Source: an optimization exercise on an open RTL-to-GDS flow (aim: small area and a short achievable clock period). Production flows keep margins and buffers that such runs may drop. Where RTL was checked, it was by simulation tests only, not by an equivalence proof against the original. Some runs may be left out. An edit can pass the tests and still lose a function that they never use. No functional check of the RTL was part of runs 2, 3 and 7. In runs 5 to 12 the design's own scripts or RTL, not TritonCTS, make the clock network. The clock port is modelled as an ideal driver, which makes a skipped or thinned clock tree look cheaper than it is; a real chip needs a root buffer or a tree. No activity file was given, so power comes from the tool's default toggle rates.

$ cat flow/design.v
module alu_top (
    input             iClk,
    input      [31:0] iDataA,
    input      [31:0] iDataB,
    input      [3:0]  iAluOp,
    output reg [31:0] oData,
    output reg        oZero
  );
  reg [31:0] rDataA;
  reg [31:0] rDataB;
  reg [3:0]  rAluOp;
  wire [31:0] wData;
  wire        wZero;
  ALU u_alu (
        .iDataA(rDataA),
        .iDataB(rDataB),
        .iAluOp(rAluOp),
        .oData(wData),
        .oZero(wZero)
      );
  always @(posedge iClk)
  begin
    rDataA <= iDataA;
    rDataB <= iDataB;
    rAluOp <= iAluOp;
    oData  <= wData;
    oZero  <= wZero;
  end
endmodule

module AND (
    input [31:0] iDataA,
    input [31:0] iDataB,
    output [31:0] oData
    );
    assign oData = iDataA & iDataB;
    endmodule
module OR (
    input [31:0] iDataA,
    input [31:0] iDataB,
    output [31:0] oData
    );
    assign oData = iDataA | iDataB;
endmodule
module XOR (
    input [31:0] iDataA,
    input [31:0] iDataB,
    output [31:0] oData
    );
    assign oData = iDataA ^ iDataB;
endmodule
/*verilator lint_off DECLFILENAME*/
module mux2 (input wire i0, i1, j, output wire o);
  wire not_j, w1, w2;
  not (not_j, j);  
  and (w1, i0, not_j);
  and (w2, i1, j);
  or  (o, w1, w2);  
endmodule
module shifter_stage #(parameter DIST = 1) (
    input  wire [31:0]  i,
    input  wire         s,        
    /*verilator lint_off UNUSED*/
    input  wire [2:0]   func3,  
    /*verilator lint_on UNUSED*/
    input  wire         is_sra,   
    output wire [31:0] o
  );
  wire fill_bit;
  and (fill_bit, is_sra, i[31]);
  genvar k;
  generate
    for (k = 0; k < 32; k = k + 1)
    begin : bit_logic
      wire left_val, right_val, target_val;
      if (k < DIST)
        assign left_val = 1'b0;  
      else
        assign left_val = i[k - DIST];  
      if (k >= 32 - DIST)
        assign right_val = fill_bit;  
      else
        assign right_val = i[k + DIST];
      mux2 dir_mux (left_val, right_val, func3[2], target_val);  
      mux2 final_mux (i[k], target_val, s, o[k]);
    end
  endgenerate
endmodule
module barrelshifter32(
    input  wire [31:0] i,
    /*verilator lint_off UNUSED*/
    input  wire [31:0]  s,  
    /*verilator lint_on UNUSED*/
    input  wire [2:0]   func3,  
    input  wire         is_sra,  
    output wire [31:0] o
  );
  wire [31:0] t16, t8, t4, t2;
  shifter_stage #(.DIST(16)) s16 (i,   s[4], func3, is_sra, t16);
  shifter_stage #(.DIST(8))  s8  (t16, s[3], func3, is_sra, t8);
  shifter_stage #(.DIST(4))  s4  (t8,  s[2], func3, is_sra, t4);
  shifter_stage #(.DIST(2))  s2  (t4,  s[1], func3, is_sra, t2);
  shifter_stage #(.DIST(1))  s1  (t2,  s[0], func3, is_sra, o);
endmodule
/*verilator lint_on DECLFILENAME*/
/*verilator lint_off DECLFILENAME*/
module Comparator (
    input [31:0] iDataA,
    input [31:0] iDataB,
    output [2:0] oData
  );
  assign oData[0] = (iDataA > iDataB) ? 1'b1 : 1'b0;
  assign oData[1] = (iDataA == iDataB) ? 1'b1 : 1'b0;
  assign oData[2] = (iDataA < iDataB) ? 1'b1 : 1'b0;
endmodule
/*verilator lint_on DECLFILENAME*/
module LCA (
    input [31:0] iDataA,
    input [31:0] iDataB,
    input iCin,           
    output [31:0] oData,
    output oCout,         
    output oZero
  );
  wire [31:0] sum;
  wire c4, c8, c12, c16, c20, c24, c28;
  LCA4 bit0_3   (iDataA[3:0],   iDataB[3:0],   iCin, sum[3:0],   c4);
  LCA4 bit4_7   (iDataA[7:4],   iDataB[7:4],   c4,   sum[7:4],   c8);
  LCA4 bit8_11  (iDataA[11:8],  iDataB[11:8],  c8,   sum[11:8],  c12);
  LCA4 bit12_15 (iDataA[15:12], iDataB[15:12], c12,  sum[15:12], c16);
  LCA4 bit16_19 (iDataA[19:16], iDataB[19:16], c16,  sum[19:16], c20);
  LCA4 bit20_23 (iDataA[23:20], iDataB[23:20], c20,  sum[23:20], c24);
  LCA4 bit24_27 (iDataA[27:24], iDataB[27:24], c24,  sum[27:24], c28);
  LCA4 bit28_31 (iDataA[31:28], iDataB[31:28], c28,  sum[31:28], oCout);
  assign oData = sum;
  assign oZero = ~|sum;
endmodule
/*verilator lint_off DECLFILENAME*/
module LCA4 (
    input [3:0] a,
    input [3:0] b,
    input cin,
    output [3:0] s,
    output cout
  );
  wire [3:0] p, g;
  /*verilator lint_off UNOPTFLAT*/
  wire [4:0] c;
  assign g = a & b;
  assign p = a ^ b;
  assign c[0] = cin;
  assign c[1] = g[0] | (p[0] & c[0]);
  assign c[2] = g[1] | (p[1] & c[1]);
  assign c[3] = g[2] | (p[2] & c[2]);
  assign c[4] = g[3] | (p[3] & c[3]);  
  assign s = p ^ c[3:0];
  assign cout = c[4];
  /*verilator lint_on UNOPTFLAT*/
endmodule
/*verilator lint_on DECLFILENAME*/
module slt (
    input [31:0] iDataA,
    input [31:0] iDataB,
    output [31:0] oData
  );
  wire [31:0] invertB;
  wire [31:0] diff;
  /*verilator lint_off UNUSED*/
  wire oCout;  
  wire oZero;  
  assign invertB = ~iDataB;
  /*verilator lint_on UNUSED*/
  LCA sub (
        .iDataA(iDataA),
        .iDataB(invertB),
        .iCin(1'b1),
        .oData(diff),
        .oCout(oCout),
        .oZero(oZero)
    );
    /*verilator lint_off UNUSED*/
    wire [31:0] diff_unused = diff; 
    /*verilator lint_on UNUSED*/
    wire overflow;
    assign overflow = (iDataA[31] & !iDataB[31] & !diff[31]) | (!iDataA[31] & iDataB[31] & diff[31]);
  assign oData = {31'b0, diff[31] ^ overflow};  
endmodule
/*verilator lint_off DECLFILENAME*/
module setLessThanUnsigned (
    input [31:0] iDataA,
    input [31:0] iDataB,
    output [31:0] oData
  );
  /*verilator lint_off UNUSED*/
  wire [2:0] iSet;  
  /*verilator lint_on UNUSED*/
  Comparator SLTUcomp(
               .iDataA(iDataA),
               .iDataB(iDataB),
               .oData(iSet)
             );
  assign oData = (iSet[2] == 1) ? 32'b1 : 32'b0;
endmodule
/*verilator lint_on DECLFILENAME*/
module ALU (
    input [31:0] iDataA,  
    input [31:0] iDataB,  
    input [3:0] iAluOp,   
    output reg [31:0] oData,  
    output reg oZero
  );
  localparam ADD  = 4'b0000;
  localparam SUB  = 4'b1000;
  localparam SLL  = 4'b0001;
  localparam SRL  = 4'b1001;
  localparam SRA  = 4'b1101;
  localparam SLT  = 4'b0010;
  localparam SLTU = 4'b0011;
  localparam XOR  = 4'b0100;
  localparam OR   = 4'b0110;
  localparam AND  = 4'b0111;
  localparam BEQ  = 4'b1000;
  localparam BNE  = 4'b1100;
  localparam BLT  = 4'b1010;
  localparam BGE  = 4'b1110;
  wire is_sub = (iAluOp == SUB) || (iAluOp == BNE) || (iAluOp == BLT) || (iAluOp == BGE);
  wire [31:0] adder_b = is_sub ? ~iDataB : iDataB;   
  wire [31:0] wSum;
  /*verilator lint_off UNUSED*/
  wire wCout;  
  wire wAdderZero;  
  /*verilator lint_on UNUSED*/
  LCA u_adder (
        .iDataA(iDataA),
        .iDataB(adder_b),
        .iCin(is_sub),
        .oData(wSum),
        .oCout(wCout),
        .oZero(wAdderZero)
      );
  wire [31:0] shiftedRes;  
  wire [31:0] shamt;
  wire overflow;  
  assign overflow =| iDataB[31:5];  
  assign shamt = overflow ? 32'd31 : iDataB;  
  wire is_sra;  
  assign is_sra = (iAluOp == SRA);
  wire [2:0] derived_funct3 = (iAluOp == SLL) ? 3'b001 : 3'b101;
  barrelshifter32 shifting (
                    .i(iDataA),
                    .s(shamt),
                    .func3(derived_funct3),
                    .is_sra(is_sra),
                    .o(shiftedRes)
                  );
  wire [31:0] slt_res;
  slt SLTmod(
                .iDataA(iDataA),
                .iDataB(iDataB),
                .oData(slt_res)
              );
  wire [31:0] sltu_res;
  setLessThanUnsigned SLTUmod(
                        .iDataA(iDataA),
                        .iDataB(iDataB),
                        .oData(sltu_res)
                      );
  wire [31:0] wAnd;
  AND u_and (
        .iDataA(iDataA),
        .iDataB(iDataB),
        .oData(wAnd)
      );
  wire [31:0] wOr;
  OR u_or (
       .iDataA(iDataA),
       .iDataB(iDataB),
       .oData(wOr)
     );
  wire [31:0] wXor;
  XOR u_xor (
        .iDataA(iDataA),
        .iDataB(iDataB),
        .oData(wXor)
      );
  always @(*)
  begin
    oData = 32'b0;
    oZero = 1'b0;  
    case (iAluOp)
      ADD, SUB:
      begin
        oData = wSum;            
        oZero = ~|oData;
      end
      SLL, SRL, SRA:
      begin
        oData = shiftedRes;      
        oZero = ~|oData;
      end
      SLT:
      begin
        oData = slt_res;         
        oZero = ~|oData;
      end
      SLTU:
      begin
        oData = sltu_res;        
        oZero = ~|oData;
      end
      XOR:
      begin
        oData = wXor;            
        oZero = ~|oData;
      end
      OR:
      begin
        oData = wOr;             
        oZero = ~|oData;
      end
      AND:
      begin
        oData = wAnd;            
        oZero = ~|oData;
      end
      BNE:
      begin
        oData = wSum;     
        oZero = |oData;   
      end
      BLT:
      begin
        oData = wSum;        
        oZero = slt_res[0];  
      end
      BGE:
      begin
        oData = wSum;         
        oZero = ~slt_res[0];  
      end
      default:
      begin
        oData = 32'b0;
        oZero = ~|oData;
      end
    endcase
  end
endmodule
$ cat flow/run.sh
#!/bin/bash
# synth_recipe.tcl (not shown) runs the flow's synth.tcl, then flattens the netlist and writes it again
# the make line also repeats each setting of config.mk as NAME=value (left out here)
make -C /OpenROAD-flow-scripts/flow DESIGN_CONFIG=/design/flow/config.mk WORK_HOME=/design/flow/orfs CLKGATE_MAP_FILE= SYNTH_SCRIPT=/design/flow/synth_recipe.tcl finish
$ cat flow/config.mk
export PLATFORM = sky130hd
export DESIGN_NAME = alu_top
export DESIGN_NICKNAME = alu_top
export VERILOG_FILES = /design/flow/design.v
export SDC_FILE = /design/flow/constraint.sdc
export NUM_CORES = 4
export LEC_CHECK = 0
export CAP_MARGIN = 20
export CORE_MARGIN = 2
export CORE_UTILIZATION = 40
export SLEW_MARGIN = 20
$ cat flow/constraint.sdc
create_clock -name core_clock -period 15.0 [get_ports {iClk}]
set_input_delay 3.0000 -clock core_clock [delete_from_list [all_inputs] [get_ports {iClk}]]
set_output_delay 3.0000 -clock core_clock [all_outputs]
set_load 0.01 [all_outputs]
### Final layout, run 1

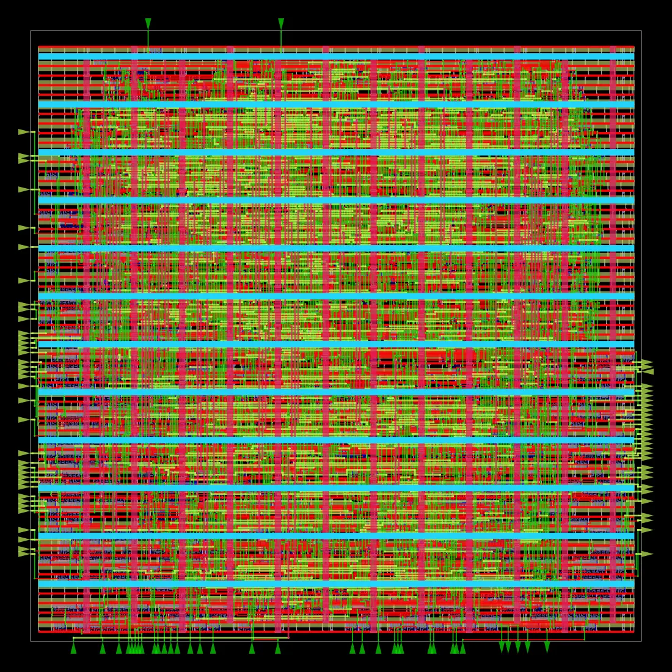
I/O pin count: 102
post-route insts no fill: 1993
post-route cell area: 13100 um2
post-layout util: 0.468

### Wire density map, run 1

Scale: 2 px per um. 35 x 35 tiles, from black (low) to pale yellow (high), scaled to the fullest tile. Values are wire area over tile area, all layers added.
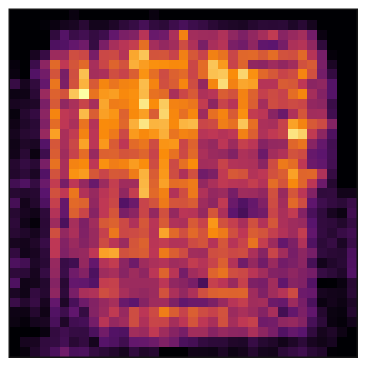
fullest tile: 1.0
nearly empty tiles: 8.8%
tiles over half the peak: 34%
Via Count: 13900
Post-Route WL: 63700 um
gr usage total: 0.408
DR WL/cell: 32.0 um

==> flow_summary.json, run 1 <==
{
  "outcome": "complete, no violations",
  "crit_path_top_delay_cell": "fa_1",
  "hp-class": "reg2reg",
  "area_delta_synth_final_pct": 14.4,
  "rrSetupSlack_ps": 470,
  "synth_area_um2": 11500,
  "worst_pin_slew_ps": 1210,
  "crit_path_frequent_cell": "fa_1",
  "die_x_um": 173,
  "synth_edf_count": 0,
  "grt.overflow.total": 0,
  "min_from": "rAluOp[1]$_DFF_P_",
  "htreeDepth": 3,
  "initial_core_util": 0.409,
  "end_kind": "flip-flop",
  "drc": 0,
  "path_clk_slew_ps": 70,
  "reg2reg_from": "rAluOp[0]$_DFF_P_",
  "async_flop_share": 0,
  "core_area_um2": 28000,
  "final_hold_viol_count": 0,
  "whs_path_depth": 3,
  "ant_nets": 0,
  "endpoint": "oZero$_DFF_P_",
  "final_cell_mix": "155 x nand2_1, 136 x a21oi_1, 130 x nor2_1",
  "grt_pass1_vias": 12500,
  "numPortBuffers": 101,
  "cts_made_buffers": 9,
  "crit_path_start_kind": "flip-flop",
  "synth_cell_types": 94,
  "fin_crit_ps": 14530,
  "powerDensity_nw_per_um2": 68.8,
  "drive_gt1_frac": 0.0750,
  "reg2reg_to": "oZero$_DFF_P_",
  "critPathMaxStageDelay_ps": 450,
  "slew_headroom": 0.192,
  "fillCellCount": 2878,
  "crit_path_max_fanout": 4,
  "ys_seq_elements": 101,
  "synth_top_family_by_area": "compound AO/OA/AOI/OAI gates",
  "vdd_drop_max_uv": 49.7,
  "ys_seq_area_frac": 0.176,
  "reg2regPathDepth": 41,
  "syn_nets": 1768,
  "dieArea_um2": 30000,
  "synth_compound_area_frac": 0.307,
  "fp-row-count": 61,
  "yosys_warnings": 2,
  "antenna_found_initial": 1,
  "muxShareOfSynthArea": 0.0214,
  "grt_pass1_wl_um": 90400,
  "synth_cells": 1572,
  "cp.required_ps": 15220,
  "synth_xor_area_frac": 0.0260,
  "crit_path_start": "rAluOp[0]$_DFF_P_",
  "clock-sinks": 101,
  "place_congestion": 1.04,
  "synth_flop_cell": "dfxtp_1",
  "setup-tns-final_ps": 0,
  "maxCapViolCount": 0,
  "first_iter_violations": 2751,
  "yosys.area_share.simple": 0.234,
  "cts_buffer_depth": 2,
  "routed_via_density": 6.98,
  "final_common_cell": "nand2_1",
  "slew_viol_final": 0,
  "fin_nets": 1805,
  "crit_arrival_ps": 14750,
  "path_class": "reg2reg",
  "power_leakage_nw": 5.01,
  "die_y_um": 173,
  "postPlaceCellArea_um2": 12800,
  "hold_slack_ps": 820,
  "avgSynthCellArea_um2": 7.29,
  "drt_pass1_iterations": 7,
  "fin_worst_skew_ps": 14.6,
  "root_buffer": "clkbuf_16",
  "setup_viol_count_final": 0,
  "post_synth_fa_ha_maj_area_fraction": 0.158,
  "hpwl_um": 48700,
  "cts_hold_buf": 0,
  "fmax_mhz": 68.8,
  "grt_max_degree": 59,
  "min_to": "oData[0]$_DFF_P_",
  "cts_tree": "yes",
  "fin_crit_sh": 0.969
}
### Metal layers overlaid, run 1

Scale: 2 px per um. Two of the layers only.
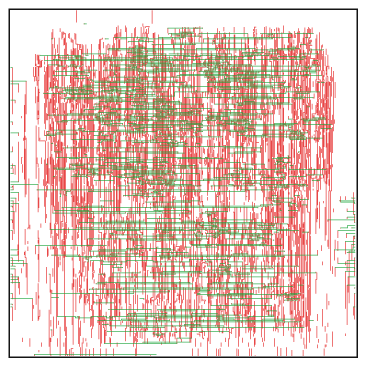
[red] metal 2 | wire length: 24.4 mm
[green] metal 3 | wire length: 9260 um

### Clock distribution, run 1

Scale: 3 px per um.
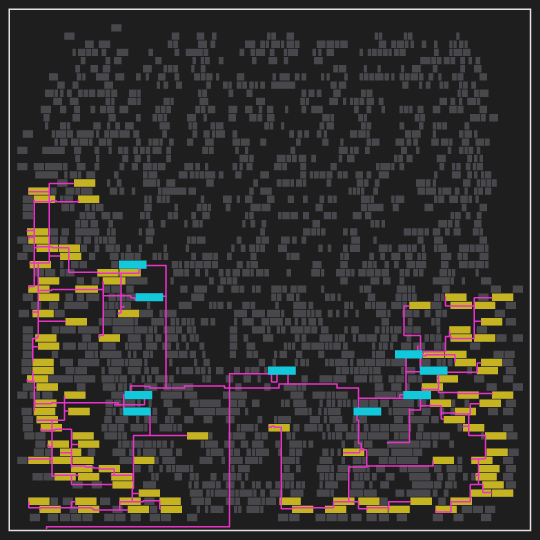
[cyan] clock drivers | count: 9
[magenta] clock wires | length: 1370 um
[yellow] flip-flops | count: 101
routed clock nets: 10
clock share of power: 0.278
clk latency of the worst-skew pair: 360 ps

-- run 1: repair_timing --
| item | 4_1_cts | 5_1_grt |
|---|---|---|
| resized for setup | 0 | 8 |
| endpoints found under the setup margin | 0 | 1 |
| buffers inserted | 0 | 1 |
-- run 1: where the power goes --
| part | internal [mW] | switching (mW) | total [mW] |
|---|---|---|---|
| Combinational | 0.132 | 0.202 | 0.334 |
| Clock | 0.134 | 0.117 | 0.250 |
| Sequential | 0.292 | 0.0250 | 0.317 |
-- run 1: synthesized netlist by cell type, drive strengths merged, types with 33 or more instances --
cell type / instances / area (um2)
o21ai: 128 / 644
xnor2: 33 / 289
clkbuf: 74 / 278
a21oi: 139 / 707
inv: 85 / 319
dfxtp: 101 / 2020
ha: 97 / 1210
a211oi: 33 / 248
buf: 49 / 287
nand3: 63 / 315
nor3: 62 / 338
nor4: 34 / 243
nor2: 133 / 517
nand2: 156 / 588
-- run 1: critical path: cells and delay by family (launching register included) --
| kind | cells | cell delay (ps) |
|---|---|---|
| flops | 1 | 310 |
| buf+inv | 2 | 210 |
| simple gates | 4 | 570 |
| compound gates | 4 | 600 |
| fa+ha+maj | 30 | 12530 |
| xor+xnor | 1 | 180 |
-- run 1: layout make-up --
type / count / area [um2] / share of cell area
sequential: 101 / 2020 / 0.154
clock buffer: 9 / 225 / 0.0172
antenna: 1 / 2.50 / 0.000191
timing repair buffer: 149 / 1370 / 0.105
clock inverter: 7 / 87.6 / 0.00668
multi-input combinational: 1263 / 8610 / 0.657
inverter: 85 / 319 / 0.0243
tap: 378 / 473 / 0.0361
-- run 1: metal layers --
layer / part of all wire / track usage / vias up / routed length [um]
li1: - / - / 5882 / -
met3: 0.15 / 0.130 / 203 / 9260
met1: 0.41 / 0.579 / 6560 / 26200
met5: 0 / 0 / - / 0
met2: 0.38 / 0.554 / 1261 / 24400
met4: 0.060 / 0.187 / 0 / 3830
-- run 1: per-stage QoR --
stage          setup slack (ps)  power (mW)  cells
2_1_floorplan              24.1       0.485   1572
3_3_place_gp                272       0.635   1975
3_5_place_dp               84.8       0.636   1975
4_1_cts                    24.0       0.886   1991
5_1_grt                   -77.3       0.937   1992
6_report                    472       0.902   1993
-- run 1: registers in the layout, indices dropped and copies added (netlist names) --
| signal | flops |
|---|---|
| oZero | 1 |
| rAluOp | 4 |
| oData | 32 |
| rDataA | 32 |
| rDataB | 32 |
==> run 2: changes to the inputs <==
==> flow/design.v (replaced) <==
module alu_top (
    input             iClk,
    input      [31:0] iDataA,
    input      [31:0] iDataB,
    input      [3:0]  iAluOp,
    output reg [31:0] oData,
    output reg        oZero
  );
  reg [31:0] rDataA;
  reg [31:0] rDataB;
  reg [3:0]  rAluOp;
  wire [31:0] wData;
  wire        wZero;
  ALU u_alu (
        .iDataA(rDataA),
        .iDataB(rDataB),
        .iAluOp(rAluOp),
        .oData(wData),
        .oZero(wZero)
      );
  always @(posedge iClk)
  begin
    rDataA <= iDataA;
    rDataB <= iDataB;
    rAluOp <= iAluOp;
    oData  <= wData;
    oZero  <= wZero;
  end
endmodule

module ALU (
    input  [31:0] iDataA,  
    input  [31:0] iDataB,  
    input  [3:0]  iAluOp,  
    output [31:0] oData,   
    output        oZero
  );
  wire [31:0] a  = iDataA;
  wire [31:0] b  = iDataB;
  wire [3:0]  op = iAluOp;
  wire op_sum  = ~op[0] & (op[3] | (~op[2] & ~op[1]));
  wire op_sll  = (op == 4'b0001);
  wire op_sr   = op[3] & ~op[1] & op[0];           
  wire op_sra  = (op == 4'b1101);
  wire op_slt  = (op == 4'b0010);
  wire op_sltu = (op == 4'b0011);
  wire op_xor  = (op == 4'b0100);
  wire op_or   = (op == 4'b0110);
  wire op_and  = (op == 4'b0111);
  wire op_eqz  = ~op[2] & ~op[1] & ~op[0];          
  wire op_bne  = (op == 4'b1100);
  wire op_blt  = (op == 4'b1010);
  wire op_bge  = (op == 4'b1110);
  wire op_none = (op == 4'b0101) | (op == 4'b1011) | (op == 4'b1111);
  wire sub = op[3] | (~op[2] & op[1]);
  wire [31:0] bx = b ^ {32{sub}};
  wire [31:0] p  = a ^ bx;
  wire [31:0] g  = a & bx;
  wire [31:0] gl [0:5];
  wire [31:0] pl [0:5];
  assign gl[0] = {g[31:1], g[0] | (p[0] & sub)};
  assign pl[0] = p;
  genvar l, i;
  generate
    for (l = 0; l < 5; l = l + 1) begin : lvl
      for (i = 0; i < 32; i = i + 1) begin : bit_
        if (((i >> l) & 1) == 1) begin : comb
          localparam integer J = ((i >> l) << l) - 1;
          assign gl[l+1][i] = gl[l][i] | (pl[l][i] & gl[l][J]);
          assign pl[l+1][i] = pl[l][i] & pl[l][J];
        end else begin : pass
          assign gl[l+1][i] = gl[l][i];
          assign pl[l+1][i] = pl[l][i];
        end
      end
    end
  endgenerate
  wire [31:0] cgen = gl[5];                  
  wire [31:0] cin_v = {cgen[30:0], sub};     
  wire [31:0] sum = p ^ cin_v;
  wire cout = cgen[31];
  wire ltu = ~cout;
  wire lts = (a[31] ^ b[31]) ? a[31] : ltu;
  wire [31:0] kz = {a[30:0] | bx[30:0], sub};
  wire sum_zero = ~|(p ^ kz);
  wire ovf = |b[31:5];
  wire [31:0] r;
  generate
    for (i = 0; i < 32; i = i + 1) begin : rev_in
      assign r[i] = op_sll ? a[31-i] : a[i];
    end
  endgenerate
  wire fill = op_sra & a[31];
  wire [31:0] s0 = b[0] ? {fill,       r[31:1]}  : r;
  wire [31:0] s1 = b[1] ? {{2{fill}},  s0[31:2]} : s0;
  wire [31:0] s2 = b[2] ? {{4{fill}},  s1[31:4]} : s1;
  wire [31:0] s3 = b[3] ? {{8{fill}},  s2[31:8]} : s2;
  wire [31:0] sr = b[4] ? {{16{fill}}, s3[31:16]} : s3;
  wire shift_zero = ovf ? ~(fill | r[31]) : ~|sr;
  wire sel_p = op_xor | op_or;
  wire sel_g = op_or | op_and;
  wire [31:0] lg = ({32{sel_p}} & p) | ({32{sel_g}} & g);
  wire logic_zero = ~|lg;
  wire sel_r  = op_sr  & ~ovf;
  wire sel_l  = op_sll & ~ovf;
  wire [31:0] sr_rev;
  generate
    for (i = 0; i < 32; i = i + 1) begin : rev_out
      assign sr_rev[i] = sr[31-i];
    end
  endgenerate
  wire ov_r  = op_sr  & ovf;    
  wire ov_l  = op_sll & ovf;    
  wire lt_bit = (op_slt & lts) | (op_sltu & ltu);
  wire [31:0] other = ({32{sel_r}} & sr) | ({32{sel_l}} & sr_rev) | lg
                    | {32{ov_r & fill}}
                    | {ov_l & a[0], 30'b0, (ov_r & a[31]) | lt_bit};
  assign oData = ({32{op_sum}} & sum) | other;
  assign oZero = (op_eqz & sum_zero)
               | (op_bne & ~sum_zero)
               | (op_blt & lts)
               | (op_bge & ~lts)
               | (op_slt & ~lts)
               | (op_sltu & ~ltu)
               | ((op_sll | op_sr) & shift_zero)
               | ((op_xor | op_or | op_and) & logic_zero)
               | op_none;
endmodule
--- a/flow/config.mk
+++ b/flow/config.mk
@@ -5,6 +5,7 @@
 export SDC_FILE = /design/flow/constraint.sdc
 export NUM_CORES = 4
 export LEC_CHECK = 0
+export ABC_AREA = 1
 export CAP_MARGIN = 20
 export CORE_MARGIN = 2
 export CORE_UTILIZATION = 40
==> run 2 against run 1 <==
  * Die area down 22%
  * First-iteration DRC count shrank 53%
  * Worst setup slack improved by 10000 ps
  * Final cell count is 16% lower
  * Via count shrank 32%
  * Count of clock-buffer cells in the layout stayed put
  * Largest cell class unchanged
==> flow_summary.json, run 2 <==
{
  "yosys.area_share.simple": 0.405,
  "ant_nets": 0,
  "routed_via_density": 5.69,
  "fp-row-count": 54,
  "reg.largest.list": "oData: 32 flops, rDataA: 32 flops, rDataB: 32 flops",
  "synth_cells": 1321,
  "postCtsSetupBuffers": 0,
  "avgSynthCellArea_um2": 6.71,
  "outcome": "complete, no violations",
  "place_congestion": 1.04,
  "syn_nets": 1458,
  "first_iter_violations": 1282,
  "htreeDepth": 3,
  "drive_gt1_frac": 0.0756,
  "initial_core_util": 0.406,
  "grt.overflow.total": 0,
  "hp-class": "reg2reg",
  "synth_flop_cell": "dfxtp_1",
  "final_hold_viol_count": 0,
  "die_y_um": 153,
  "crit_buf_inv": 1,
  "clk_latency_ps": 380,
  "crit_arrival_ps": 1270,
  "final_cell_mix": "288 x nand2_1, 275 x nand3_1, 144 x inv_1",
  "min_from": "rDataB[31]$_DFF_P_",
  "worst_pin_slew_ps": 1110,
  "synth_top_area_share": 0.228,
  "grt_max_degree": 41,
  "reg2reg_from": "rAluOp[3]$_DFF_P_",
  "crit_path_start_kind": "flip-flop",
  "synth_compound_area_frac": 0.108,
  "antenna_found_initial": 0,
  "maxCapViolCount": 0,
  "yosysTopAreaCell": "dfxtp_1",
  "antenna_cells": 0,
  "post_synth_fa_ha_maj_area_fraction": 0.100,
  "hpwl_um": 26100,
  "cp_cell_sequence": "clkdlybuf4s50_1",
  "slew_headroom": 0.258,
  "area_delta_synth_final_pct": 16.2,
  "crit_path_start": "oData[0]$_DFF_P_",
  "drt_pass1_iterations": 6,
  "fmax_mhz": 234,
  "drc": 0,
  "cts_hold_buf": 0,
  "rsz0062_at_grt": "no",
  "cp.required_ps": 12000,
  "cts_resized": 0,
  "yosys_warnings": 2,
  "ys_seq_elements": 101,
  "synth_top_family_by_area": "simple AND/OR/NAND/NOR gates",
  "vdd_drop_max_uv": 58.4,
  "synth_xor_area_frac": 0.0563,
  "clock-sinks": 101,
  "die_x_um": 153,
  "fin_crit_sh": 0.285,
  "crit_path_top_delay_cell": "clkdlybuf4s50_1",
  "setup_viol_count_final": 0,
  "power_leakage_nw": 4.98,
  "numPortBuffers": 101,
  "cts_tree": "yes",
  "core_area_um2": 21800,
  "io_pins": 102,
  "path_class": "reg2out",
  "synthTopCellsByArea": "dfxtp_1 23%, nand3_1 16%, nand2_1 12%",
  "synth_area_um2": 8870,
  "slew_viol_final": 0,
  "end_kind": "primary output",
  "setup-tns-final_ps": 0,
  "synth.most_common_cell": "nand2_1",
  "fillCellCount": 2240,
  "fin_nets": 1520,
  "async_flop_share": 0,
  "root_buffer": "clkbuf_16",
  "grt_pass1_wl_um": 49400,
  "ys_seq_area_frac": 0.228,
  "ys_top_cells_by_count": "288 x nand2_1, 275 x nand3_1, 144 x inv_1, 101 x dfxtp_1, 65 x nor2_1",
  "cts_made_buffers": 9,
  "cts_buffer_depth": 2,
  "grt_pass1_vias": 8534,
  "critPathTopFamily": "buffers and inverters",
  "synth_cell_types": 51,
  "dieArea_um2": 23400,
  "path_clk_slew_ps": 100,
  "final_common_cell": "nand2_1",
  "finish.utilization": 0.472,
  "synth_edf_count": 0,
  "fin_worst_skew_ps": 21.2,
  "fin_crit_ps": 4270,
  "crit_path_max_fanout": 1,
  "powerDensity_nw_per_um2": 90.2,
  "muxShareOfSynthArea": 0,
  "critPathMaxStageDelay_ps": 540
}
==> run 2: final timing paths <==
path	end	slack (ps)	depth (start not counted)
setup / recovery	oData[0]	10730	1
hold / removal	oZero$_DFF_P_	710	5
hold reg to reg	oZero$_DFF_P_	710	5
setup reg to reg	oData[17]$_DFF_P_	10800	19
==> run 2: cell families (layout without fill, tap and decap cells) <==
group                    Yosys count  count (layout)
buffers and inverters            211             278
flip-flops                       101             101
XOR/XNOR                          57              57
adder cells (fa/ha/maj)           68              68
AO/OA/AOI/OAI                    147             147
AND/OR/NAND/NOR                  737             737
==> run 2: metrics by stage <==
stage	power, mW	area, um2	hold slack (ps)	setup slack, ps	cells
after floorplan	0.543	8870	567	11210	1321
after global placement	0.670	9960	709	10950	1651
after detailed placement	0.673	9960	692	10860	1651
after CTS	0.925	10300	712	10720	1667
after global routing	0.982	10300	768	10470	1668
final	0.929	10300	705	10730	1668
==> run 2: power breakdown <==
part	total, mW	internal, mW	switching [mW]
Clock	0.252	0.122	0.131
Sequential	0.312	0.294	0.0183
Combinational	0.364	0.141	0.224
Total	0.929	0.557	0.373
==> run 2: layer usage <==
| metal | up-vias | GRT usage | wire [um] |
|---|---|---|---|
| li1 | 4563 | - | - |
| met4 | 0 | 0.152 | 2010 |
| met5 | - | 0 | 0 |
| met3 | 96 | 0.0567 | 3300 |
| met1 | 4267 | 0.392 | 14600 |
| met2 | 564 | 0.382 | 12800 |
==> run 2: layout make-up <==
cell class                      count  area [um2]  area share
Multi-Input combinational cell   1009        5940       0.577
Tap cell                          280         350      0.0340
Clock buffer                        9         225      0.0219
Inverter                          150         563      0.0546
Timing Repair Buffer              112        1110       0.108
Sequential cell                   101        2020       0.196
Clock inverter                      7        88.8     0.00862
### Wire density map, run 2

Scale: 2 px per um. 31 x 31 tiles, from black (low) to pale yellow (high), scaled to the fullest tile. Values are wire area over tile area, all layers added.
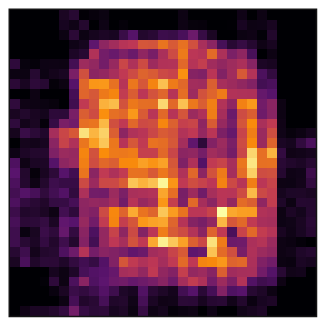
fullest tile: 0.80
densest ninth of the die: centre
mean over tiles: 0.24
tiles over half the peak: 26%
nearly empty tiles: 16%
DR WL/cell: 19.6 um
gr usage total: 0.274
Post-Route WL: 32700 um
Via Count: 9490

### Metal layers overlaid, run 2

Scale: 2 px per um. Two of the layers only.
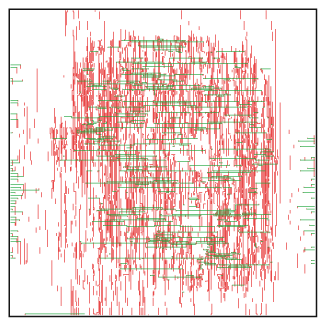
[green] metal 3 | wire length: 3300 um
[red] metal 2 | wire length: 12800 um

==> run 3: changes to the inputs <==
--- a/flow/config.mk
+++ b/flow/config.mk
@@ -5,7 +5,6 @@
 export SDC_FILE = /design/flow/constraint.sdc
 export NUM_CORES = 4
 export LEC_CHECK = 0
-export ABC_AREA = 1
 export CAP_MARGIN = 20
 export CORE_MARGIN = 2
 export CORE_UTILIZATION = 40
==> run 3 against run 2 <==
  * Still clean on timing, DRC and antenna
  * Routed wire length shrank 11%
  * Combinational power is essentially flat
  * Utilization shrank 0.42 points
  * Fmax shrank 14%
  * Critical path depth grew 15
  * Count of clock-buffer cells in the layout grew 1
  * Sequential power is essentially flat
  * Sequential share of layout area grew 1.2 points
  * Die area shrank 5.0%
==> flow_summary.json, run 3 <==
{
  "power_leakage_nw": 3.98,
  "antenna_cells": 0,
  "cts_made_buffers": 9,
  "crit_path_start_kind": "flip-flop",
  "grtUsageMet2": 0.401,
  "yosys.area_share.simple": 0.125,
  "drt_pass1_iterations": 8,
  "fin_area_um2": 9750,
  "synthTopCellsByArea": "dfxtp_1 24%, ha_1 9.4%, xnor2_1 7.4%",
  "muxShareOfSynthArea": 0.172,
  "postCtsSetupBuffers": 0,
  "synth_top_area_share": 0.240,
  "cts_tree": "yes",
  "post_synth_fa_ha_maj_area_fraction": 0.106,
  "synth_xor_area_frac": 0.0855,
  "fin_crit_ps": 4950,
  "area_delta_synth_final_pct": 15.9,
  "ys_seq_elements": 101,
  "io_pins": 102,
  "final_cell_mix": "101 x clkdlybuf4s50_1, 99 x dfxtp_1, 71 x xnor2_1",
  "grt_use_met3": 0.0459,
  "routed_via_density": 6.02,
  "drive_gt1_frac": 0.0707,
  "vdd_drop_max_uv": 53.5,
  "synth_edf_count": 0,
  "hpwl_um": 23100,
  "busiest_layer": "met2",
  "grt_pass1_wl_um": 43500,
  "synth_top_family_by_area": "compound AO/OA/AOI/OAI gates",
  "core_area_um2": 20800,
  "final_common_cell": "clkdlybuf4s50_1",
  "final_hold_viol_count": 0,
  "dieArea_um2": 22200,
  "postPlaceCellArea_um2": 9450,
  "cts_buffer_depth": 2,
  "cts_resized": 0,
  "place_congestion": 0.979,
  "finish.utilization": 0.468,
  "setup_viol_count_final": 0,
  "root_buffer": "clkbuf_16",
  "clk_latency_ps": 360,
  "routed_wirelength_um": 29000,
  "numPortBuffers": 101,
  "path_clk_slew_ps": 70,
  "powerDensity_nw_per_um2": 94.7,
  "ant_nets": 0,
  "htreeDepth": 3,
  "end_kind": "flip-flop",
  "grt_use_total": 0.265,
  "async_flop_share": 0,
  "outcome": "complete, no violations",
  "synth_cell_types": 78,
  "reg2regPathDepth": 16,
  "antenna_found_initial": 0,
  "drc": 0,
  "first_iter_violations": 854,
  "maxCapViolCount": 0,
  "yosysTopAreaCell": "dfxtp_1",
  "syn_nets": 1055,
  "rsz0062_at_grt": "no",
  "cp.required_ps": 15230,
  "synth.most_common_cell": "dfxtp_1",
  "rrSetupSlack_ps": 10050,
  "clock-sinks": 101,
  "reg.largest.list": "oData: 32 flops, rDataA: 32 flops, rDataB: 32 flops",
  "total_power_mw": 0.923,
  "synth_compound_area_frac": 0.190,
  "synth_area_um2": 8410,
  "synth_cells": 918,
  "worst_slack_ps": 10050,
  "cts_hold_buf": 0,
  "fin_worst_skew_ps": 15.2,
  "grt_max_degree": 40,
  "worst_pin_slew_ps": 1130,
  "grtUsageMet1": 0.372,
  "slew_headroom": 0.246,
  "avgSynthCellArea_um2": 9.16,
  "synth_flop_cell": "dfxtp_1",
  "fmax_mhz": 202,
  "hp-class": "reg2reg",
  "grt.overflow.total": 0,
  "fin_cells": 1251,
  "ys_seq_area_frac": 0.240,
  "pre_cts_slack_ps": 10160,
  "fin_nets": 1109,
  "whs_path_depth": 2,
  "hold_slack_ps": 728,
  "setup-tns-final_ps": 0,
  "yosys_warnings": 2,
  "ys_top_cells_by_count": "101 x dfxtp_1, 71 x xnor2_1, 69 x inv_1, 63 x ha_1, 62 x mux2i_1",
  "crit_path_max_fanout": 32,
  "initial_core_util": 0.404,
  "crit_arrival_ps": 5180,
  "path_class": "reg2reg",
  "dp_cells": 1236,
  "grt_pass1_vias": 6929,
  "slew_viol_final": 0,
  "fin_crit_sh": 0.330
}
run 3: changes by cell type in the layout (fill, tap and decap cells not counted), sizes merged, moves of 16 or more:
cell   change
mux4      +31
nand3    -310
mux2i     +62
a21oi     +20
xor2      -47
inv       -82
xnor2     +70
nor2      -16
nand2    -263
run 3: per-layer routing:
layer	routed length (um)	vias to the layer above
met3	2370	65
met5	0	-
met4	1270	0
li1	-	3495
met2	12500	409
met1	12900	3556
run 3: cells by family (layout without fill, tap and decap cells):
logic type	count (synthesis)	in the layout
xor gates and xnor gates	80	80
and+or+nand+nor	200	200
adders and majority gates	68	68
muxes	98	98
DFF	101	101
AOI/OAI and AO/OA	233	233
buffers and inverters	138	196
run 3: worst paths after layout:
| kind | startpoint | end |
|---|---|---|
| worst max register to register | rAluOp[2]$_DFF_P_ | oZero$_DFF_P_ |
| worst min register to register | rAluOp[1]$_DFF_P_ | oZero$_DFF_P_ |
| worst max-delay path | rAluOp[2]$_DFF_P_ | oZero$_DFF_P_ |
| worst min-delay path | rAluOp[1]$_DFF_P_ | oZero$_DFF_P_ |
run 3: critical path, cell delays in order (launching register included):
cell	delay [ps]
dfxtp_1	590
and2b_2	320
nor2_4	70
buf_4	440
xnor2_1	260
inv_1	80
ha_1	350
a211oi_1	350
o21ai_0	150
a21o_1	230
a2bb2oi_1	370
o211ai_1	230
a31oi_1	350
a21oi_1	220
a31oi_1	190
nor2_1	50
or4_1	510
run 3: report_power, final:
part	total [mW]	leakage (nW)	internal, mW	switching, mW
registers	0.315	0.850	0.295	0.0201
logic	0.367	2.98	0.163	0.204
clock network	0.241	0.150	0.134	0.107
total	0.923	3.98	0.592	0.331
run 3: layout make-up:
class | count | area [um2]
Tap cell | 275 | 344
Inverter | 69 | 259
Timing Repair Buffer | 112 | 1090
Multi-Input combinational cell | 679 | 5730
Clock buffer | 10 | 239
Fill cell | 2047 | 11100
Sequential cell | 101 | 2020
Clock inverter | 5 | 60.1
### Final layout, run 3

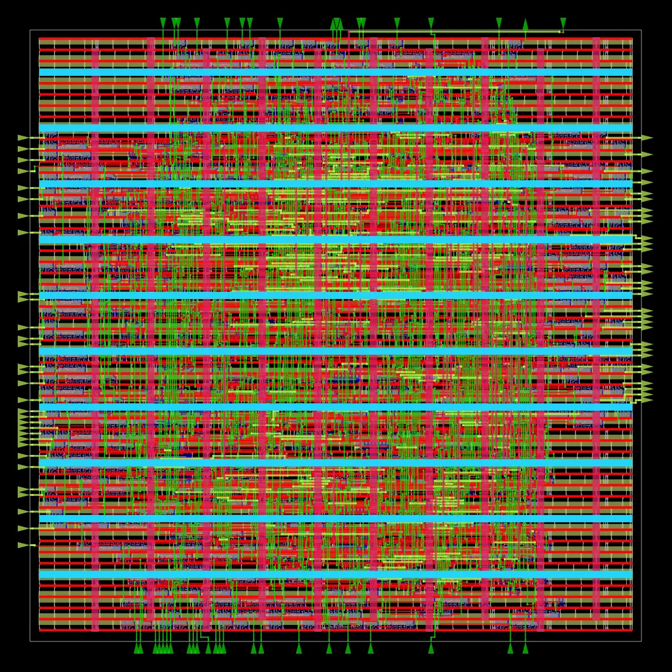
Die Wd: 149 um
Core Rows: 53

### Metal layers overlaid, run 3

Scale: 2 px per um. Two of the layers only.
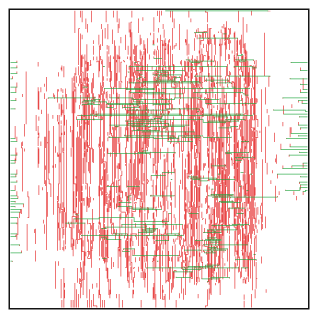
[red] metal 2 | wire length: 12500 um
[green] metal 3 | wire length: 2370 um
Via Count: 7525
DR WL/cell: 23.2 um

==> run 4: a larger rewrite; changed files in full <==
removed: flow/run.sh
==> flow/design.v <==
module alu_top (
    input             iClk,
    input      [31:0] iDataA,
    input      [31:0] iDataB,
    input      [3:0]  iAluOp,
    output reg [31:0] oData,
    output reg        oZero
  );
  reg [31:0] rDataA;
  reg [31:0] rDataB;
  reg [3:0]  rAluOp;
  wire [31:0] wData;
  wire        wZero;
  ALU u_alu (
        .iDataA(rDataA),
        .iDataB(rDataB),
        .iAluOp(rAluOp),
        .oData(wData),
        .oZero(wZero)
      );
  always @(posedge iClk)
  begin
    rDataA <= iDataA;
    rDataB <= iDataB;
    rAluOp <= iAluOp;
    oData  <= wData;
    oZero  <= wZero;
  end
endmodule

module ALU (
    input  [31:0] iDataA,  
    input  [31:0] iDataB,  
    input  [3:0]  iAluOp,  
    output [31:0] oData,   
    output        oZero
  );
  wire [31:0] a  = iDataA;
  wire [31:0] b  = iDataB;
  wire [3:0]  op = iAluOp;
  wire op_sum  = ~op[0] & (op[3] | (~op[2] & ~op[1]));
  wire op_sll  = (op == 4'b0001);
  wire op_sr   = op[3] & ~op[1] & op[0];           
  wire op_sra  = (op == 4'b1101);
  wire op_slt  = (op == 4'b0010);
  wire op_sltu = (op == 4'b0011);
  wire op_xor  = (op == 4'b0100);
  wire op_or   = (op == 4'b0110);
  wire op_and  = (op == 4'b0111);
  wire op_eqz  = ~op[2] & ~op[1] & ~op[0];          
  wire op_bne  = (op == 4'b1100);
  wire op_blt  = (op == 4'b1010);
  wire op_bge  = (op == 4'b1110);
  wire op_none = (op == 4'b0101) | (op == 4'b1011) | (op == 4'b1111);
  wire sub = op[3] | (~op[2] & op[1]);
  wire [31:0] x  = a ^ b;
  wire [31:0] p  = x ^ {32{sub}};
  wire [31:0] g  = a & ~p;
  wire [31:0] bx = b ^ {32{sub}};
  wire g0_0 = g[0] | (p[0] & sub);
  wire p0_0 = p[0];
  wire g0_1 = g[1];
  wire p0_1 = p[1];
  wire g0_2 = g[2];
  wire p0_2 = p[2];
  wire g0_3 = g[3];
  wire p0_3 = p[3];
  wire g0_4 = g[4];
  wire p0_4 = p[4];
  wire g0_5 = g[5];
  wire p0_5 = p[5];
  wire g0_6 = g[6];
  wire p0_6 = p[6];
  wire g0_7 = g[7];
  wire p0_7 = p[7];
  wire g0_8 = g[8];
  wire p0_8 = p[8];
  wire g0_9 = g[9];
  wire p0_9 = p[9];
  wire g0_10 = g[10];
  wire p0_10 = p[10];
  wire g0_11 = g[11];
  wire p0_11 = p[11];
  wire g0_12 = g[12];
  wire p0_12 = p[12];
  wire g0_13 = g[13];
  wire p0_13 = p[13];
  wire g0_14 = g[14];
  wire p0_14 = p[14];
  wire g0_15 = g[15];
  wire p0_15 = p[15];
  wire g0_16 = g[16];
  wire p0_16 = p[16];
  wire g0_17 = g[17];
  wire p0_17 = p[17];
  wire g0_18 = g[18];
  wire p0_18 = p[18];
  wire g0_19 = g[19];
  wire p0_19 = p[19];
  wire g0_20 = g[20];
  wire p0_20 = p[20];
  wire g0_21 = g[21];
  wire p0_21 = p[21];
  wire g0_22 = g[22];
  wire p0_22 = p[22];
  wire g0_23 = g[23];
  wire p0_23 = p[23];
  wire g0_24 = g[24];
  wire p0_24 = p[24];
  wire g0_25 = g[25];
  wire p0_25 = p[25];
  wire g0_26 = g[26];
  wire p0_26 = p[26];
  wire g0_27 = g[27];
  wire p0_27 = p[27];
  wire g0_28 = g[28];
  wire p0_28 = p[28];
  wire g0_29 = g[29];
  wire p0_29 = p[29];
  wire g0_30 = g[30];
  wire p0_30 = p[30];
  wire g0_31 = g[31];
  wire p0_31 = p[31];
  wire gn1 = g0_1 | (p0_1 & g0_0);
  wire gn2 = g0_3 | (p0_3 & g0_2);
  wire pn2 = p0_3 & p0_2;
  wire gn3 = g0_5 | (p0_5 & g0_4);
  wire pn3 = p0_5 & p0_4;
  wire gn4 = g0_7 | (p0_7 & g0_6);
  wire pn4 = p0_7 & p0_6;
  wire gn5 = g0_9 | (p0_9 & g0_8);
  wire pn5 = p0_9 & p0_8;
  wire gn6 = g0_11 | (p0_11 & g0_10);
  wire pn6 = p0_11 & p0_10;
  wire gn7 = g0_13 | (p0_13 & g0_12);
  wire pn7 = p0_13 & p0_12;
  wire gn8 = g0_15 | (p0_15 & g0_14);
  wire pn8 = p0_15 & p0_14;
  wire gn9 = g0_17 | (p0_17 & g0_16);
  wire pn9 = p0_17 & p0_16;
  wire gn10 = g0_19 | (p0_19 & g0_18);
  wire pn10 = p0_19 & p0_18;
  wire gn11 = g0_21 | (p0_21 & g0_20);
  wire pn11 = p0_21 & p0_20;
  wire gn12 = g0_23 | (p0_23 & g0_22);
  wire pn12 = p0_23 & p0_22;
  wire gn13 = g0_25 | (p0_25 & g0_24);
  wire pn13 = p0_25 & p0_24;
  wire gn14 = g0_27 | (p0_27 & g0_26);
  wire pn14 = p0_27 & p0_26;
  wire gn15 = g0_29 | (p0_29 & g0_28);
  wire pn15 = p0_29 & p0_28;
  wire gn16 = g0_31 | (p0_31 & g0_30);
  wire pn16 = p0_31 & p0_30;
  wire gn17 = gn2 | (pn2 & gn1);
  wire gn18 = gn4 | (pn4 & gn3);
  wire pn18 = pn4 & pn3;
  wire gn19 = gn6 | (pn6 & gn5);
  wire pn19 = pn6 & pn5;
  wire gn20 = gn8 | (pn8 & gn7);
  wire pn20 = pn8 & pn7;
  wire gn21 = gn10 | (pn10 & gn9);
  wire pn21 = pn10 & pn9;
  wire gn22 = gn12 | (pn12 & gn11);
  wire pn22 = pn12 & pn11;
  wire gn23 = gn14 | (pn14 & gn13);
  wire pn23 = pn14 & pn13;
  wire gn24 = gn16 | (pn16 & gn15);
  wire pn24 = pn16 & pn15;
  wire gn25 = gn18 | (pn18 & gn17);
  wire gn26 = gn20 | (pn20 & gn19);
  wire pn26 = pn20 & pn19;
  wire gn27 = gn22 | (pn22 & gn21);
  wire pn27 = pn22 & pn21;
  wire gn28 = gn24 | (pn24 & gn23);
  wire pn28 = pn24 & pn23;
  wire gn29 = gn26 | (pn26 & gn25);
  wire gn30 = gn28 | (pn28 & gn27);
  wire pn30 = pn28 & pn27;
  wire gn31 = gn30 | (pn30 & gn29);
  wire gn32 = gn27 | (pn27 & gn29);
  wire gn33 = gn19 | (pn19 & gn25);
  wire gn34 = gn21 | (pn21 & gn29);
  wire gn35 = gn23 | (pn23 & gn32);
  wire gn36 = gn3 | (pn3 & gn17);
  wire gn37 = gn5 | (pn5 & gn25);
  wire gn38 = gn7 | (pn7 & gn33);
  wire gn39 = gn9 | (pn9 & gn29);
  wire gn40 = gn11 | (pn11 & gn34);
  wire gn41 = gn13 | (pn13 & gn32);
  wire gn42 = gn15 | (pn15 & gn35);
  wire gn43 = g0_2 | (p0_2 & gn1);
  wire gn44 = g0_4 | (p0_4 & gn17);
  wire gn45 = g0_6 | (p0_6 & gn36);
  wire gn46 = g0_8 | (p0_8 & gn25);
  wire gn47 = g0_10 | (p0_10 & gn37);
  wire gn48 = g0_12 | (p0_12 & gn33);
  wire gn49 = g0_14 | (p0_14 & gn38);
  wire gn50 = g0_16 | (p0_16 & gn29);
  wire gn51 = g0_18 | (p0_18 & gn39);
  wire gn52 = g0_20 | (p0_20 & gn34);
  wire gn53 = g0_22 | (p0_22 & gn40);
  wire gn54 = g0_24 | (p0_24 & gn32);
  wire gn55 = g0_26 | (p0_26 & gn41);
  wire gn56 = g0_28 | (p0_28 & gn35);
  wire gn57 = g0_30 | (p0_30 & gn42);
  wire [31:0] cgen = {gn31, gn57, gn42, gn56, gn35, gn55, gn41, gn54, gn32, gn53, gn40, gn52, gn34, gn51, gn39, gn50, gn29, gn49, gn38, gn48, gn33, gn47, gn37, gn46, gn25, gn45, gn36, gn44, gn17, gn43, gn1, g0_0};
  wire [31:0] sum = p ^ {cgen[30:0], sub};
  wire cout = cgen[31];
  wire ltu = ~cout;
  wire lts = (a[31] ^ b[31]) ? a[31] : ltu;
  wire ovf = |b[31:5];
  wire [31:0] r;
  genvar i;
  generate
    for (i = 0; i < 32; i = i + 1) begin : rev_in
      assign r[i] = op_sll ? a[31-i] : a[i];
    end
  endgenerate
  wire fill = op_sra & a[31];
  wire [31:0] s0 = b[0] ? {fill,       r[31:1]}  : r;
  wire [31:0] s1 = b[1] ? {{2{fill}},  s0[31:2]} : s0;
  wire [31:0] s2 = b[2] ? {{4{fill}},  s1[31:4]} : s1;
  wire [31:0] s3 = b[3] ? {{8{fill}},  s2[31:8]} : s2;
  wire [31:0] sr = b[4] ? {{16{fill}}, s3[31:16]} : s3;
  wire sel_p = op_xor | op_or;
  wire sel_g = op_or | op_and;
  wire [31:0] lg = ({32{sel_p}} & p) | ({32{sel_g}} & g);
  wire sel_r  = op_sr  & ~ovf;
  wire sel_l  = op_sll & ~ovf;
  wire [31:0] sr_rev;
  generate
    for (i = 0; i < 32; i = i + 1) begin : rev_out
      assign sr_rev[i] = sr[31-i];
    end
  endgenerate
  wire ov_r  = op_sr  & ovf;    
  wire ov_l  = op_sll & ovf;    
  wire lt_bit = (op_slt & lts) | (op_sltu & ltu);
  wire [31:0] other = ({32{sel_r}} & sr) | ({32{sel_l}} & sr_rev) | lg
                    | {32{ov_r & fill}}
                    | {ov_l & a[0], 30'b0, (ov_r & a[31]) | lt_bit};
  assign oData = ({32{op_sum}} & sum) | other;
  wire dz = ~|oData;
  assign oZero = op_bne ? ~dz : (op_blt | op_bge) ? (lts ^ op[2]) : dz;
endmodule
==> flow/flow/run.sh <==
#!/bin/bash
# Own layout flow: the standard ORFS flow (standard.sh) with three changes:
#  - Yosys's final ABC mapping uses flow/map.abc (delay-targeted map with area
#    recovery) instead of ORFS's abc_speed script;
#  - ports are buffered with buf_1 instead of the default buffer cell;
#  - repair_timing aims for extra setup slack (SETUP_SLACK_MARGIN).
# Everything else (synthesis script, register names, SDC, clock period, PDN,
# tap cells, CTS, routing) is the standard flow. The make output goes to
# flow_make.log; ORFS writes each tool's own log under orfs/logs/.
set -euo pipefail
HERE=$(pwd)
cat > "$HERE/own_synth.tcl" <<EOT
# Same synthesis as synth_recipe.tcl; only the script given to the final abc call differs.
proc abc {args} {
  set i [lsearch -exact \$args -script]
  if {\$i >= 0} { lset args [expr {\$i + 1}] $HERE/flow/map.abc }
  yosys abc {*}\$args
}
source $HERE/synth_recipe.tcl
EOT
MARGIN=$(cat "$HERE/flow/margin.txt")
bash standard.sh "SYNTH_SCRIPT=$HERE/own_synth.tcl" \
  "BUFFER_PORTS_ARGS=-buffer_cell sky130_fd_sc_hd__buf_1" \
  "SETUP_SLACK_MARGIN=$MARGIN" finish > "$HERE/flow_make.log" 2>&1
==> flow/flow/map.abc <==
strash
dch
map -D 2500
topo
stime -c
buffer -c
upsize -D 2500
dnsize -D 2500
==> flow/flow/margin.txt <==
11.5
==> flow/standard.sh <==
#!/bin/bash
# synth_recipe.tcl (not shown) runs the flow's synth.tcl, then flattens the netlist and writes it again
# the make line also repeats each setting of config.mk as NAME=value (left out here)
make -C /OpenROAD-flow-scripts/flow DESIGN_CONFIG=/design/flow/config.mk WORK_HOME=/design/flow/orfs CLKGATE_MAP_FILE= SYNTH_SCRIPT=/design/flow/synth_recipe.tcl "${@:-finish}"
==> run 4 against run 3 <==
  * Still clean
  * Utilization rose by 2.6 points
  * Non-clock buffer count is 18 higher
  * Final cell count is 9.8% higher
  * Combinational power fell by about 20%
  * Clock skew is 4.1 ps lower
  * Die area is 18% lower
  * Routed wire length down 10%
  * Sequential share of layout area up 3.9 points
  * Power is 11% lower
  * Register-to-register slack better by 1200 ps
  * Largest cell class unchanged
==> flow_summary.json, run 4 <==
{
  "ys_seq_area_frac": 0.295,
  "crit_arrival_ps": 800,
  "area_delta_synth_final_pct": 20.1,
  "grt_pass1_vias": 6577,
  "crit_path_max_fanout": 1,
  "crit_buf_inv": 1,
  "place_congestion": 1.01,
  "fin_crit_ps": 3800,
  "fin_area_um2": 8240,
  "async_flop_share": 0,
  "crit_path_start_kind": "flip-flop",
  "synth_area_um2": 6860,
  "postPlaceCellArea_um2": 7370,
  "antenna_cells": 0,
  "rsz0062_at_grt": "yes",
  "synth_cells": 1061,
  "cp_cell_sequence": "buf_6",
  "root_buffer": "clkbuf_16",
  "wl_per_cell_um": 19.0,
  "vias": 7624,
  "power_frac_comb": 0.358,
  "first_iter_violations": 952,
  "crit_path_top_delay_cell": "dfxtp_2",
  "avgSynthCellArea_um2": 6.47,
  "hpwl_um": 19200,
  "fin_nets": 1217,
  "swShare": 0.374,
  "path_class": "reg2out",
  "routed_via_density": 5.55,
  "worst_slack_ps": 11200,
  "htreeDepth": 3,
  "ant_nets": 0,
  "final_cell_mix": "258 x nand2_1, 96 x nor2_1, 92 x o21ai_0",
  "drt_pass1_iterations": 5,
  "reg.largest.list": "oData: 32 flops, rDataA: 32 flops, rDataB: 32 flops",
  "cts_tree": "yes",
  "final_common_cell": "nand2_1",
  "synth.most_common_cell": "nand2_1",
  "cts_buffer_depth": 2,
  "initial_core_util": 0.411,
  "synth_top_area_share": 0.295,
  "worst_pin_slew_ps": 809,
  "outcome": "complete, no violations",
  "routed_wirelength_um": 26000,
  "synth_flop_cell": "dfxtp_1",
  "ys_seq_elements": 101,
  "core_area_um2": 16700,
  "final_hold_viol_count": 0,
  "grt_max_degree": 67,
  "clk_latency_ps": 360,
  "critPathMaxStageDelay_ps": 330,
  "powerDensity_nw_per_um2": 99.1,
  "fin_crit_sh": 0.253,
  "switchingPower_mw": 0.305,
  "power_leakage_nw": 3.65,
  "setup-tns-final_ps": 0,
  "clock-sinks": 101,
  "synth_cell_types": 59,
  "slew_headroom": 0.454,
  "hp-class": "reg2reg",
  "critPathTopFamily": "flip-flops",
  "path_clk_slew_ps": 70,
  "yosysTopAreaCell": "dfxtp_1",
  "setup_viol_count_final": 0,
  "pre_cts_slack_ps": 10410,
  "fmax_mhz": 263,
  "drive_gt1_frac": 0.143,
  "cts_made_buffers": 9,
  "drc": 0,
  "fin_worst_skew_ps": 11.1,
  "dieArea_um2": 18200,
  "vdd_drop_max_uv": 83.4,
  "yosys_warnings": 1,
  "hold_slack_ps": 624,
  "io_pins": 102,
  "maxCapViolCount": 0,
  "seqPwrFrac": 0.379,
  "slew_viol_final": 0,
  "grt.overflow.total": 0,
  "internal_power_mw": 0.511,
  "grt_pass1_wl_um": 37500,
  "cp.required_ps": 12000,
  "antenna_found_initial": 0,
  "grt_use_total": 0.274,
  "end_kind": "primary output",
  "synth_edf_count": 0,
  "total_power_mw": 0.817,
  "syn_nets": 1130,
  "synthTopCellsByArea": "dfxtp_1 29%, nand2_1 14%, o21ai_0 9.6%",
  "dp_cells": 1338,
  "clkPwrFrac": 0.263,
  "ys_top_cells_by_count": "263 x nand2_1, 131 x o21ai_0, 102 x nor2_1, 101 x dfxtp_1, 86 x inv_1"
}
run 4: cell count changes after synthesis, sizes merged, moves of 17 or more:
cell,before,now
nand2,44,264
o21ai,41,139
ha,63,0
mux2i,62,5
nor2,51,102
xnor2,72,30
mux4,31,0
nand3,12,35
inv,69,89
xor2,8,28
o22ai,4,21
run 4: layer usage:
metal / vias to the layer above / GRT usage / routed length, um
met5: - / 0 / 0
met4: 0 / 0.123 / 1090
met3: 53 / 0.0571 / 2460
met2: 394 / 0.403 / 10900
met1: 3415 / 0.386 / 11500
li1: 3762 / - / -
run 4: power by group through the flow:
stage / logic (mW) / registers (mW) / clock network, mW
6_report: 0.293 / 0.309 / 0.215
5_1_grt: 0.318 / 0.312 / 0.229
4_1_cts: 0.264 / 0.308 / 0.220
3_5_place_dp: 0.248 / 0.314 / 0
3_3_place_gp: 0.249 / 0.314 / 0
2_1_floorplan: 0.170 / 0.317 / 0
run 4: cells by family (layout without fill, tap and decap cells):
logic type,count (synthesis),in the layout,synth area share
AO/OA/AOI/OAI,295,295,0.259
AND/OR/NAND/NOR,453,453,0.272
XOR/XNOR,58,58,0.0801
flip-flops,101,101,0.295
multiplexers,5,5,0.00729
buffers and inverters,149,241,0.0866
run 4: worst paths after layout:
check | from | to | slack (ps) | cells after the start
setup / recovery | oData[11]$_DFF_P_ | oData[11] | 11200 | 1
hold / removal | rAluOp[3]$_DFF_P_ | oZero$_DFF_P_ | 620 | 2
setup reg to reg | rAluOp[1]$_DFF_P_ | oZero$_DFF_P_ | 11210 | 19
hold reg to reg | rAluOp[3]$_DFF_P_ | oZero$_DFF_P_ | 620 | 2
run 4: tightest hold or removal path: stages, from the launching register on:
cell and delay, ps:
dfxtp_2 370, a21oi_1 130, o22ai_1 70
run 4: timing repair:
| action | 4_1_cts | 5_1_grt |
|---|---|---|
| endpoints found under the setup margin | 55 | 42 |
| buffers inserted | 5 | 9 |
| hold buffers | 0 | 0 |
| gates cloned | 1 | 4 |
| pin swaps | 1 | 16 |
| hold endpoints to repair | 0 | 0 |
| resized for setup | 81 | 81 |
run 4: final cells by class:
type	count	area (um2)
Fill cell	1750	8460
Multi-Input combinational cell	811	4510
Sequential cell	101	2040
Timing Repair Buffer	130	779
Inverter	93	369
Tap cell	220	275
Clock buffer	11	233
Clock inverter	5	36.3
Timing Repair inverter	2	10.0
### Wires at chosen ports, followed through buffers, run 4

Scale: 4 px per um.
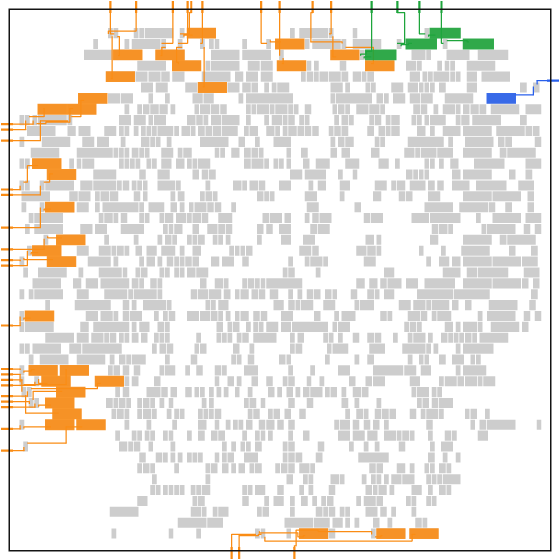
[blue] `oZero` | bits: 1 | direction: output | end cells: 1 | buffers: 1 | wire: 10.5 um
[green] `iAluOp` | bits: 4 | direction: input | end cells: 4 | buffers: 4 | wire: 54.4 um
[orange] `iDataA` | bits: 32 | direction: input | end cells: 32 | buffers: 32 | wire: 525 um
Port Buffers: 101

### Final layout, run 4

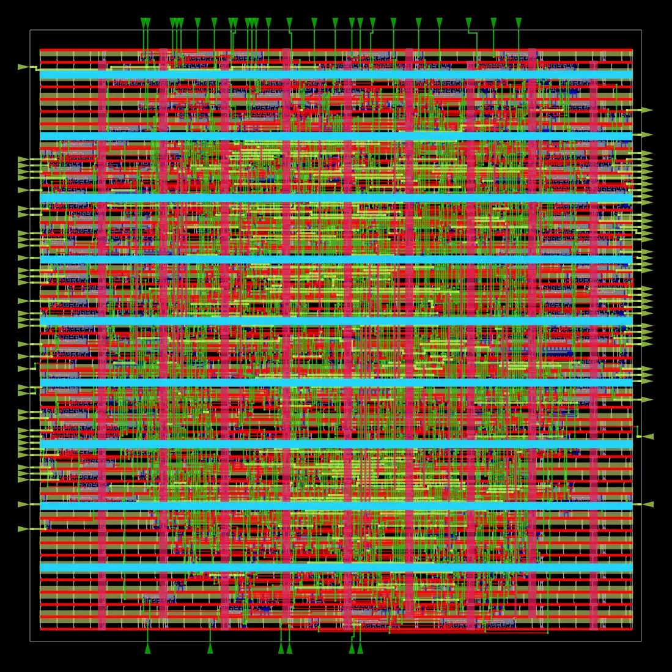
post-route insts no fill: 1373
Core Rows: 47
post-layout util: 0.494
Die Wd: 135 um

==> run 5: changes to the inputs <==
--- a/flow/flow/run.sh
+++ b/flow/flow/run.sh
@@ -3,9 +3,12 @@
 #  - Yosys's final ABC mapping uses flow/map.abc (delay-targeted map with area
 #    recovery) instead of ORFS's abc_speed script;
 #  - ports are buffered with buf_1 instead of the default buffer cell;
-#  - repair_timing aims for extra setup slack (SETUP_SLACK_MARGIN).
+#  - repair_timing aims for extra setup slack (SETUP_SLACK_MARGIN);
+#  - the clock is distributed by flow/own_cts.tcl (run as the CTS step's
+#    PRE_CTS_TCL hook) instead of TritonCTS: four clkbuf_16, each driving a
+#    quarter of the flip-flops, so every flip-flop sees one buffer stage.
 # Everything else (synthesis script, register names, SDC, clock period, PDN,
-# tap cells, CTS, routing) is the standard flow. The make output goes to
+# tap cells, placement, routing) is the standard flow. The make output goes to
 # flow_make.log; ORFS writes each tool's own log under orfs/logs/.
 set -euo pipefail
 HERE=$(pwd)
@@ -21,4 +24,4 @@
 MARGIN=$(cat "$HERE/flow/margin.txt")
 bash standard.sh "SYNTH_SCRIPT=$HERE/own_synth.tcl" \
   "BUFFER_PORTS_ARGS=-buffer_cell sky130_fd_sc_hd__buf_1" \
-  "SETUP_SLACK_MARGIN=$MARGIN" finish > "$HERE/flow_make.log" 2>&1
+  "SETUP_SLACK_MARGIN=$MARGIN" "PRE_CTS_TCL=$HERE/flow/own_cts.tcl" finish > "$HERE/flow_make.log" 2>&1
==> flow/flow/margin.txt (replaced) <==
11.4
==> flow/flow/own_cts.tcl (new file) <==
# Clock distribution without TritonCTS. The flip-flops are split into NCLK
# groups by position (halves in x, then halves in y); the clock port drives one
# clkbuf_16 per group, placed at the group's centre, and each buffer drives its
# group's clock pins. All flip-flops see one buffer stage, so skew stays small.
set nclk 4
set block [ord::get_db_block]
set dbu [$block getDbUnitsPerMicron]
set flops {}
foreach inst [$block getInsts] {
  if {[[$inst getMaster] isSequential]} {
    set loc [$inst getLocation]
    lappend flops [list [$inst getName] [lindex $loc 0] [lindex $loc 1]]
  }
}
proc split_half {items idx} {
  set s [lsort -integer -index $idx $items]
  set h [expr {[llength $s] / 2}]
  return [list [lrange $s 0 [expr {$h - 1}]] [lrange $s $h end]]
}
set groups {}
foreach half [split_half $flops 1] {
  if {$nclk == 4} {
    foreach q [split_half $half 2] { lappend groups $q }
  } else {
    lappend groups $half
  }
}
set k 0
foreach g $groups {
  set xs 0; set ys 0; set pins {}
  foreach f $g {
    set xs [expr {$xs + [lindex $f 1]}]; set ys [expr {$ys + [lindex $f 2]}]
    lappend pins [get_pins "[lindex $f 0]/CLK"]
  }
  set cx [expr {double($xs) / [llength $g] / $dbu}]
  set cy [expr {double($ys) / [llength $g] / $dbu}]
  set b [insert_buffer -buffer_cell sky130_fd_sc_hd__clkbuf_16 -net iClk -load_pins $pins \
           -location [list $cx $cy] -buffer_name clkbuf_own_$k -net_name clknet_own_$k]
  set buf [$block findInst [get_full_name $b]]
  foreach it [$buf getITerms] {
    set nt [$it getNet]
    if {$nt ne "NULL"} { $nt setSigType CLOCK }
  }
  puts "own clock buffer [$buf getName] at $cx $cy drives [llength $g] flip-flops"
  incr k
}
proc clock_tree_synthesis {args} { puts "clock_tree_synthesis skipped: clock buffered by the own flow" }
==> run 5 against run 4 <==
  * Register-to-register slack got worse by 40 ps
  * Sequential share of layout area decreased by 0.17 points
  * Critical path depth increased by 22
  * Worst setup slack got worse by 30 ps
  * Utilization increased by 0.67 points
  * Clock power decreased by 48%
  * Hold slack improved by 22 ps
  * Via count increased by 1.2%
  * Synthesized cell count unchanged
  * Power decreased by 9.9%
  * Highest routed layer unchanged
==> flow_summary.json, run 5 <==
{
  "maxCapViolCount": 0,
  "dp_cells": 1338,
  "final_common_cell": "nand2_1",
  "area_delta_synth_final_pct": 21.8,
  "swShare": 0.373,
  "fin_cells": 1371,
  "synth_xor_area_frac": 0.0801,
  "worst_pin_slew_ps": 851,
  "io_pins": 102,
  "seqCellArea_um2": 2050,
  "hpwl_um": 19200,
  "synth_top_area_share": 0.295,
  "drt_pass1_iterations": 5,
  "ys_seq_area_frac": 0.295,
  "antenna_found_initial": 0,
  "ant_nets": 0,
  "grt_use_met3": 0.0315,
  "crit_path_start_kind": "flip-flop",
  "first_iter_violations": 893,
  "setup-tns-final_ps": 0,
  "switchingPower_mw": 0.275,
  "busiest_layer": "met2",
  "hold_slack_ps": 646,
  "worst_slack_ps": 11170,
  "synth_area_um2": 6860,
  "die_y_um": 135,
  "power_frac_comb": 0.425,
  "initial_core_util": 0.411,
  "hp-class": "reg2reg",
  "place_congestion": 1.01,
  "drive_gt1_frac": 0.163,
  "numPortBuffers": 101,
  "seqPwrFrac": 0.423,
  "die_x_um": 135,
  "final_cell_mix": "255 x nand2_1, 93 x nor2_1, 91 x o21ai_0",
  "grtUsageMet1": 0.388,
  "dieArea_um2": 18200,
  "muxShareOfSynthArea": 0.00729,
  "total_power_mw": 0.736,
  "synthTopCellsByArea": "dfxtp_1 29%, nand2_1 14%, o21ai_0 9.6%",
  "cp.required_ps": 15090,
  "synth_top_family_by_area": "simple AND/OR/NAND/NOR gates",
  "fmax_mhz": 261,
  "multiInputGateArea_um2": 4630,
  "yosys.area_share.simple": 0.272,
  "fin_crit_sh": 0.255,
  "crit_path_max_fanout": 6,
  "drc": 0,
  "synth_flop_cell": "dfxtp_1",
  "post_synth_fa_ha_maj_area_fraction": 0,
  "antenna_cells": 0,
  "path_clk_slew_ps": 90,
  "fin_crit_ps": 3830,
  "setup_viol_count_final": 0,
  "core_area_um2": 16700,
  "synth_compound_area_frac": 0.259,
  "finish.utilization": 0.500,
  "reg.largest.list": "oData: 32 flops, rDataA: 32 flops, rDataB: 32 flops",
  "ys_top_cells_by_count": "263 x nand2_1, 131 x o21ai_0, 102 x nor2_1, 101 x dfxtp_1, 86 x inv_1",
  "cts_hold_buf": 0,
  "fp-row-count": 47,
  "final_hold_viol_count": 0,
  "synth.most_common_cell": "nand2_1",
  "path_class": "reg2reg",
  "outcome": "complete, no violations",
  "powerDensity_nw_per_um2": 88.0,
  "power_leakage_nw": 3.66,
  "routed_via_density": 5.63,
  "end_kind": "flip-flop",
  "yosysTopAreaCell": "dfxtp_1",
  "pre_cts_slack_ps": 10410,
  "async_flop_share": 0,
  "fin_area_um2": 8360,
  "fin_nets": 1222,
  "syn_nets": 1130,
  "synth_cells": 1061,
  "vdd_drop_max_uv": 97.9,
  "fillCellCount": 1730,
  "internal_power_mw": 0.461,
  "avgSynthCellArea_um2": 6.47,
  "grt_max_degree": 67,
  "slew_viol_final": 0,
  "grt_pass1_wl_um": 37100,
  "slew_headroom": 0.425,
  "synth_cell_types": 59,
  "ys_seq_elements": 101,
  "yosys_warnings": 1,
  "grt_pass1_vias": 6502,
  "postPlaceCellArea_um2": 7370,
  "synth_edf_count": 0,
  "grt.overflow.total": 0,
  "rsz0062_at_grt": "yes",
  "grtUsageMet2": 0.397,
  "crit_arrival_ps": 3910
}
-- run 5: changes by cell type in the layout (fill, tap and decap cells not counted), sizes merged --
cell    change
buf        +10
inv         -1
clkbuf      -7
clkinv      -4
-- run 5: what timing repair did --
item,CTS,global route
buffers inserted,4,20
pin swaps,1,25
setup endpoints to repair,17,35
gates resized for setup,49,188
gates cloned,1,4
-- run 5: final cells by class, without the clock buffers --
cell class,instances,area share
multi-input cells,811,0.555
flip-flops and latches,101,0.245
repair buffers,140,0.110
inverters,93,0.0442
well taps,220,0.0329
repair inverters,2,0.00120
-- run 5: worst max-delay path, cell delays in order (launching register included) --
cell	delay (ps)
dfxtp_2	370
inv_2	80
o21ai_4	180
buf_12	170
clkinvlp_4	160
o21ai_2	210
nand2_2	100
o21ai_4	90
nand3_2	110
o211ai_4	140
nand3_2	130
nand2_4	110
inv_1	80
o21ai_0	320
a21oi_1	110
o21ai_0	130
o2111ai_1	230
nor4_1	310
nand3_1	130
nor2_2	130
nand4_1	120
nor2_2	150
a21oi_1	50
o22ai_1	130
-- run 5: per-layer routing --
metal  vias up  share of wire
met4         0          0.042
met3        60          0.098
met2       425           0.43
met5         -              0
met1      3467           0.43
li1       3764              -
-- run 5: path summary, 6_finish.rpt --
| path | startpoint | slack, ps | cells after the start | end |
|---|---|---|---|---|
| worst min register to register | rAluOp[3]$_DFF_P_ | 650 | 2 | oZero$_DFF_P_ |
| worst min-delay path | rAluOp[3]$_DFF_P_ | 650 | 2 | oZero$_DFF_P_ |
| worst max-delay path | rAluOp[1]$_DFF_P_ | 11170 | 23 | oZero$_DFF_P_ |
| worst max register to register | rAluOp[1]$_DFF_P_ | 11170 | 23 | oZero$_DFF_P_ |
-- run 5: cell families after synthesis --
| family | count (synthesis) |
|---|---|
| buffers and inverters | 149 |
| multiplexers | 5 |
| AO/OA/AOI/OAI | 295 |
| XOR/XNOR | 58 |
| flip-flops | 101 |
| AND/OR/NAND/NOR | 453 |
-- run 5: power groups by stage --
stage | registers, mW | clock network (mW) | logic (mW)
3_3_place_gp | 0.314 | 0 | 0.249
4_1_cts | 0.315 | 0.0889 | 0.260
5_1_grt | 0.313 | 0.126 | 0.339
6_report | 0.311 | 0.112 | 0.313
2_1_floorplan | 0.317 | 0 | 0.170
3_5_place_dp | 0.314 | 0 | 0.248
### Clock distribution, run 5

Scale: 4 px per um.
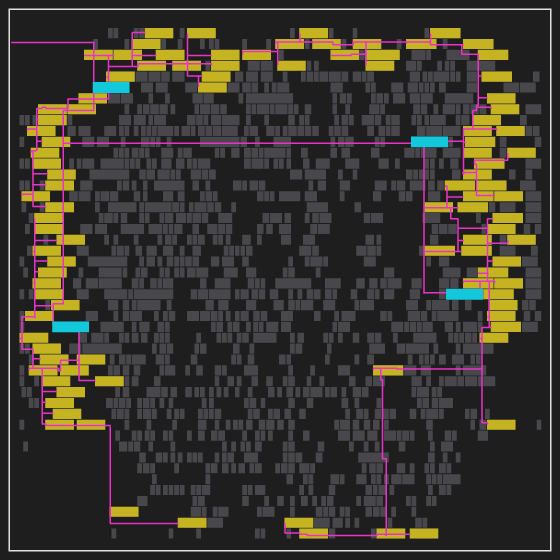
[magenta] clock wires | length: 972 um
[yellow] flip-flops | count: 101
[cyan] clock drivers | count: 4
flops lie: spread over the die
clk latency of the worst-skew pair: 160 ps
clock skew: 16.2 ps
clock group power: 0.112 mW
clock share of power: 0.152

### Metal layers overlaid, run 5

Scale: 3 px per um. Two of the layers only.
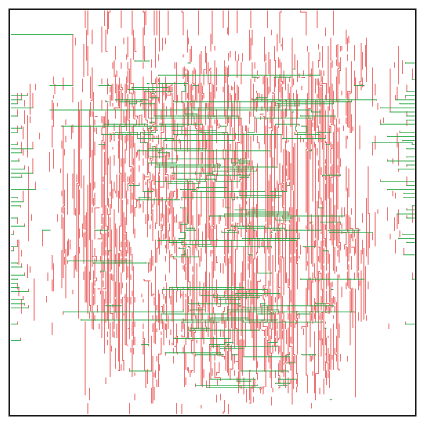
[green] metal 3 | wire length: 2540 um
[red] metal 2 | wire length: 11000 um
DR WL/cell: 18.9 um
Via Count: 7716
Post-Route WL: 25900 um
gr usage total: 0.263

==> run 6: changes to the inputs <==
==> flow/flow/run.sh (replaced) <==
#!/bin/bash
# Own layout flow: the standard ORFS flow (standard.sh) with these changes:
#  - Yosys's final ABC mapping uses flow/map.abc (delay-targeted map with area
#    recovery) instead of ORFS's abc_speed script;
#  - ports are buffered with buf_1 instead of the default buffer cell;
#  - repair_timing aims for extra setup slack (SETUP_SLACK_MARGIN);
#  - the clock is distributed by flow/own_cts.tcl (run as the CTS step's
#    PRE_CTS_TCL hook) instead of TritonCTS: four clkbuf_16, each driving a
#    quarter of the flip-flops, so every flip-flop sees one buffer stage;
#  - the repair after global routing is skipped (SKIP_INCREMENTAL_REPAIR), as
#    it mostly upsized cells for paths it could not speed up.
# Everything else (synthesis script, register names, SDC, clock period, PDN,
# tap cells, placement, routing) is the standard flow. The make output goes to
# flow_make.log; ORFS writes each tool's own log under orfs/logs/.
set -euo pipefail
HERE=$(pwd)
cat > "$HERE/own_synth.tcl" <<EOT
# Same synthesis as synth_recipe.tcl; only the script given to the final abc call differs.
proc abc {args} {
  set i [lsearch -exact \$args -script]
  if {\$i >= 0} { lset args [expr {\$i + 1}] $HERE/flow/map.abc }
  yosys abc {*}\$args
}
source $HERE/synth_recipe.tcl
EOT
MARGIN=$(cat "$HERE/flow/margin.txt")
bash standard.sh "SYNTH_SCRIPT=$HERE/own_synth.tcl" \
  "BUFFER_PORTS_ARGS=-buffer_cell sky130_fd_sc_hd__buf_1" \
  "SETUP_SLACK_MARGIN=$MARGIN" "PRE_CTS_TCL=$HERE/flow/own_cts.tcl" \
  SKIP_INCREMENTAL_REPAIR=1 finish > "$HERE/flow_make.log" 2>&1
==> run 6 against run 5 <==
  * Area after synthesis did not move
  * Critical path depth up 2
  * Clock power is essentially flat
  * Fmax down 0.98%
  * Via count down 4.5%
  * Design area is 7.9% lower
  * First-iteration DRC count shrank 7.5%
  * Routed wire length decreased by 5.1%
  * Register-to-register slack worse by 40 ps
  * Power is 6.6% lower
==> flow_summary.json, run 6 <==
{
  "first_iter_violations": 826,
  "synth_flop_cell": "dfxtp_1",
  "drc": 0,
  "path_clk_slew_ps": 90,
  "fillCellCount": 1780,
  "place_congestion": 1.01,
  "cts_resized": 49,
  "avgSynthCellArea_um2": 6.47,
  "crit_arrival_ps": 3950,
  "async_flop_share": 0,
  "synth_edf_count": 0,
  "crit_path_start_kind": "flip-flop",
  "fin_area_um2": 7700,
  "hold_slack_ps": 599,
  "yosys_warnings": 1,
  "swShare": 0.374,
  "crit_path_max_fanout": 66,
  "vdd_drop_max_uv": 97.8,
  "slew_headroom": 0.402,
  "final_hold_viol_count": 0,
  "powerDensity_nw_per_um2": 89.2,
  "power_frac_comb": 0.390,
  "io_pins": 102,
  "slew_viol_final": 0,
  "core_area_um2": 16700,
  "initial_core_util": 0.411,
  "die_y_um": 135,
  "hpwl_um": 19200,
  "hp-class": "reg2reg",
  "final_cell_mix": "260 x nand2_1, 116 x o21ai_0, 101 x nor2_1, 101 x buf_1, 98 x dfxtp_1",
  "grt_max_degree": 67,
  "yosysTopAreaCell": "dfxtp_1",
  "fin_crit_sh": 0.258,
  "grt_use_total": 0.263,
  "worst_slack_ps": 11140,
  "setup-tns-final_ps": 0,
  "fmax_mhz": 259,
  "pre_cts_slack_ps": 10410,
  "ys_top_cells_by_count": "263 x nand2_1, 131 x o21ai_0, 102 x nor2_1, 101 x dfxtp_1, 86 x inv_1",
  "internal_power_mw": 0.430,
  "path_class": "reg2reg",
  "routed_via_density": 5.47,
  "synth_area_um2": 6860,
  "syn_nets": 1130,
  "clk_latency_ps": 160,
  "fp-row-count": 47,
  "area_delta_synth_final_pct": 12.2,
  "synth_cells": 1061,
  "grt_pass1_wl_um": 37100,
  "cts_hold_buf": 0,
  "grt_pass1_vias": 6502,
  "cp.required_ps": 15090,
  "drive_gt1_frac": 0.0630,
  "die_x_um": 135,
  "postPlaceCellArea_um2": 7370,
  "switchingPower_mw": 0.257,
  "outcome": "complete, no violations",
  "worst_pin_slew_ps": 896,
  "numPortBuffers": 101,
  "setup_viol_count_final": 0,
  "antenna_cells": 0,
  "seqPwrFrac": 0.448,
  "end_kind": "flip-flop",
  "synth_top_area_share": 0.295,
  "dieArea_um2": 18200,
  "ant_nets": 0,
  "postCtsSetupBuffers": 4,
  "maxCapViolCount": 0,
  "antenna_found_initial": 0,
  "fin_nets": 1198,
  "fin_crit_ps": 3860,
  "synthTopCellsByArea": "dfxtp_1 29%, nand2_1 14%, o21ai_0 9.6%",
  "reg.largest.list": "oData: 32 flops, rDataA: 32 flops, rDataB: 32 flops",
  "drt_pass1_iterations": 5,
  "power_leakage_nw": 3.31,
  "synth_cell_types": 59,
  "ys_seq_area_frac": 0.295,
  "final_common_cell": "nand2_1",
  "grt.overflow.total": 0,
  "synth.most_common_cell": "nand2_1",
  "ys_seq_elements": 101
}
## run 6: cell counts after synthesis
No cell type changed its count.
## run 6: worst max-delay path, stage by stage (launching register included)
cell and delay, ps:
dfxtp_1 390, inv_1 80, nor2_1 150, nand2_2 80, buf_12 180, nand2_1 80
o21ai_0 80, inv_1 110, nand2_1 70, o21ai_0 140, nor2_1 80, a31oi_2 240
o21ai_0 150, nand2_1 80, o21ai_0 170, nor2_1 160, nor2_1 100, a221oi_2 250
nand2_1 100, a31oi_2 240, inv_1 90, nor4_1 260, nand4_1 140, nor2_1 150
a21oi_1 50, o22ai_1 100
## run 6: cell families after synthesis
kind of cell	Yosys count	share of synthesized area
and+or+nand+nor	453	0.272
AOI/OAI and AO/OA	295	0.259
buffers and inverters	149	0.0866
DFF	101	0.295
xor gates and xnor gates	58	0.0801
muxes	5	0.00729
## run 6: cell type report, without the clock buffers
cell class	count	area, um2	area share
timing repair buffer	118	569	0.0739
tap	220	275	0.0357
multi-input combinational	811	4370	0.568
sequential	101	2030	0.263
inverter	93	359	0.0466
## run 6: power groups by stage
stage | logic, mW | clock network, mW | registers [mW]
5_1_grt | 0.294 | 0.126 | 0.311
2_1_floorplan | 0.170 | 0 | 0.317
6_report | 0.268 | 0.111 | 0.308
3_3_place_gp | 0.249 | 0 | 0.314
3_5_place_dp | 0.248 | 0 | 0.314
4_1_cts | 0.260 | 0.0889 | 0.315
## run 6: final timing paths
check | endpoint | depth (start not counted) | startpoint | slack (ps)
worst max-delay path | oZero$_DFF_P_ | 25 | rAluOp[0]$_DFF_P_ | 11140
worst min-delay path | oZero$_DFF_P_ | 2 | rAluOp[3]$_DFF_P_ | 600
worst min register to register | oZero$_DFF_P_ | 2 | rAluOp[3]$_DFF_P_ | 600
worst max register to register | oZero$_DFF_P_ | 25 | rAluOp[0]$_DFF_P_ | 11140
## run 6: per-stage QoR
step / power [mW] / util / cells
after floorplan: 0.487 / - / 1061
after global placement: 0.563 / 0.441 / 1338
after detailed placement: 0.562 / 0.441 / 1338
after CTS: 0.664 / 0.461 / 1347
after global routing: 0.731 / 0.461 / 1347
final: 0.687 / 0.461 / 1347
## run 6: per-layer routing
metal	share of wire	track usage	wire [um]	vias to the layer above
met1	0.46	0.388	11300	3255
met2	0.41	0.397	10200	355
met3	0.086	0.0315	2120	50
met4	0.041	0.0926	1010	0
met5	0	0	0	-
li1	-	-	-	3711
### Clock distribution, run 6

Scale: 4 px per um.
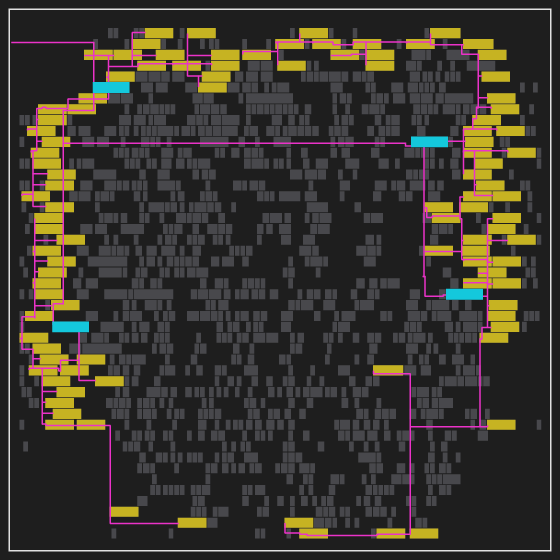
[magenta] clock wires | length: 960 um
[cyan] clock drivers | count: 4
[yellow] flip-flops | count: 101
routed clock nets: 5
clock group power: 0.111 mW
clock skew: 13.2 ps
clock share of power: 0.162

### Wire density map, run 6

Scale: 3 px per um. 27 x 27 tiles, from black (low) to pale yellow (high), scaled to the fullest tile. Values are wire area over tile area, all layers added.
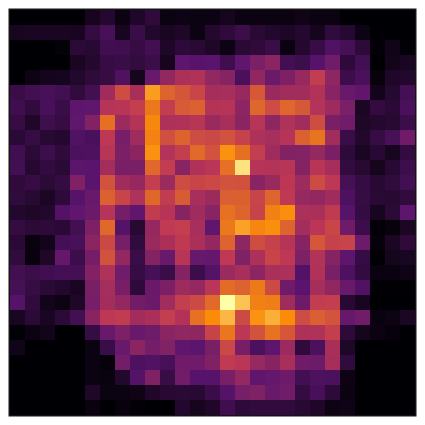
nearly empty tiles: 12%
mean over tiles: 0.23
fullest tile: 0.85
Post-Route WL: 24600 um
Via Count: 7371
DR WL/cell: 18.3 um

==> run 7: changes to the inputs <==
--- a/flow/design.v
+++ b/flow/design.v
@@ -209,6 +209,8 @@
   wire cout = cgen[31];
   wire ltu = ~cout;
   wire lts = (a[31] ^ b[31]) ? a[31] : ltu;
+  wire [31:0] kz = {a[30:0] | bx[30:0], sub};
+  wire sum_zero = ~|(p ^ kz);
   wire ovf = |b[31:5];
   wire [31:0] r;
   genvar i;
@@ -223,9 +225,11 @@
   wire [31:0] s2 = b[2] ? {{4{fill}},  s1[31:4]} : s1;
   wire [31:0] s3 = b[3] ? {{8{fill}},  s2[31:8]} : s2;
   wire [31:0] sr = b[4] ? {{16{fill}}, s3[31:16]} : s3;
+  wire shift_zero = ovf ? ~(fill | r[31]) : ~|sr;
   wire sel_p = op_xor | op_or;
   wire sel_g = op_or | op_and;
   wire [31:0] lg = ({32{sel_p}} & p) | ({32{sel_g}} & g);
+  wire logic_zero = ~|lg;
   wire sel_r  = op_sr  & ~ovf;
   wire sel_l  = op_sll & ~ovf;
   wire [31:0] sr_rev;
@@ -241,6 +245,13 @@
                     | {32{ov_r & fill}}
                     | {ov_l & a[0], 30'b0, (ov_r & a[31]) | lt_bit};
   assign oData = ({32{op_sum}} & sum) | other;
-  wire dz = ~|oData;
-  assign oZero = op_bne ? ~dz : (op_blt | op_bge) ? (lts ^ op[2]) : dz;
+  assign oZero = (op_eqz & sum_zero)
+               | (op_bne & ~sum_zero)
+               | (op_blt & lts)
+               | (op_bge & ~lts)
+               | (op_slt & ~lts)
+               | (op_sltu & ~ltu)
+               | ((op_sll | op_sr) & shift_zero)
+               | ((op_xor | op_or | op_and) & logic_zero)
+               | op_none;
 endmodule
==> flow/flow/run.sh (replaced) <==
#!/bin/bash
# Own layout flow: the standard ORFS flow (standard.sh) with these changes:
#  - Yosys's final ABC mapping uses flow/map.abc (delay-targeted map with area
#    recovery) instead of ORFS's abc_speed script;
#  - ports are buffered with buf_1 instead of the default buffer cell;
#  - repair_timing aims for extra setup slack (SETUP_SLACK_MARGIN), with the
#    margins in flow/params.sh: one up to CTS, one for the repair after global
#    routing (which works on the worst path only, or is skipped);
#  - the clock is distributed by flow/own_cts.tcl (run as the CTS step's
#    PRE_CTS_TCL hook) instead of TritonCTS: four clkbuf_16, each driving a
#    quarter of the flip-flops, so every flip-flop sees one buffer stage.
# Everything else (synthesis script, register names, SDC, clock period, PDN,
# tap cells, placement, routing) is the standard flow. The make output goes to
# flow_make_*.log; ORFS writes each tool's own log under orfs/logs/.
set -euo pipefail
HERE=$(pwd)
source "$HERE/flow/params.sh"
cat > "$HERE/own_synth.tcl" <<EOT
# Same synthesis as synth_recipe.tcl; only the script given to the final abc call differs.
proc abc {args} {
  set i [lsearch -exact \$args -script]
  if {\$i >= 0} { lset args [expr {\$i + 1}] $HERE/flow/map.abc }
  yosys abc {*}\$args
}
source $HERE/synth_recipe.tcl
EOT
COMMON=("SYNTH_SCRIPT=$HERE/own_synth.tcl"
  "BUFFER_PORTS_ARGS=-buffer_cell sky130_fd_sc_hd__buf_1"
  "PRE_CTS_TCL=$HERE/flow/own_cts.tcl")
bash standard.sh "${COMMON[@]}" "SETUP_SLACK_MARGIN=$MARGIN_CTS" cts > "$HERE/flow_make_cts.log" 2>&1
if [[ "$MARGIN_GRT" == skip ]]; then
  bash standard.sh "${COMMON[@]}" "SETUP_SLACK_MARGIN=$MARGIN_CTS" SKIP_INCREMENTAL_REPAIR=1 finish > "$HERE/flow_make_finish.log" 2>&1
else
  bash standard.sh "${COMMON[@]}" "SETUP_SLACK_MARGIN=$MARGIN_GRT" TNS_END_PERCENT=0 finish > "$HERE/flow_make_finish.log" 2>&1
fi
==> flow/flow/params.sh (new file) <==
MARGIN_CTS=11.4
MARGIN_GRT=skip
removed: flow/flow/margin.txt
==> run 7 against run 6 <==
  * Still clean
  * Power rose by 2.2%
  * Routed wire length rose by 11%
  * Hold slack improved by 130 ps
  * Critical endpoint is now oData[23]$_DFF_P_
==> flow_summary.json, run 7 <==
{
  "crit_path_frequent_cell": "nor2_1",
  "fmax_mhz": 271,
  "antenna_cells": 0,
  "avgSynthCellArea_um2": 6.38,
  "fin_crit_sh": 0.246,
  "crit_path_start_kind": "flip-flop",
  "core_area_um2": 18100,
  "place_congestion": 1.01,
  "yosysTopAreaCell": "dfxtp_1",
  "synthTopCellsByArea": "dfxtp_1 27%, nand2_1 12%, o21ai_0 9.8%",
  "synth_top_area_share": 0.271,
  "outcome": "complete, no violations",
  "maxCapViolCount": 0,
  "ant_nets": 0,
  "power_leakage_nw": 3.60,
  "final_common_cell": "nand2_1",
  "grt_pass1_vias": 7390,
  "dieArea_um2": 19800,
  "drive_gt1_frac": 0.0638,
  "crit_path_top_delay_cell": "dfxtp_1",
  "synth_area_um2": 7470,
  "critPathMaxStageDelay_ps": 420,
  "die_y_um": 141,
  "ys_top_cells_by_count": "233 x nand2_1, 147 x o21ai_0, 134 x nor2_1, 131 x inv_1, 101 x dfxtp_1",
  "setup_viol_count_final": 0,
  "async_flop_share": 0,
  "route.met3.wl_um": 2580,
  "vdd_drop_max_uv": 101,
  "cp_cell_sequence": "inv_2 > o21ai_4 > buf_12 > buf_4 > xor2_2 > inv_1 > nor2_1 > nor2_1 > nand2_1 > nor2_2 > a211oi_2 > nand2_2 > a31oi_1 > nor3_1 > nor2_1 > a31oi_1 > a21oi_1 > o221ai_1",
  "path_clk_slew_ps": 100,
  "synth_cell_types": 63,
  "setup-tns-final_ps": 0,
  "cp.required_ps": 15000,
  "synth_flop_cell": "dfxtp_1",
  "fin_nets": 1310,
  "grt_use_total": 0.268,
  "postPlaceCellArea_um2": 7960,
  "final_cell_mix": "232 x nand2_1, 142 x o21ai_0, 134 x nor2_1",
  "met2_length_um": 11100,
  "crit_arrival_ps": 3690,
  "final_hold_viol_count": 0,
  "postCtsSetupBuffers": 6,
  "ys_seq_elements": 101,
  "cts_hold_buf": 0,
  "hpwl_um": 21800,
  "io_pins": 102,
  "numPortBuffers": 101,
  "synth_edf_count": 0,
  "worst_pin_slew_ps": 875,
  "synth_cells": 1172,
  "crit_path_max_fanout": 15,
  "wl_per_cell_um": 18.6,
  "powerDensity_nw_per_um2": 85.7,
  "grt_max_degree": 67,
  "drc": 0,
  "grt.overflow.total": 0,
  "hp-class": "reg2reg",
  "reg.largest.list": "oData: 32 flops, rDataA: 32 flops, rDataB: 32 flops",
  "slew_viol_final": 0,
  "ys_seq_area_frac": 0.271,
  "grt_pass1_wl_um": 41700,
  "hold_slack_ps": 730,
  "routed_via_density": 5.57,
  "first_iter_violations": 971,
  "end_kind": "flip-flop"
}
[run 7: changes by cell type after synthesis, sizes merged, moves of 12 or more]
cell | previous run | this run
nor2 | 102 | 139
o22ai | 21 | 44
o21ai | 139 | 153
nand2 | 264 | 243
xnor2 | 30 | 18
inv | 89 | 137
[run 7: cells by family (layout without fill, tap and decap cells)]
kind of cell,count (synthesis),in the layout,share of synthesized area
AND/OR/NAND/NOR,490,490,0.286
AO/OA/AOI/OAI,322,322,0.257
buffers and inverters,197,264,0.105
flip-flops,101,101,0.271
XOR/XNOR,57,57,0.0748
multiplexers,5,5,0.00670
[run 7: final cells by class, without the clock buffers]
type	instances	area, um2
fillers	1991	9960
repair inverters	1	5.00
multi-input cells	874	4690
flip-flops and latches	101	2020
repair buffers	117	544
inverters	142	542
well taps	229	287
[run 7: final timing paths]
check | start | endpoint | slack, ps | cells after the start
worst max register to register | rAluOp[1]$_DFF_P_ | oData[23]$_DFF_P_ | 11300 | 18
worst min register to register | rAluOp[3]$_DFF_P_ | oData[0]$_DFF_P_ | 730 | 3
worst min-delay path | rAluOp[3]$_DFF_P_ | oData[0]$_DFF_P_ | 730 | 3
worst max-delay path | rAluOp[1]$_DFF_P_ | oData[23]$_DFF_P_ | 11300 | 18
[run 7: power breakdown]
part,internal [mW],switching (mW)
Clock,0.0489,0.0644
Combinational,0.0902,0.189
Sequential,0.293,0.0158
Total,0.432,0.269
[run 7: per-stage QoR]
stage                     setup slack, ps  cells  total power [mW]   util
after global placement              10980   1456             0.582  0.439
final                               11300   1468             0.702  0.451
after global routing                10930   1468             0.749  0.451
after floorplan                     11670   1172             0.501      -
after detailed placement            10850   1456             0.581  0.439
after CTS                           11400   1468             0.677  0.451
[run 7: metal layers]
layer | GRT usage | up-vias
met5 | 0 | -
met4 | 0.103 | 0
met3 | 0.0425 | 55
met2 | 0.398 | 415
met1 | 0.389 | 3626
li1 | - | 4077
[run 7: critical path: cells and delay by family, from the launching register on]
family          cells  cell delay (ps)
compound gates      6             1440
flops               1              420
simple gates        7             1040
buf+inv             4              480
xor+xnor            1              140
### Final layout, run 7

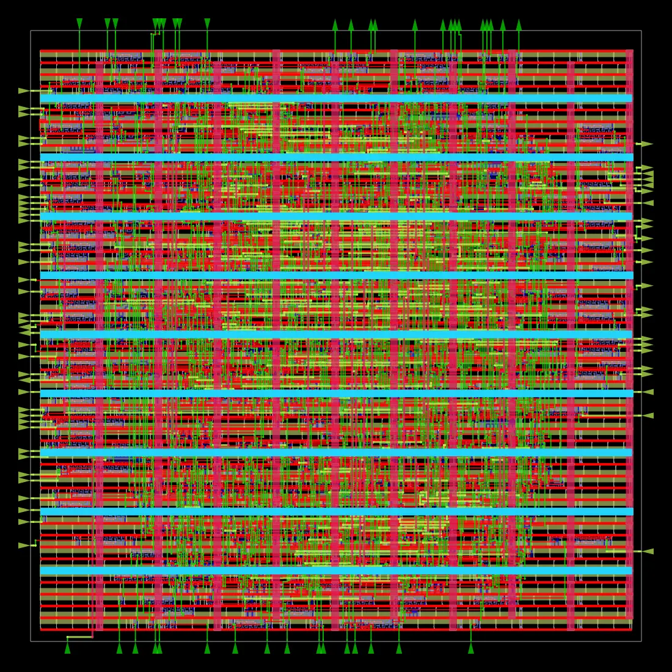
post-layout util: 0.451
post-route cell area: 8190 um2
Core Rows: 49
Post-Route WL: 27200 um

### Wires at chosen ports, followed through buffers, run 7

Scale: 4 px per um.
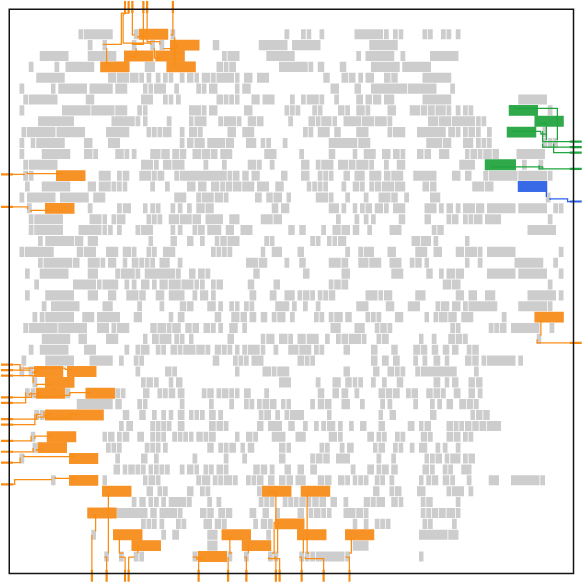
[orange] `iDataA` | bits: 32 | direction: input | end cells: 32 | buffers: 32 | wire: 424 um
[blue] `oZero` | bits: 1 | direction: output | end cells: 1 | buffers: 1 | wire: 7.80 um
[green] `iAluOp` | bits: 4 | direction: input | end cells: 4 | buffers: 4 | wire: 79.4 um

==> run 8: changes to the inputs <==
--- a/flow/design.v
+++ b/flow/design.v
@@ -209,8 +209,7 @@
   wire cout = cgen[31];
   wire ltu = ~cout;
   wire lts = (a[31] ^ b[31]) ? a[31] : ltu;
-  wire [31:0] kz = {a[30:0] | bx[30:0], sub};
-  wire sum_zero = ~|(p ^ kz);
+  wire sum_zero = ~|sum;
   wire ovf = |b[31:5];
   wire [31:0] r;
   genvar i;
@@ -225,7 +224,14 @@
   wire [31:0] s2 = b[2] ? {{4{fill}},  s1[31:4]} : s1;
   wire [31:0] s3 = b[3] ? {{8{fill}},  s2[31:8]} : s2;
   wire [31:0] sr = b[4] ? {{16{fill}}, s3[31:16]} : s3;
-  wire shift_zero = ovf ? ~(fill | r[31]) : ~|sr;
+  wire [4:0] sh = b[4:0] | {5{ovf}};
+  wire [31:0] keep;
+  generate
+    for (i = 0; i < 32; i = i + 1) begin : keep_m
+      assign keep[i] = (sh <= i);
+    end
+  endgenerate
+  wire shift_zero = ~|(r & keep);
   wire sel_p = op_xor | op_or;
   wire sel_g = op_or | op_and;
   wire [31:0] lg = ({32{sel_p}} & p) | ({32{sel_g}} & g);
==> flow/flow/params.sh (replaced) <==
MARGIN_CTS=11.4
MARGIN_GRT=11.3
==> run 8 against run 7 <==
  * Combinational power is 13% higher
  * First-iteration DRC count increased by 5.3%
  * Register-to-register slack gained 110 ps
  * Sequential cell count stayed put
  * Utilization up 1.4 points
  * Worst setup slack worse by 12 ps
  * Sequential power about the same
  * Hold slack lost 68 ps
  * Final cell count shrank 1.8%
==> flow_summary.json, run 8 <==
{
  "setup_viol_count_final": 0,
  "fmax_mhz": 270,
  "internal_power_mw": 0.448,
  "swShare": 0.394,
  "grt_pass1_vias": 7045,
  "yosys_warnings": 1,
  "fillCellCount": 1907,
  "crit_path_start": "oData[25]$_DFF_P_",
  "crit_path_start_kind": "flip-flop",
  "initial_core_util": 0.407,
  "ys_seq_elements": 101,
  "place_congestion": 1.01,
  "fin_crit_ps": 3710,
  "final_cell_mix": "246 x nand2_1, 171 x o21ai_0, 103 x inv_1",
  "min_from": "rAluOp[2]$_DFF_P_",
  "powerDensity_nw_per_um2": 88.9,
  "synth_edf_count": 0,
  "slew_viol_final": 0,
  "synth_cell_types": 52,
  "slew_headroom": 0.330,
  "maxCapViolCount": 0,
  "yosysTopAreaCell": "dfxtp_1",
  "fp-row-count": 49,
  "path_clk_slew_ps": 100,
  "synthTopCellsByArea": "dfxtp_1 28%, nand2_1 13%, o21ai_0 12%",
  "reg.largest.list": "oData: 32 flops, rDataA: 32 flops, rDataB: 32 flops",
  "path_class": "reg2out",
  "crit_arrival_ps": 710,
  "routed_via_density": 5.70,
  "antenna_found_initial": 0,
  "postPlaceCellArea_um2": 7770,
  "hpwl_um": 21800,
  "synth_area_um2": 7280,
  "vdd_drop_max_uv": 101,
  "ant_nets": 0,
  "setup-tns-final_ps": 0,
  "crit_path_top_delay_cell": "dfxtp_1",
  "drt_pass1_iterations": 6,
  "ys_top_cells_by_count": "256 x nand2_1, 173 x o21ai_0, 103 x inv_1, 101 x dfxtp_1, 101 x nor2_1",
  "dp_cells": 1415,
  "first_iter_violations": 1022,
  "async_flop_share": 0,
  "clkPwrFrac": 0.153,
  "hold_slack_ps": 662,
  "critPathMaxStageDelay_ps": 380,
  "io_pins": 102,
  "synth_flop_cell": "dfxtp_1",
  "seqPwrFrac": 0.422,
  "hp-class": "reg2reg",
  "cp.required_ps": 12000,
  "synth.most_common_cell": "nand2_1",
  "switchingPower_mw": 0.292,
  "dieArea_um2": 19300,
  "avgSynthCellArea_um2": 6.42,
  "clk_latency_ps": 160,
  "ys_seq_area_frac": 0.278,
  "core_area_um2": 17900,
  "end_kind": "primary output",
  "crit_buf_inv": 1,
  "numPortBuffers": 101,
  "fin_crit_sh": 0.247,
  "syn_nets": 1203,
  "outcome": "complete, no violations",
  "reg2reg_from": "rAluOp[2]$_DFF_P_",
  "cp_cell_sequence": "buf_1",
  "drc": 0,
  "critPathTopFamily": "flip-flops",
  "grt_pass1_wl_um": 41000,
  "final_common_cell": "nand2_1",
  "power_frac_comb": 0.425,
  "synth_cells": 1134,
  "grt.overflow.total": 0,
  "worst_pin_slew_ps": 1000,
  "grt_max_degree": 66,
  "rsz0062_at_grt": "yes",
  "power_leakage_nw": 3.60,
  "synth_top_area_share": 0.278,
  "antenna_cells": 0,
  "fin_nets": 1283,
  "fin_area_um2": 8320,
  "area_delta_synth_final_pct": 14.3,
  "rrSetupSlack_ps": 11410,
  "final_hold_viol_count": 0,
  "fin_worst_skew_ps": 16.6,
  "crit_path_max_fanout": 1,
  "drive_gt1_frac": 0.0833
}
-- run 8: final cells by class, without the clock buffers --
cell class	count	area (um2)	share of cell area
multi-input combinational	865	4820	0.579
sequential	101	2030	0.244
timing repair buffer	132	673	0.0809
inverter	110	415	0.0499
tap	229	287	0.0344
-- run 8: cell families (layout without fill, tap and decap cells) --
kind of cell / after synthesis / after routing / share of synthesized area
AOI/OAI and AO/OA: 326 / 326 / 0.265
muxes: 4 / 4 / 0.00550
buffers and inverters: 168 / 246 / 0.0907
and+or+nand+nor: 458 / 458 / 0.264
xor gates and xnor gates: 77 / 77 / 0.0972
DFF: 101 / 101 / 0.278
-- run 8: what timing repair did --
item | 4_1_cts | 5_1_grt
gates cloned | 1 | 1
resized for setup | 19 | 39
endpoints found under the setup margin | 31 | 29
pin swaps | 5 | 15
buffers inserted | 6 | 14
hold buffers | 0 | 0
-- run 8: path summary, 6_finish.rpt --
kind                                       to  cells past startpoint
worst min-delay path            oZero$_DFF_P_                      3
worst max register to register  oZero$_DFF_P_                     20
worst max-delay path                oData[25]                      1
worst min register to register  oZero$_DFF_P_                      3
-- run 8: power by group through the flow --
| stage | clock [mW] | combinational (mW) | sequential [mW] |
|---|---|---|---|
| 2_1_floorplan | 0 | 0.178 | 0.322 |
| 3_3_place_gp | 0 | 0.277 | 0.318 |
| 3_5_place_dp | 0 | 0.274 | 0.318 |
| 4_1_cts | 0.0889 | 0.286 | 0.318 |
| 5_1_grt | 0.127 | 0.340 | 0.315 |
| 6_report | 0.113 | 0.315 | 0.312 |
-- run 8: per-layer routing --
metal	wire [um]	up-vias	track usage
met3	2840	65	0.0497
met5	0	-	0
met1	12200	3671	0.391
met2	11500	480	0.396
met4	1270	0	0.106
li1	-	4000	-
-- run 8: through the flow --
stage	power, mW	setup slack (ps)
2_1_floorplan	0.501	11670
3_3_place_gp	0.595	10910
3_5_place_dp	0.592	10960
4_1_cts	0.693	11410
5_1_grt	0.782	11210
6_report	0.740	11290
### Wire density map, run 8

Scale: 3 px per um. 28 x 28 tiles, from black (low) to pale yellow (high), scaled to the fullest tile. Values are wire area over tile area, all layers added.
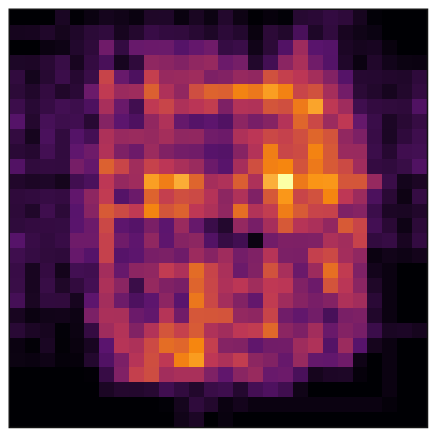
fullest tile: 0.94
nearly empty tiles: 13%
mean over tiles: 0.25
DR WL/cell: 19.4 um
Post-Route WL: 27900 um
gr usage total: 0.270
Via Count: 8216

### Final layout, run 8

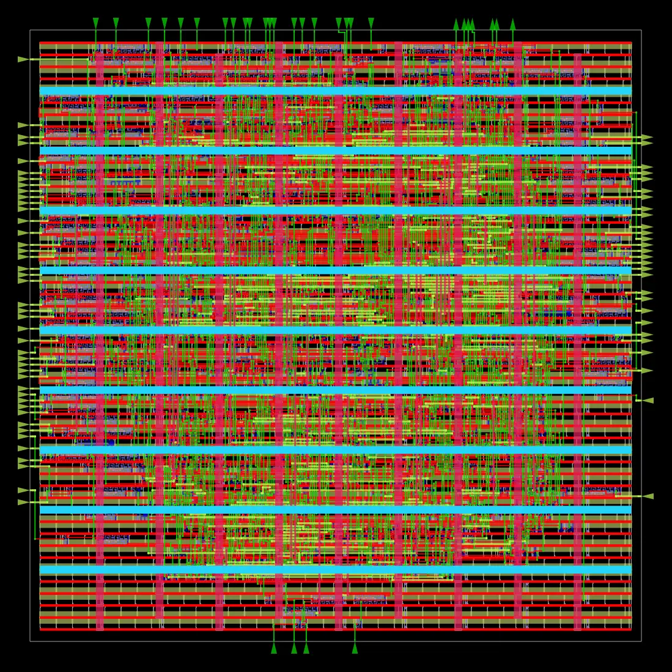
post-route insts no fill: 1441
post-layout util: 0.465
Die Wd: 139 um

==> run 9: changes to the inputs <==
==> flow/flow/params.sh (replaced) <==
MARGIN_CTS=11.2
MARGIN_GRT=skip
==> run 9 against run 8 <==
  * Area after synthesis unchanged
  * Critical path depth increased by 19
  * Clock power about the same
  * Synthesized cell count unchanged
  * Critical endpoint is now oZero$_DFF_P_
  * Largest cell class unchanged
  * Highest routed layer unchanged
==> flow_summary.json, run 9 <==
{
  "outcome": "complete, no violations",
  "synth.most_common_cell": "nand2_1",
  "place_congestion": 1.01,
  "first_iter_violations": 1107,
  "avgSynthCellArea_um2": 6.42,
  "synth_cells": 1134,
  "antenna_found_initial": 0,
  "worst_pin_slew_ps": 997,
  "cp_cell_sequence": "a21oi_4 > buf_8 > or2_2 > nand2_1 > nand2_1 > nand2_1 > nand3_1 > o211ai_2 > nand4_1 > nand2_1 > nand3_1 > and2_4 > xnor2_1 > nand2_1 > nor4_1 > nand4_1 > nor3_1 > nand4_1 > nor2_1 > o2111ai_1",
  "ys_seq_area_frac": 0.278,
  "end_kind": "flip-flop",
  "ys_seq_elements": 101,
  "grt_max_degree": 66,
  "area_delta_synth_final_pct": 8.61,
  "ys_top_cells_by_count": "256 x nand2_1, 173 x o21ai_0, 103 x inv_1, 101 x dfxtp_1, 101 x nor2_1",
  "synthTopCellsByArea": "dfxtp_1 28%, nand2_1 13%, o21ai_0 12%",
  "hold_slack_ps": 632,
  "cp.required_ps": 15050,
  "grt_use_total": 0.268,
  "numPortBuffers": 101,
  "synth_xor_area_frac": 0.0972,
  "reg.largest.list": "oData: 32 flops, rDataA: 32 flops, rDataB: 32 flops",
  "slew_viol_final": 0,
  "switchingPower_mw": 0.278,
  "vias": 7982,
  "drc": 0,
  "ant_nets": 0,
  "internal_power_mw": 0.432,
  "grt_pass1_wl_um": 40800,
  "route.met3.wl_um": 2550,
  "post_synth_fa_ha_maj_area_fraction": 0,
  "setup_viol_count_final": 0,
  "die_x_um": 139,
  "synth_top_family_by_area": "compound AO/OA/AOI/OAI gates",
  "setup-tns-final_ps": 0,
  "drt_pass1_iterations": 5,
  "wl_per_cell_um": 19.1,
  "fillCellCount": 1944,
  "seqPwrFrac": 0.439,
  "yosys_warnings": 1,
  "fmax_mhz": 254,
  "fin_crit_ps": 3940,
  "m1WireLength_um": 12300,
  "grt.overflow.total": 0,
  "crit_buf_inv": 1,
  "path_clk_slew_ps": 100,
  "routed_via_density": 5.62,
  "path_class": "reg2reg",
  "power_leakage_nw": 3.44,
  "syn_nets": 1203,
  "powerDensity_nw_per_um2": 89.8,
  "io_pins": 102,
  "synth_cell_types": 52,
  "maxCapViolCount": 0,
  "multiInputGateArea_um2": 4620,
  "antenna_cells": 0,
  "top_layer": "met4",
  "synth_flop_cell": "dfxtp_1",
  "synth_top_area_share": 0.278,
  "fp-row-count": 49,
  "crit_path_max_fanout": 36,
  "clkPwrFrac": 0.158,
  "synth_compound_area_frac": 0.265,
  "seqCellArea_um2": 2020,
  "crit_path_frequent_cell": "nand2_1",
  "total_power_mw": 0.710,
  "synth_area_um2": 7280,
  "crit_arrival_ps": 3990,
  "hp-class": "reg2reg",
  "final_hold_viol_count": 0,
  "yosysTopAreaCell": "dfxtp_1",
  "muxShareOfSynthArea": 0.00550,
  "hpwl_um": 21800,
  "cts_hold_buf": 0,
  "fin_nets": 1263,
  "met2_length_um": 11000,
  "crit_path_top_delay_cell": "xnor2_1",
  "critPathMaxStageDelay_ps": 460,
  "crit_path_start_kind": "flip-flop",
  "final_cell_mix": "255 x nand2_1, 172 x o21ai_0, 103 x inv_1",
  "vdd_drop_max_uv": 101,
  "critPathTopFamily": "simple AND/OR/NAND/NOR gates",
  "synth_edf_count": 0,
  "final_common_cell": "nand2_1"
}
## run 9: power groups by stage
| stage | Combinational [mW] | Sequential (mW) | Clock (mW) |
|---|---|---|---|
| floorplan | 0.178 | 0.322 | 0 |
| global placement | 0.277 | 0.318 | 0 |
| detailed placement | 0.274 | 0.318 | 0 |
| CTS | 0.276 | 0.318 | 0.0889 |
| global route | 0.312 | 0.315 | 0.129 |
| finish | 0.286 | 0.312 | 0.112 |
## run 9: cell families (layout without fill, tap and decap cells)
| group | after synthesis | in the layout |
|---|---|---|
| AOI/OAI and AO/OA | 326 | 326 |
| and+or+nand+nor | 458 | 458 |
| DFF | 101 | 101 |
| xor gates and xnor gates | 77 | 77 |
| muxes | 4 | 4 |
| buffers and inverters | 168 | 226 |
## run 9: cell type report, without the clock buffers
type | instances | area share
inverters | 110 | 0.0522
multi-input cells | 865 | 0.584
flip-flops and latches | 101 | 0.256
well taps | 229 | 0.0362
repair buffers | 112 | 0.0593
## run 9: per-stage QoR
step	std cells	instance area (um2)	setup WS, ps
2_1_floorplan	1134	7280	11670
3_3_place_gp	1415	7770	10910
3_5_place_dp	1415	7770	10960
4_1_cts	1421	7910	11170
5_1_grt	1421	7910	10660
6_report	1421	7910	11060
## run 9: worst min-delay path, stage by stage, from the launching register on
cell and delay (ps):
dfxtp_1 360, nand3_1 110, o2111ai_1 120
## run 9: metal layers
layer,vias to the layer above,global-route usage
met5,-,0
met4,0,0.109
met3,66,0.0466
met2,430,0.390
met1,3525,0.391
li1,3961,-
## run 9: worst paths after layout
kind	slack, ps	to	start	cells past startpoint
worst min-delay path	630	oZero$_DFF_P_	rAluOp[2]$_DFF_P_	2
worst max-delay path	11060	oZero$_DFF_P_	rAluOp[1]$_DFF_P_	20
worst min register to register	630	oZero$_DFF_P_	rAluOp[2]$_DFF_P_	2
worst max register to register	11060	oZero$_DFF_P_	rAluOp[1]$_DFF_P_	20
### Final layout, run 9

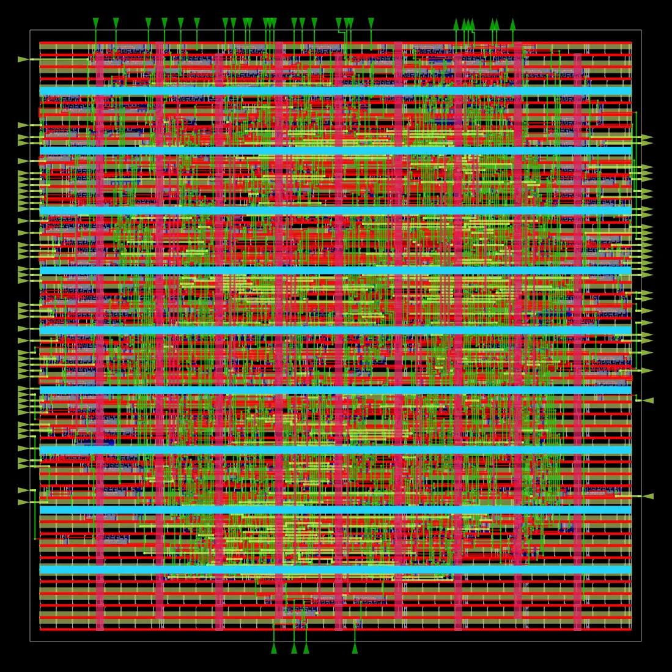
post-layout util: 0.442
Die Height: 139 um
post-route cell area: 7910 um2
post-route insts no fill: 1421
die area: 19300 um2

### Wires at chosen ports, followed through buffers, run 9

Scale: 4 px per um.
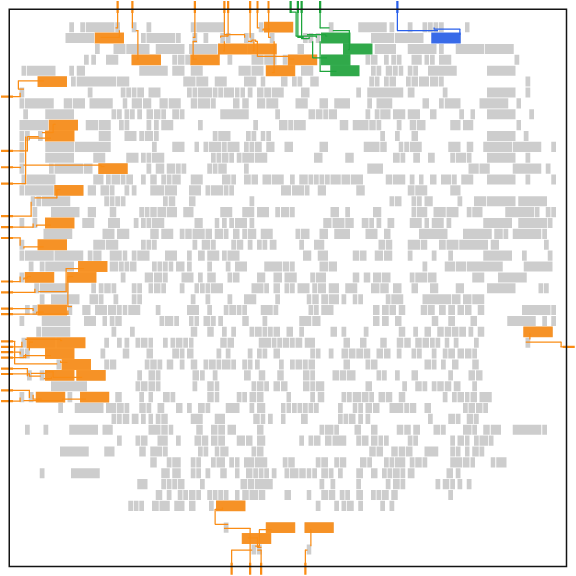
[blue] `oZero` | bits: 1 | direction: output | end cells: 1 | buffers: 1 | wire: 23.2 um
[orange] `iDataA` | bits: 32 | direction: input | end cells: 32 | buffers: 32 | wire: 455 um
[green] `iAluOp` | bits: 4 | direction: input | end cells: 4 | buffers: 4 | wire: 70.0 um

==> run 10: changes to the inputs <==
==> flow/flow/params.sh (replaced) <==
MARGIN_CTS=11.8
MARGIN_GRT=skip
==> run 10 against run 9 <==
  * Sequential cell count stayed put
  * Routed wire length rose by 5.9%
  * Utilization increased by 4.7 points
  * Fmax is 8.0% higher
  * Final cell count is 1.6% higher
  * Critical path depth down 8
  * First-iteration DRC count decreased by 2.6%
  * Largest power group is now combinational cells
  * Area after synthesis unchanged
  * Sequential share of layout area is 1.9 points lower
  * Register-to-register slack better by 290 ps
  * Via count is 3.6% higher
  * Global-route usage up 1.9 points
==> flow_summary.json, run 10 <==
{
  "async_flop_share": 0,
  "grt_use_total": 0.287,
  "ys_seq_elements": 101,
  "reg.largest.list": "oData: 32 flops, rDataA: 32 flops, rDataB: 32 flops",
  "crit_path_frequent_cell": "nor2_1",
  "muxShareOfSynthArea": 0.00550,
  "reg2reg_from": "rAluOp[3]$_DFF_P_",
  "ys_top_cells_by_count": "256 x nand2_1, 173 x o21ai_0, 103 x inv_1, 101 x dfxtp_1, 101 x nor2_1",
  "outcome": "complete, no violations",
  "total_power_mw": 0.782,
  "grt_max_degree": 66,
  "cts_resized": 146,
  "fin_crit_sh": 0.243,
  "yosysTopAreaCell": "dfxtp_1",
  "hpwl_um": 22300,
  "initial_core_util": 0.407,
  "fin_nets": 1286,
  "fin_crit_ps": 3650,
  "fin_worst_skew_ps": 19.9,
  "synth_compound_area_frac": 0.265,
  "synth_edf_count": 0,
  "end_kind": "flip-flop",
  "fp-row-count": 49,
  "worst_pin_slew_ps": 1030,
  "synth_flop_cell": "dfxtp_1",
  "numPortBuffers": 101,
  "crit_arrival_ps": 3690,
  "critPathTopFamily": "simple AND/OR/NAND/NOR gates",
  "crit_path_start": "rAluOp[3]$_DFF_P_",
  "vias": 8269,
  "synth_cell_types": 52,
  "place_congestion": 0.997,
  "cp.required_ps": 15040,
  "crit_buf_inv": 2,
  "ys_seq_area_frac": 0.278,
  "grt.overflow.total": 0,
  "powerDensity_nw_per_um2": 89.3,
  "slew_headroom": 0.311,
  "postCtsSetupBuffers": 24,
  "dieArea_um2": 19300,
  "final_cell_mix": "246 x nand2_1, 166 x o21ai_0, 101 x inv_1",
  "grt_pass1_wl_um": 43800,
  "routed_via_density": 5.73,
  "final_common_cell": "nand2_1",
  "antenna_found_initial": 0,
  "yosys.area_share.simple": 0.264,
  "clk_latency_ps": 170,
  "drc": 0,
  "crit_path_max_fanout": 25,
  "setup-tns-final_ps": 0,
  "slew_viol_final": 0,
  "final_hold_viol_count": 0,
  "cp_cell_sequence": "inv_1 > nand2_1 > nor2_1 > clkinv_2 > o22ai_1 > nor4_1 > nand4_1 > o31ai_1 > a41oi_1 > o21ai_0 > nor2_1 > o2111ai_1",
  "synth_top_area_share": 0.278,
  "core_area_um2": 17900,
  "avgSynthCellArea_um2": 6.42,
  "fin_cells": 1444,
  "hp-class": "reg2reg",
  "drive_gt1_frac": 0.147,
  "ant_nets": 0,
  "antenna_cells": 0,
  "dp_cells": 1413,
  "power_leakage_nw": 3.81,
  "hold_slack_ps": 665,
  "setup_viol_count_final": 0,
  "syn_nets": 1203,
  "grt_pass1_vias": 7539,
  "reg2reg_to": "oZero$_DFF_P_",
  "crit_path_top_delay_cell": "nor2_1",
  "cp.depth": 12,
  "critPathMaxStageDelay_ps": 730,
  "synth_top_family_by_area": "compound AO/OA/AOI/OAI gates",
  "synth.most_common_cell": "nand2_1",
  "post_synth_fa_ha_maj_area_fraction": 0,
  "area_delta_synth_final_pct": 20.3,
  "cts_hold_buf": 0,
  "wl_per_cell_um": 19.9,
  "first_iter_violations": 1078,
  "io_pins": 102
}
-- run 10: cell counts after synthesis --
Identical to the previous run, type by type.
-- run 10: area by class of cell, without the clock buffers --
class / count / area [um2]
tap: 229 / 287
inverter: 110 / 418
fill: 1851 / 9140
multi-input combinational: 865 / 4880
timing repair buffer: 135 / 1010
sequential: 101 / 2070
-- run 10: cells by family after synthesis --
logic type	after synthesis
buffers and inverters	168
and+or+nand+nor	458
xor gates and xnor gates	77
DFF	101
AOI/OAI and AO/OA	326
muxes	4
-- run 10: metrics by stage --
step                cell area (um2)  worst slack (ps)
detailed placement             7800             10810
floorplan                      7320             11680
finish                         8760             11350
CTS                            8760             11540
global route                   8760             11110
global placement               7800             10780
-- run 10: worst min-delay path by stage --
stage,start,to,slack (ps),depth (start not counted)
final,rAluOp[1]$_DFF_P_,oZero$_DFF_P_,670,3
after global routing,rAluOp[1]$_DFF_P_,oZero$_DFF_P_,720,3
after CTS,rAluOp[1]$_DFF_P_,oZero$_DFF_P_,640,3
after detailed placement,rAluOp[2]$_DFF_P_,oZero$_DFF_P_,620,2
after global placement,rAluOp[2]$_DFF_P_,oZero$_DFF_P_,620,2
after floorplan,rAluOp[2]$_DFF_P_,oZero$_DFF_P_,560,2
-- run 10: worst register-to-register path, stage by stage (launching register included) --
cell	delay, ps
dfxtp_2	360
inv_1	120
nand2_1	150
nor2_1	730
clkinv_2	630
o22ai_1	630
nor4_1	120
nand4_1	110
o31ai_1	80
a41oi_1	230
o21ai_0	140
nor2_1	120
o2111ai_1	110
-- run 10: routing by layer --
layer / wire length (um) / GRT usage / up-vias / share of wire
met5: 0 / 0 / - / 0
met4: 962 / 0.0787 / 0 / 0.033
met3: 2620 / 0.0307 / 56 / 0.091
met2: 12200 / 0.442 / 464 / 0.42
met1: 13000 / 0.427 / 3743 / 0.45
li1: - / - / 4006 / -
-- run 10: power by group --
group	switching (mW)	internal (mW)	total [mW]
sequential	0.0208	0.300	0.320
combinational	0.213	0.134	0.348
clock	0.0652	0.0490	0.114
### Wires at chosen ports, followed through buffers, run 10

Scale: 4 px per um.
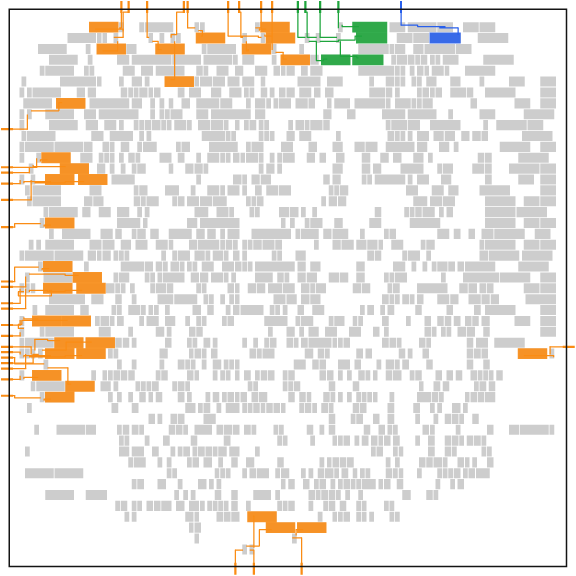
[green] `iAluOp` | bits: 4 | direction: input | end cells: 4 | buffers: 4 | wire: 67.2 um
[orange] `iDataA` | bits: 32 | direction: input | end cells: 32 | buffers: 32 | wire: 458 um
[blue] `oZero` | bits: 1 | direction: output | end cells: 1 | buffers: 1 | wire: 21.2 um

### Metal layers overlaid, run 10

Scale: 3 px per um. Two of the layers only.
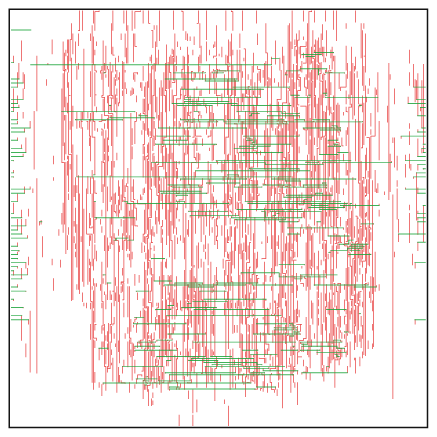
[green] metal 3 | wire length: 2620 um
[red] metal 2 | wire length: 12200 um

==> run 11: changes to the inputs <==
==> flow/flow/params.sh (replaced) <==
MARGIN_CTS=12.0
MARGIN_GRT=skip
==> run 11 against run 10 <==
  * Still clean
  * First-iteration DRC count grew 3.8%
  * Design area shrank 0.73%
  * Combinational power is essentially flat
  * Power shrank 0.68%
  * Clock power is essentially flat
  * Synthesized cell count is the same
  * Via count shrank 0.41%
  * Critical path type unchanged
  * Largest power group unchanged
==> flow_summary.json, run 11 <==
{
  "cp_cell_sequence": "nor4_1 > inv_1 > nor4_1 > nand4_1 > nor2_2 > nor2_1 > nand4_1 > nand2_1 > a21oi_1 > o221ai_1 > nor4_1 > a41oi_1 > o21ai_0 > nor2_1 > o2111ai_1",
  "ys_seq_elements": 101,
  "fin_crit_sh": 0.247,
  "ant_nets": 0,
  "yosysTopAreaCell": "dfxtp_1",
  "yosys_warnings": 1,
  "final_cell_mix": "248 x nand2_1, 149 x o21ai_0, 101 x inv_1",
  "crit_path_max_fanout": 9,
  "slew_headroom": 0.327,
  "cp.required_ps": 15070,
  "reg.largest.list": "oData: 32 flops, rDataA: 32 flops, rDataB: 32 flops",
  "cts_resized": 153,
  "ys_seq_area_frac": 0.278,
  "numPortBuffers": 101,
  "synth_cell_types": 52,
  "fp-row-count": 49,
  "dieArea_um2": 19300,
  "slew_viol_final": 0,
  "final_common_cell": "nand2_1",
  "antenna_cells": 0,
  "end_kind": "flip-flop",
  "die_x_um": 139,
  "grt.overflow.total": 0,
  "path_class": "reg2reg",
  "area_delta_synth_final_pct": 19.4,
  "grt_pass1_wl_um": 42700,
  "total_power_mw": 0.777,
  "ys_top_cells_by_count": "256 x nand2_1, 173 x o21ai_0, 103 x inv_1, 101 x dfxtp_1, 101 x nor2_1",
  "fmax_mhz": 270,
  "antenna_found_initial": 0,
  "synth_cells": 1134,
  "synth.most_common_cell": "nand2_1",
  "path_clk_slew_ps": 90,
  "syn_nets": 1203,
  "vias": 8235,
  "core_area_um2": 17900,
  "critPathTopFamily": "simple AND/OR/NAND/NOR gates",
  "setup_viol_count_final": 0,
  "avgSynthCellArea_um2": 6.42,
  "async_flop_share": 0,
  "hpwl_um": 22100,
  "fin_crit_ps": 3700,
  "grt_use_total": 0.279,
  "pre_cts_slack_ps": 10920,
  "crit_buf_inv": 1,
  "crit_path_frequent_cell": "nor4_1",
  "cts_hold_buf": 0,
  "vdd_drop_max_uv": 101,
  "fin_worst_skew_ps": 9.17,
  "crit_path_top_delay_cell": "nor4_1",
  "wl_per_cell_um": 19.5,
  "final_hold_viol_count": 0,
  "synth_area_um2": 7280,
  "fin_nets": 1284,
  "place_congestion": 1.02,
  "synth_edf_count": 0,
  "drt_pass1_iterations": 6,
  "grt_max_degree": 66,
  "powerDensity_nw_per_um2": 89.4,
  "io_pins": 102,
  "hp-class": "reg2reg",
  "initial_core_util": 0.407,
  "clk_latency_ps": 160,
  "maxCapViolCount": 0,
  "crit_path_start_kind": "flip-flop",
  "worst_slack_ps": 11300,
  "drive_gt1_frac": 0.144,
  "postCtsSetupBuffers": 21,
  "critPathMaxStageDelay_ps": 700,
  "dp_cells": 1415,
  "power_leakage_nw": 3.79,
  "worst_pin_slew_ps": 1010,
  "synthTopCellsByArea": "dfxtp_1 28%, nand2_1 13%, o21ai_0 12%",
  "postPlaceCellArea_um2": 7840,
  "crit_arrival_ps": 3770,
  "setup-tns-final_ps": 0,
  "grt_pass1_vias": 7369,
  "die_y_um": 139,
  "synth_top_area_share": 0.278,
  "first_iter_violations": 1119,
  "outcome": "complete, no violations",
  "routed_via_density": 5.71,
  "drc": 0,
  "synth_flop_cell": "dfxtp_1"
}
==> run 11: changes by cell type in the layout (fill, tap and decap cells not counted), moves of 3 or more <==
cell,previous run,this run
nor2_1,94,97
o21ai_0,166,149
nor2_2,6,3
o21ai_1,7,23
a2111oi_0,4,1
==> run 11: cell families after synthesis <==
family                    after synthesis  share of synthesized area
muxes                                   4                    0.00550
AOI/OAI and AO/OA                     326                      0.265
DFF                                   101                      0.278
and+or+nand+nor                       458                      0.264
buffers and inverters                 168                     0.0907
xor gates and xnor gates               77                     0.0972
==> run 11: final timing paths <==
check	start	to	slack (ps)	depth (start not counted)
max	rDataB[8]$_DFF_P_	oZero$_DFF_P_	11300	15
min	rAluOp[2]$_DFF_P_	oData[0]$_DFF_P_	690	3
max reg2reg	rDataB[8]$_DFF_P_	oZero$_DFF_P_	11300	15
min reg2reg	rAluOp[2]$_DFF_P_	oData[0]$_DFF_P_	690	3
==> run 11: per-layer routing <==
| layer | track usage | share of wire | vias up |
|---|---|---|---|
| li1 | - | - | 4012 |
| met1 | 0.418 | 0.45 | 3667 |
| met2 | 0.423 | 0.42 | 489 |
| met3 | 0.0297 | 0.096 | 67 |
| met4 | 0.0776 | 0.037 | 0 |
| met5 | 0 | 0 | - |
==> run 11: final cells by class, without the clock buffers <==
class / instances / area, um2
fillers: 1875 / 9210
multi-input cells: 865 / 4860
well taps: 229 / 287
flip-flops and latches: 101 / 2070
repair buffers: 133 / 961
inverters: 110 / 415
==> run 11: tightest hold or removal path: cells and delay by family, from the launching register on <==
family	cells	cell delay [ps]
and+or+nand+nor	2	180
DFF	1	370
AOI/OAI and AO/OA	1	100
==> run 11: stage by stage <==
step	hold WS, ps	util
after floorplan	550	-
after global placement	594	0.438
after global routing	742	0.486
final	689	0.486
after detailed placement	594	0.438
after CTS	669	0.486
==> run 11: where the power goes <==
group | switching [mW] | internal (mW) | leakage, nW | total [mW]
logic | 0.214 | 0.133 | 2.88 | 0.347
clock network | 0.0626 | 0.0489 | 0.0493 | 0.112
registers | 0.0193 | 0.300 | 0.858 | 0.319
total | 0.296 | 0.481 | 3.79 | 0.777
### Final layout, run 11

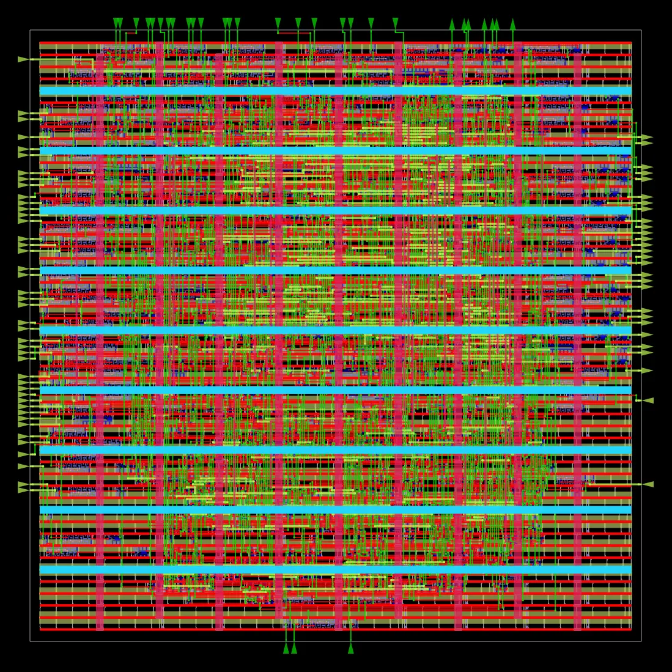
post-route insts no fill: 1442
post-route cell area: 8700 um2
Post-Route WL: 28100 um
post-layout util: 0.486

### Wire density map, run 11

Scale: 3 px per um. 28 x 28 tiles, from black (low) to pale yellow (high), scaled to the fullest tile. Values are wire area over tile area, all layers added.
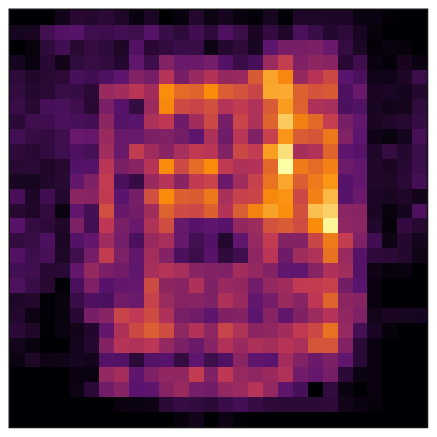
fullest tile: 0.92
tiles over half the peak: 16%
densest ninth of the die: centre
nearly empty tiles: 12%

==> run 12: changes to the inputs <==
==> flow/flow/params.sh (replaced) <==
MARGIN_CTS=11.5
MARGIN_GRT=skip
==> run 12 against run 11 <==
  * Final cell count down 0.90%
  * Utilization down 3.5 points
  * Area after synthesis unchanged
  * First-iteration DRC count decreased by 14%
  * Worst setup slack gained 26 ps
  * Critical path depth shrank 14
  * Sequential power shrank 2%
  * Via count fell by 1.7%
  * Synthesized cell count unchanged
  * Largest cell class unchanged
  * Largest power group is now registers
==> flow_summary.json, run 12 <==
{
  "postPlaceCellArea_um2": 7770,
  "fin_crit_sh": 0.245,
  "final_hold_viol_count": 0,
  "maxCapViolCount": 0,
  "ys_seq_elements": 101,
  "grt_use_total": 0.270,
  "yosys_warnings": 1,
  "synth_flop_cell": "dfxtp_1",
  "slew_headroom": 0.329,
  "fin_crit_ps": 3670,
  "ant_nets": 0,
  "synth.most_common_cell": "nand2_1",
  "cts_resized": 26,
  "yosysTopAreaCell": "dfxtp_1",
  "drt_pass1_iterations": 6,
  "slew_viol_final": 0,
  "die_y_um": 139,
  "clkPwrFrac": 0.156,
  "switchingPower_mw": 0.282,
  "pre_cts_slack_ps": 10960,
  "grt_max_degree": 66,
  "seqPwrFrac": 0.432,
  "crit_path_top_delay_cell": "dfxtp_1",
  "fp-row-count": 49,
  "cp.required_ps": 12000,
  "place_congestion": 1.01,
  "reg.largest.list": "oData: 32 flops, rDataA: 32 flops, rDataB: 32 flops",
  "grt_pass1_wl_um": 41100,
  "dieArea_um2": 19300,
  "vias": 8095,
  "synth_edf_count": 0,
  "swShare": 0.390,
  "ys_top_cells_by_count": "256 x nand2_1, 173 x o21ai_0, 103 x inv_1, 101 x dfxtp_1, 101 x nor2_1",
  "syn_nets": 1203,
  "postCtsSetupBuffers": 9,
  "crit_path_start_kind": "flip-flop",
  "avgSynthCellArea_um2": 6.42,
  "synth_cell_types": 52,
  "initial_core_util": 0.407,
  "fin_nets": 1271,
  "synth_area_um2": 7280,
  "setup-tns-final_ps": 0,
  "antenna_cells": 0,
  "drc": 0,
  "io_pins": 102,
  "power_leakage_nw": 3.51,
  "vdd_drop_max_uv": 101,
  "critPathMaxStageDelay_ps": 370,
  "crit_arrival_ps": 670,
  "numPortBuffers": 101,
  "setup_viol_count_final": 0,
  "crit_path_max_fanout": 1,
  "grt.overflow.total": 0,
  "cp_cell_sequence": "buf_2",
  "path_clk_slew_ps": 100,
  "outcome": "complete, no violations",
  "path_class": "reg2out",
  "worst_pin_slew_ps": 1000,
  "area_delta_synth_final_pct": 10.9,
  "clk_latency_ps": 160,
  "die_x_um": 139,
  "core_area_um2": 17900,
  "fmax_mhz": 272,
  "final_cell_mix": "252 x nand2_1, 172 x o21ai_0, 103 x inv_1",
  "wl_per_cell_um": 19.1,
  "final_common_cell": "nand2_1",
  "end_kind": "primary output",
  "dp_cells": 1415,
  "synth_top_area_share": 0.278,
  "fin_worst_skew_ps": 16.6,
  "hp-class": "reg2reg"
}
## run 12: tightest hold or removal path: cells and delay by family, from the launching register on
family,cells,cell delay (ps)
AO/OA/AOI/OAI,1,120
AND/OR/NAND/NOR,1,110
flip-flops,1,360
## run 12: logic make-up (layout without fill, tap and decap cells)
kind of cell / after synthesis / after routing / share of synthesized area
simple gates: 458 / 458 / 0.264
xor+xnor: 77 / 77 / 0.0972
mux: 4 / 4 / 0.00550
buf+inv: 168 / 234 / 0.0907
compound gates: 326 / 326 / 0.265
flops: 101 / 101 / 0.278
## run 12: metrics by stage
stage | hold slack (ps) | total power [mW]
after floorplan | 571 | 0.501
after global placement | 637 | 0.595
after detailed placement | 626 | 0.592
after CTS | 629 | 0.695
after global routing | 691 | 0.767
final | 645 | 0.723
## run 12: power groups by stage
| stage | sequential, mW | clock, mW | combinational, mW |
|---|---|---|---|
| final | 0.312 | 0.113 | 0.298 |
| after global routing | 0.315 | 0.129 | 0.324 |
| after CTS | 0.319 | 0.0889 | 0.288 |
| after detailed placement | 0.318 | 0 | 0.274 |
| after global placement | 0.318 | 0 | 0.277 |
| after floorplan | 0.322 | 0 | 0.178 |
## run 12: cell type report, without the clock buffers
class                   instances  area (um2)
fillers                      1931        9830
repair buffers                120         566
inverters                     110         413
flip-flops and latches        101        2020
multi-input cells             865        4690
well taps                     229         287
## run 12: routing by layer
metal  share of wire  wire (um)  track usage
met1            0.44      12200        0.391
met5               0          0            0
met4           0.042       1150       0.0978
met3            0.10       2780       0.0494
met2            0.41      11300        0.402
## run 12: final timing paths
path	start	slack, ps	endpoint	cells past startpoint
setup / recovery	oData[20]$_DFF_P_	11330	oData[20]	1
hold reg to reg	rAluOp[2]$_DFF_P_	640	oZero$_DFF_P_	2
setup reg to reg	rAluOp[3]$_DFF_P_	11350	oData[27]$_DFF_P_	16
hold / removal	rAluOp[2]$_DFF_P_	640	oZero$_DFF_P_	2
### Final layout, run 12

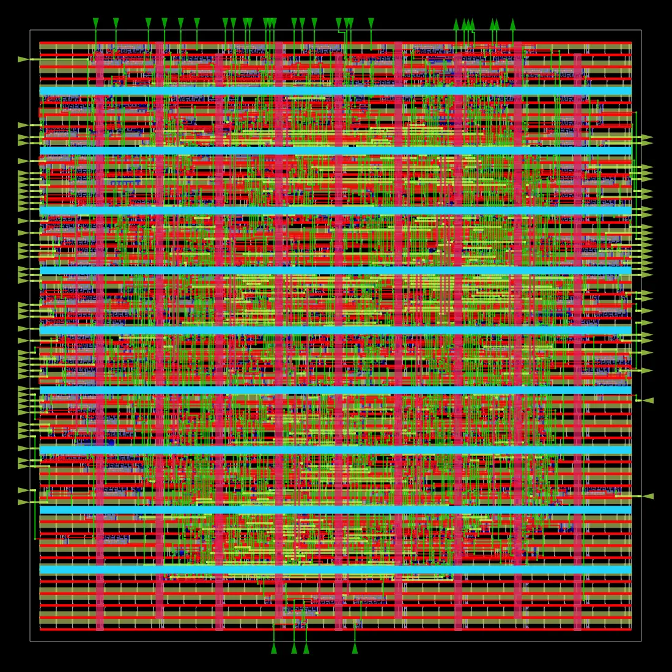
post-route cell area: 8080 um2
post-layout util: 0.451
post-route insts no fill: 1429
Post-Route WL: 27300 um

### Clock distribution, run 12

Scale: 4 px per um.
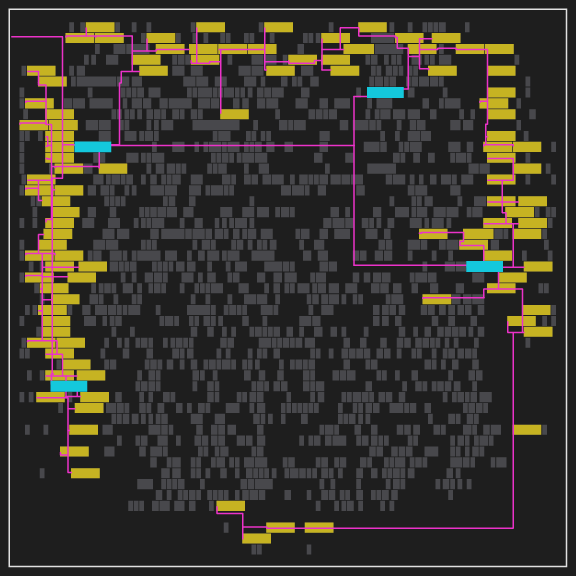
[yellow] flip-flops | count: 101
[cyan] clock drivers | count: 4
[magenta] clock wires | length: 1020 um
routed clock nets: 5

-- afterwards: timing with drivers on the ports --
The results above use ideal ports. As a check the final layouts listed here were re-extracted and re-timed, cells and wires unchanged.
Step 1, drivers: a clkbuf_16 drives iClk and a buf_2 each remaining input, both assumed.
Step 2, shift: input delay + t, output delay - t, t = (earliest + latest rising clock arrival at the registers) / 2. This alone moves slack from input paths to output paths.
Three values: no drivers, after step 1, after step 2; two values: the first two.
run | t (ns) | setup WS [ns]
run 1 | 0.397 | 0.472 / 0.472 / 0.472
run 2 | 0.419 | 10.730 / 10.681 / 10.800
run 3 | 0.400 | 10.051 / 10.051 / 10.051
run 4 | 0.395 | 11.204 / 11.160 / 11.215
run 5 | 0.246 | 11.174 / 11.174 / 11.174
run 6 | 0.242 | 11.136 / 11.136 / 11.136
run 7 | 0.256 | 11.304 / 11.246 / 11.304
run 8 | 0.247 | 11.291 / 11.201 / 11.405
run 9 | 0.248 | 11.060 / 11.060 / 11.060
run 10 | 0.244 | 11.352 / 11.284 / 11.352
run 11 | 0.245 | 11.300 / 11.300 / 11.300
run 12 | 0.249 | 11.326 / 11.235 / 11.347
After both steps every run listed still meets setup and hold.
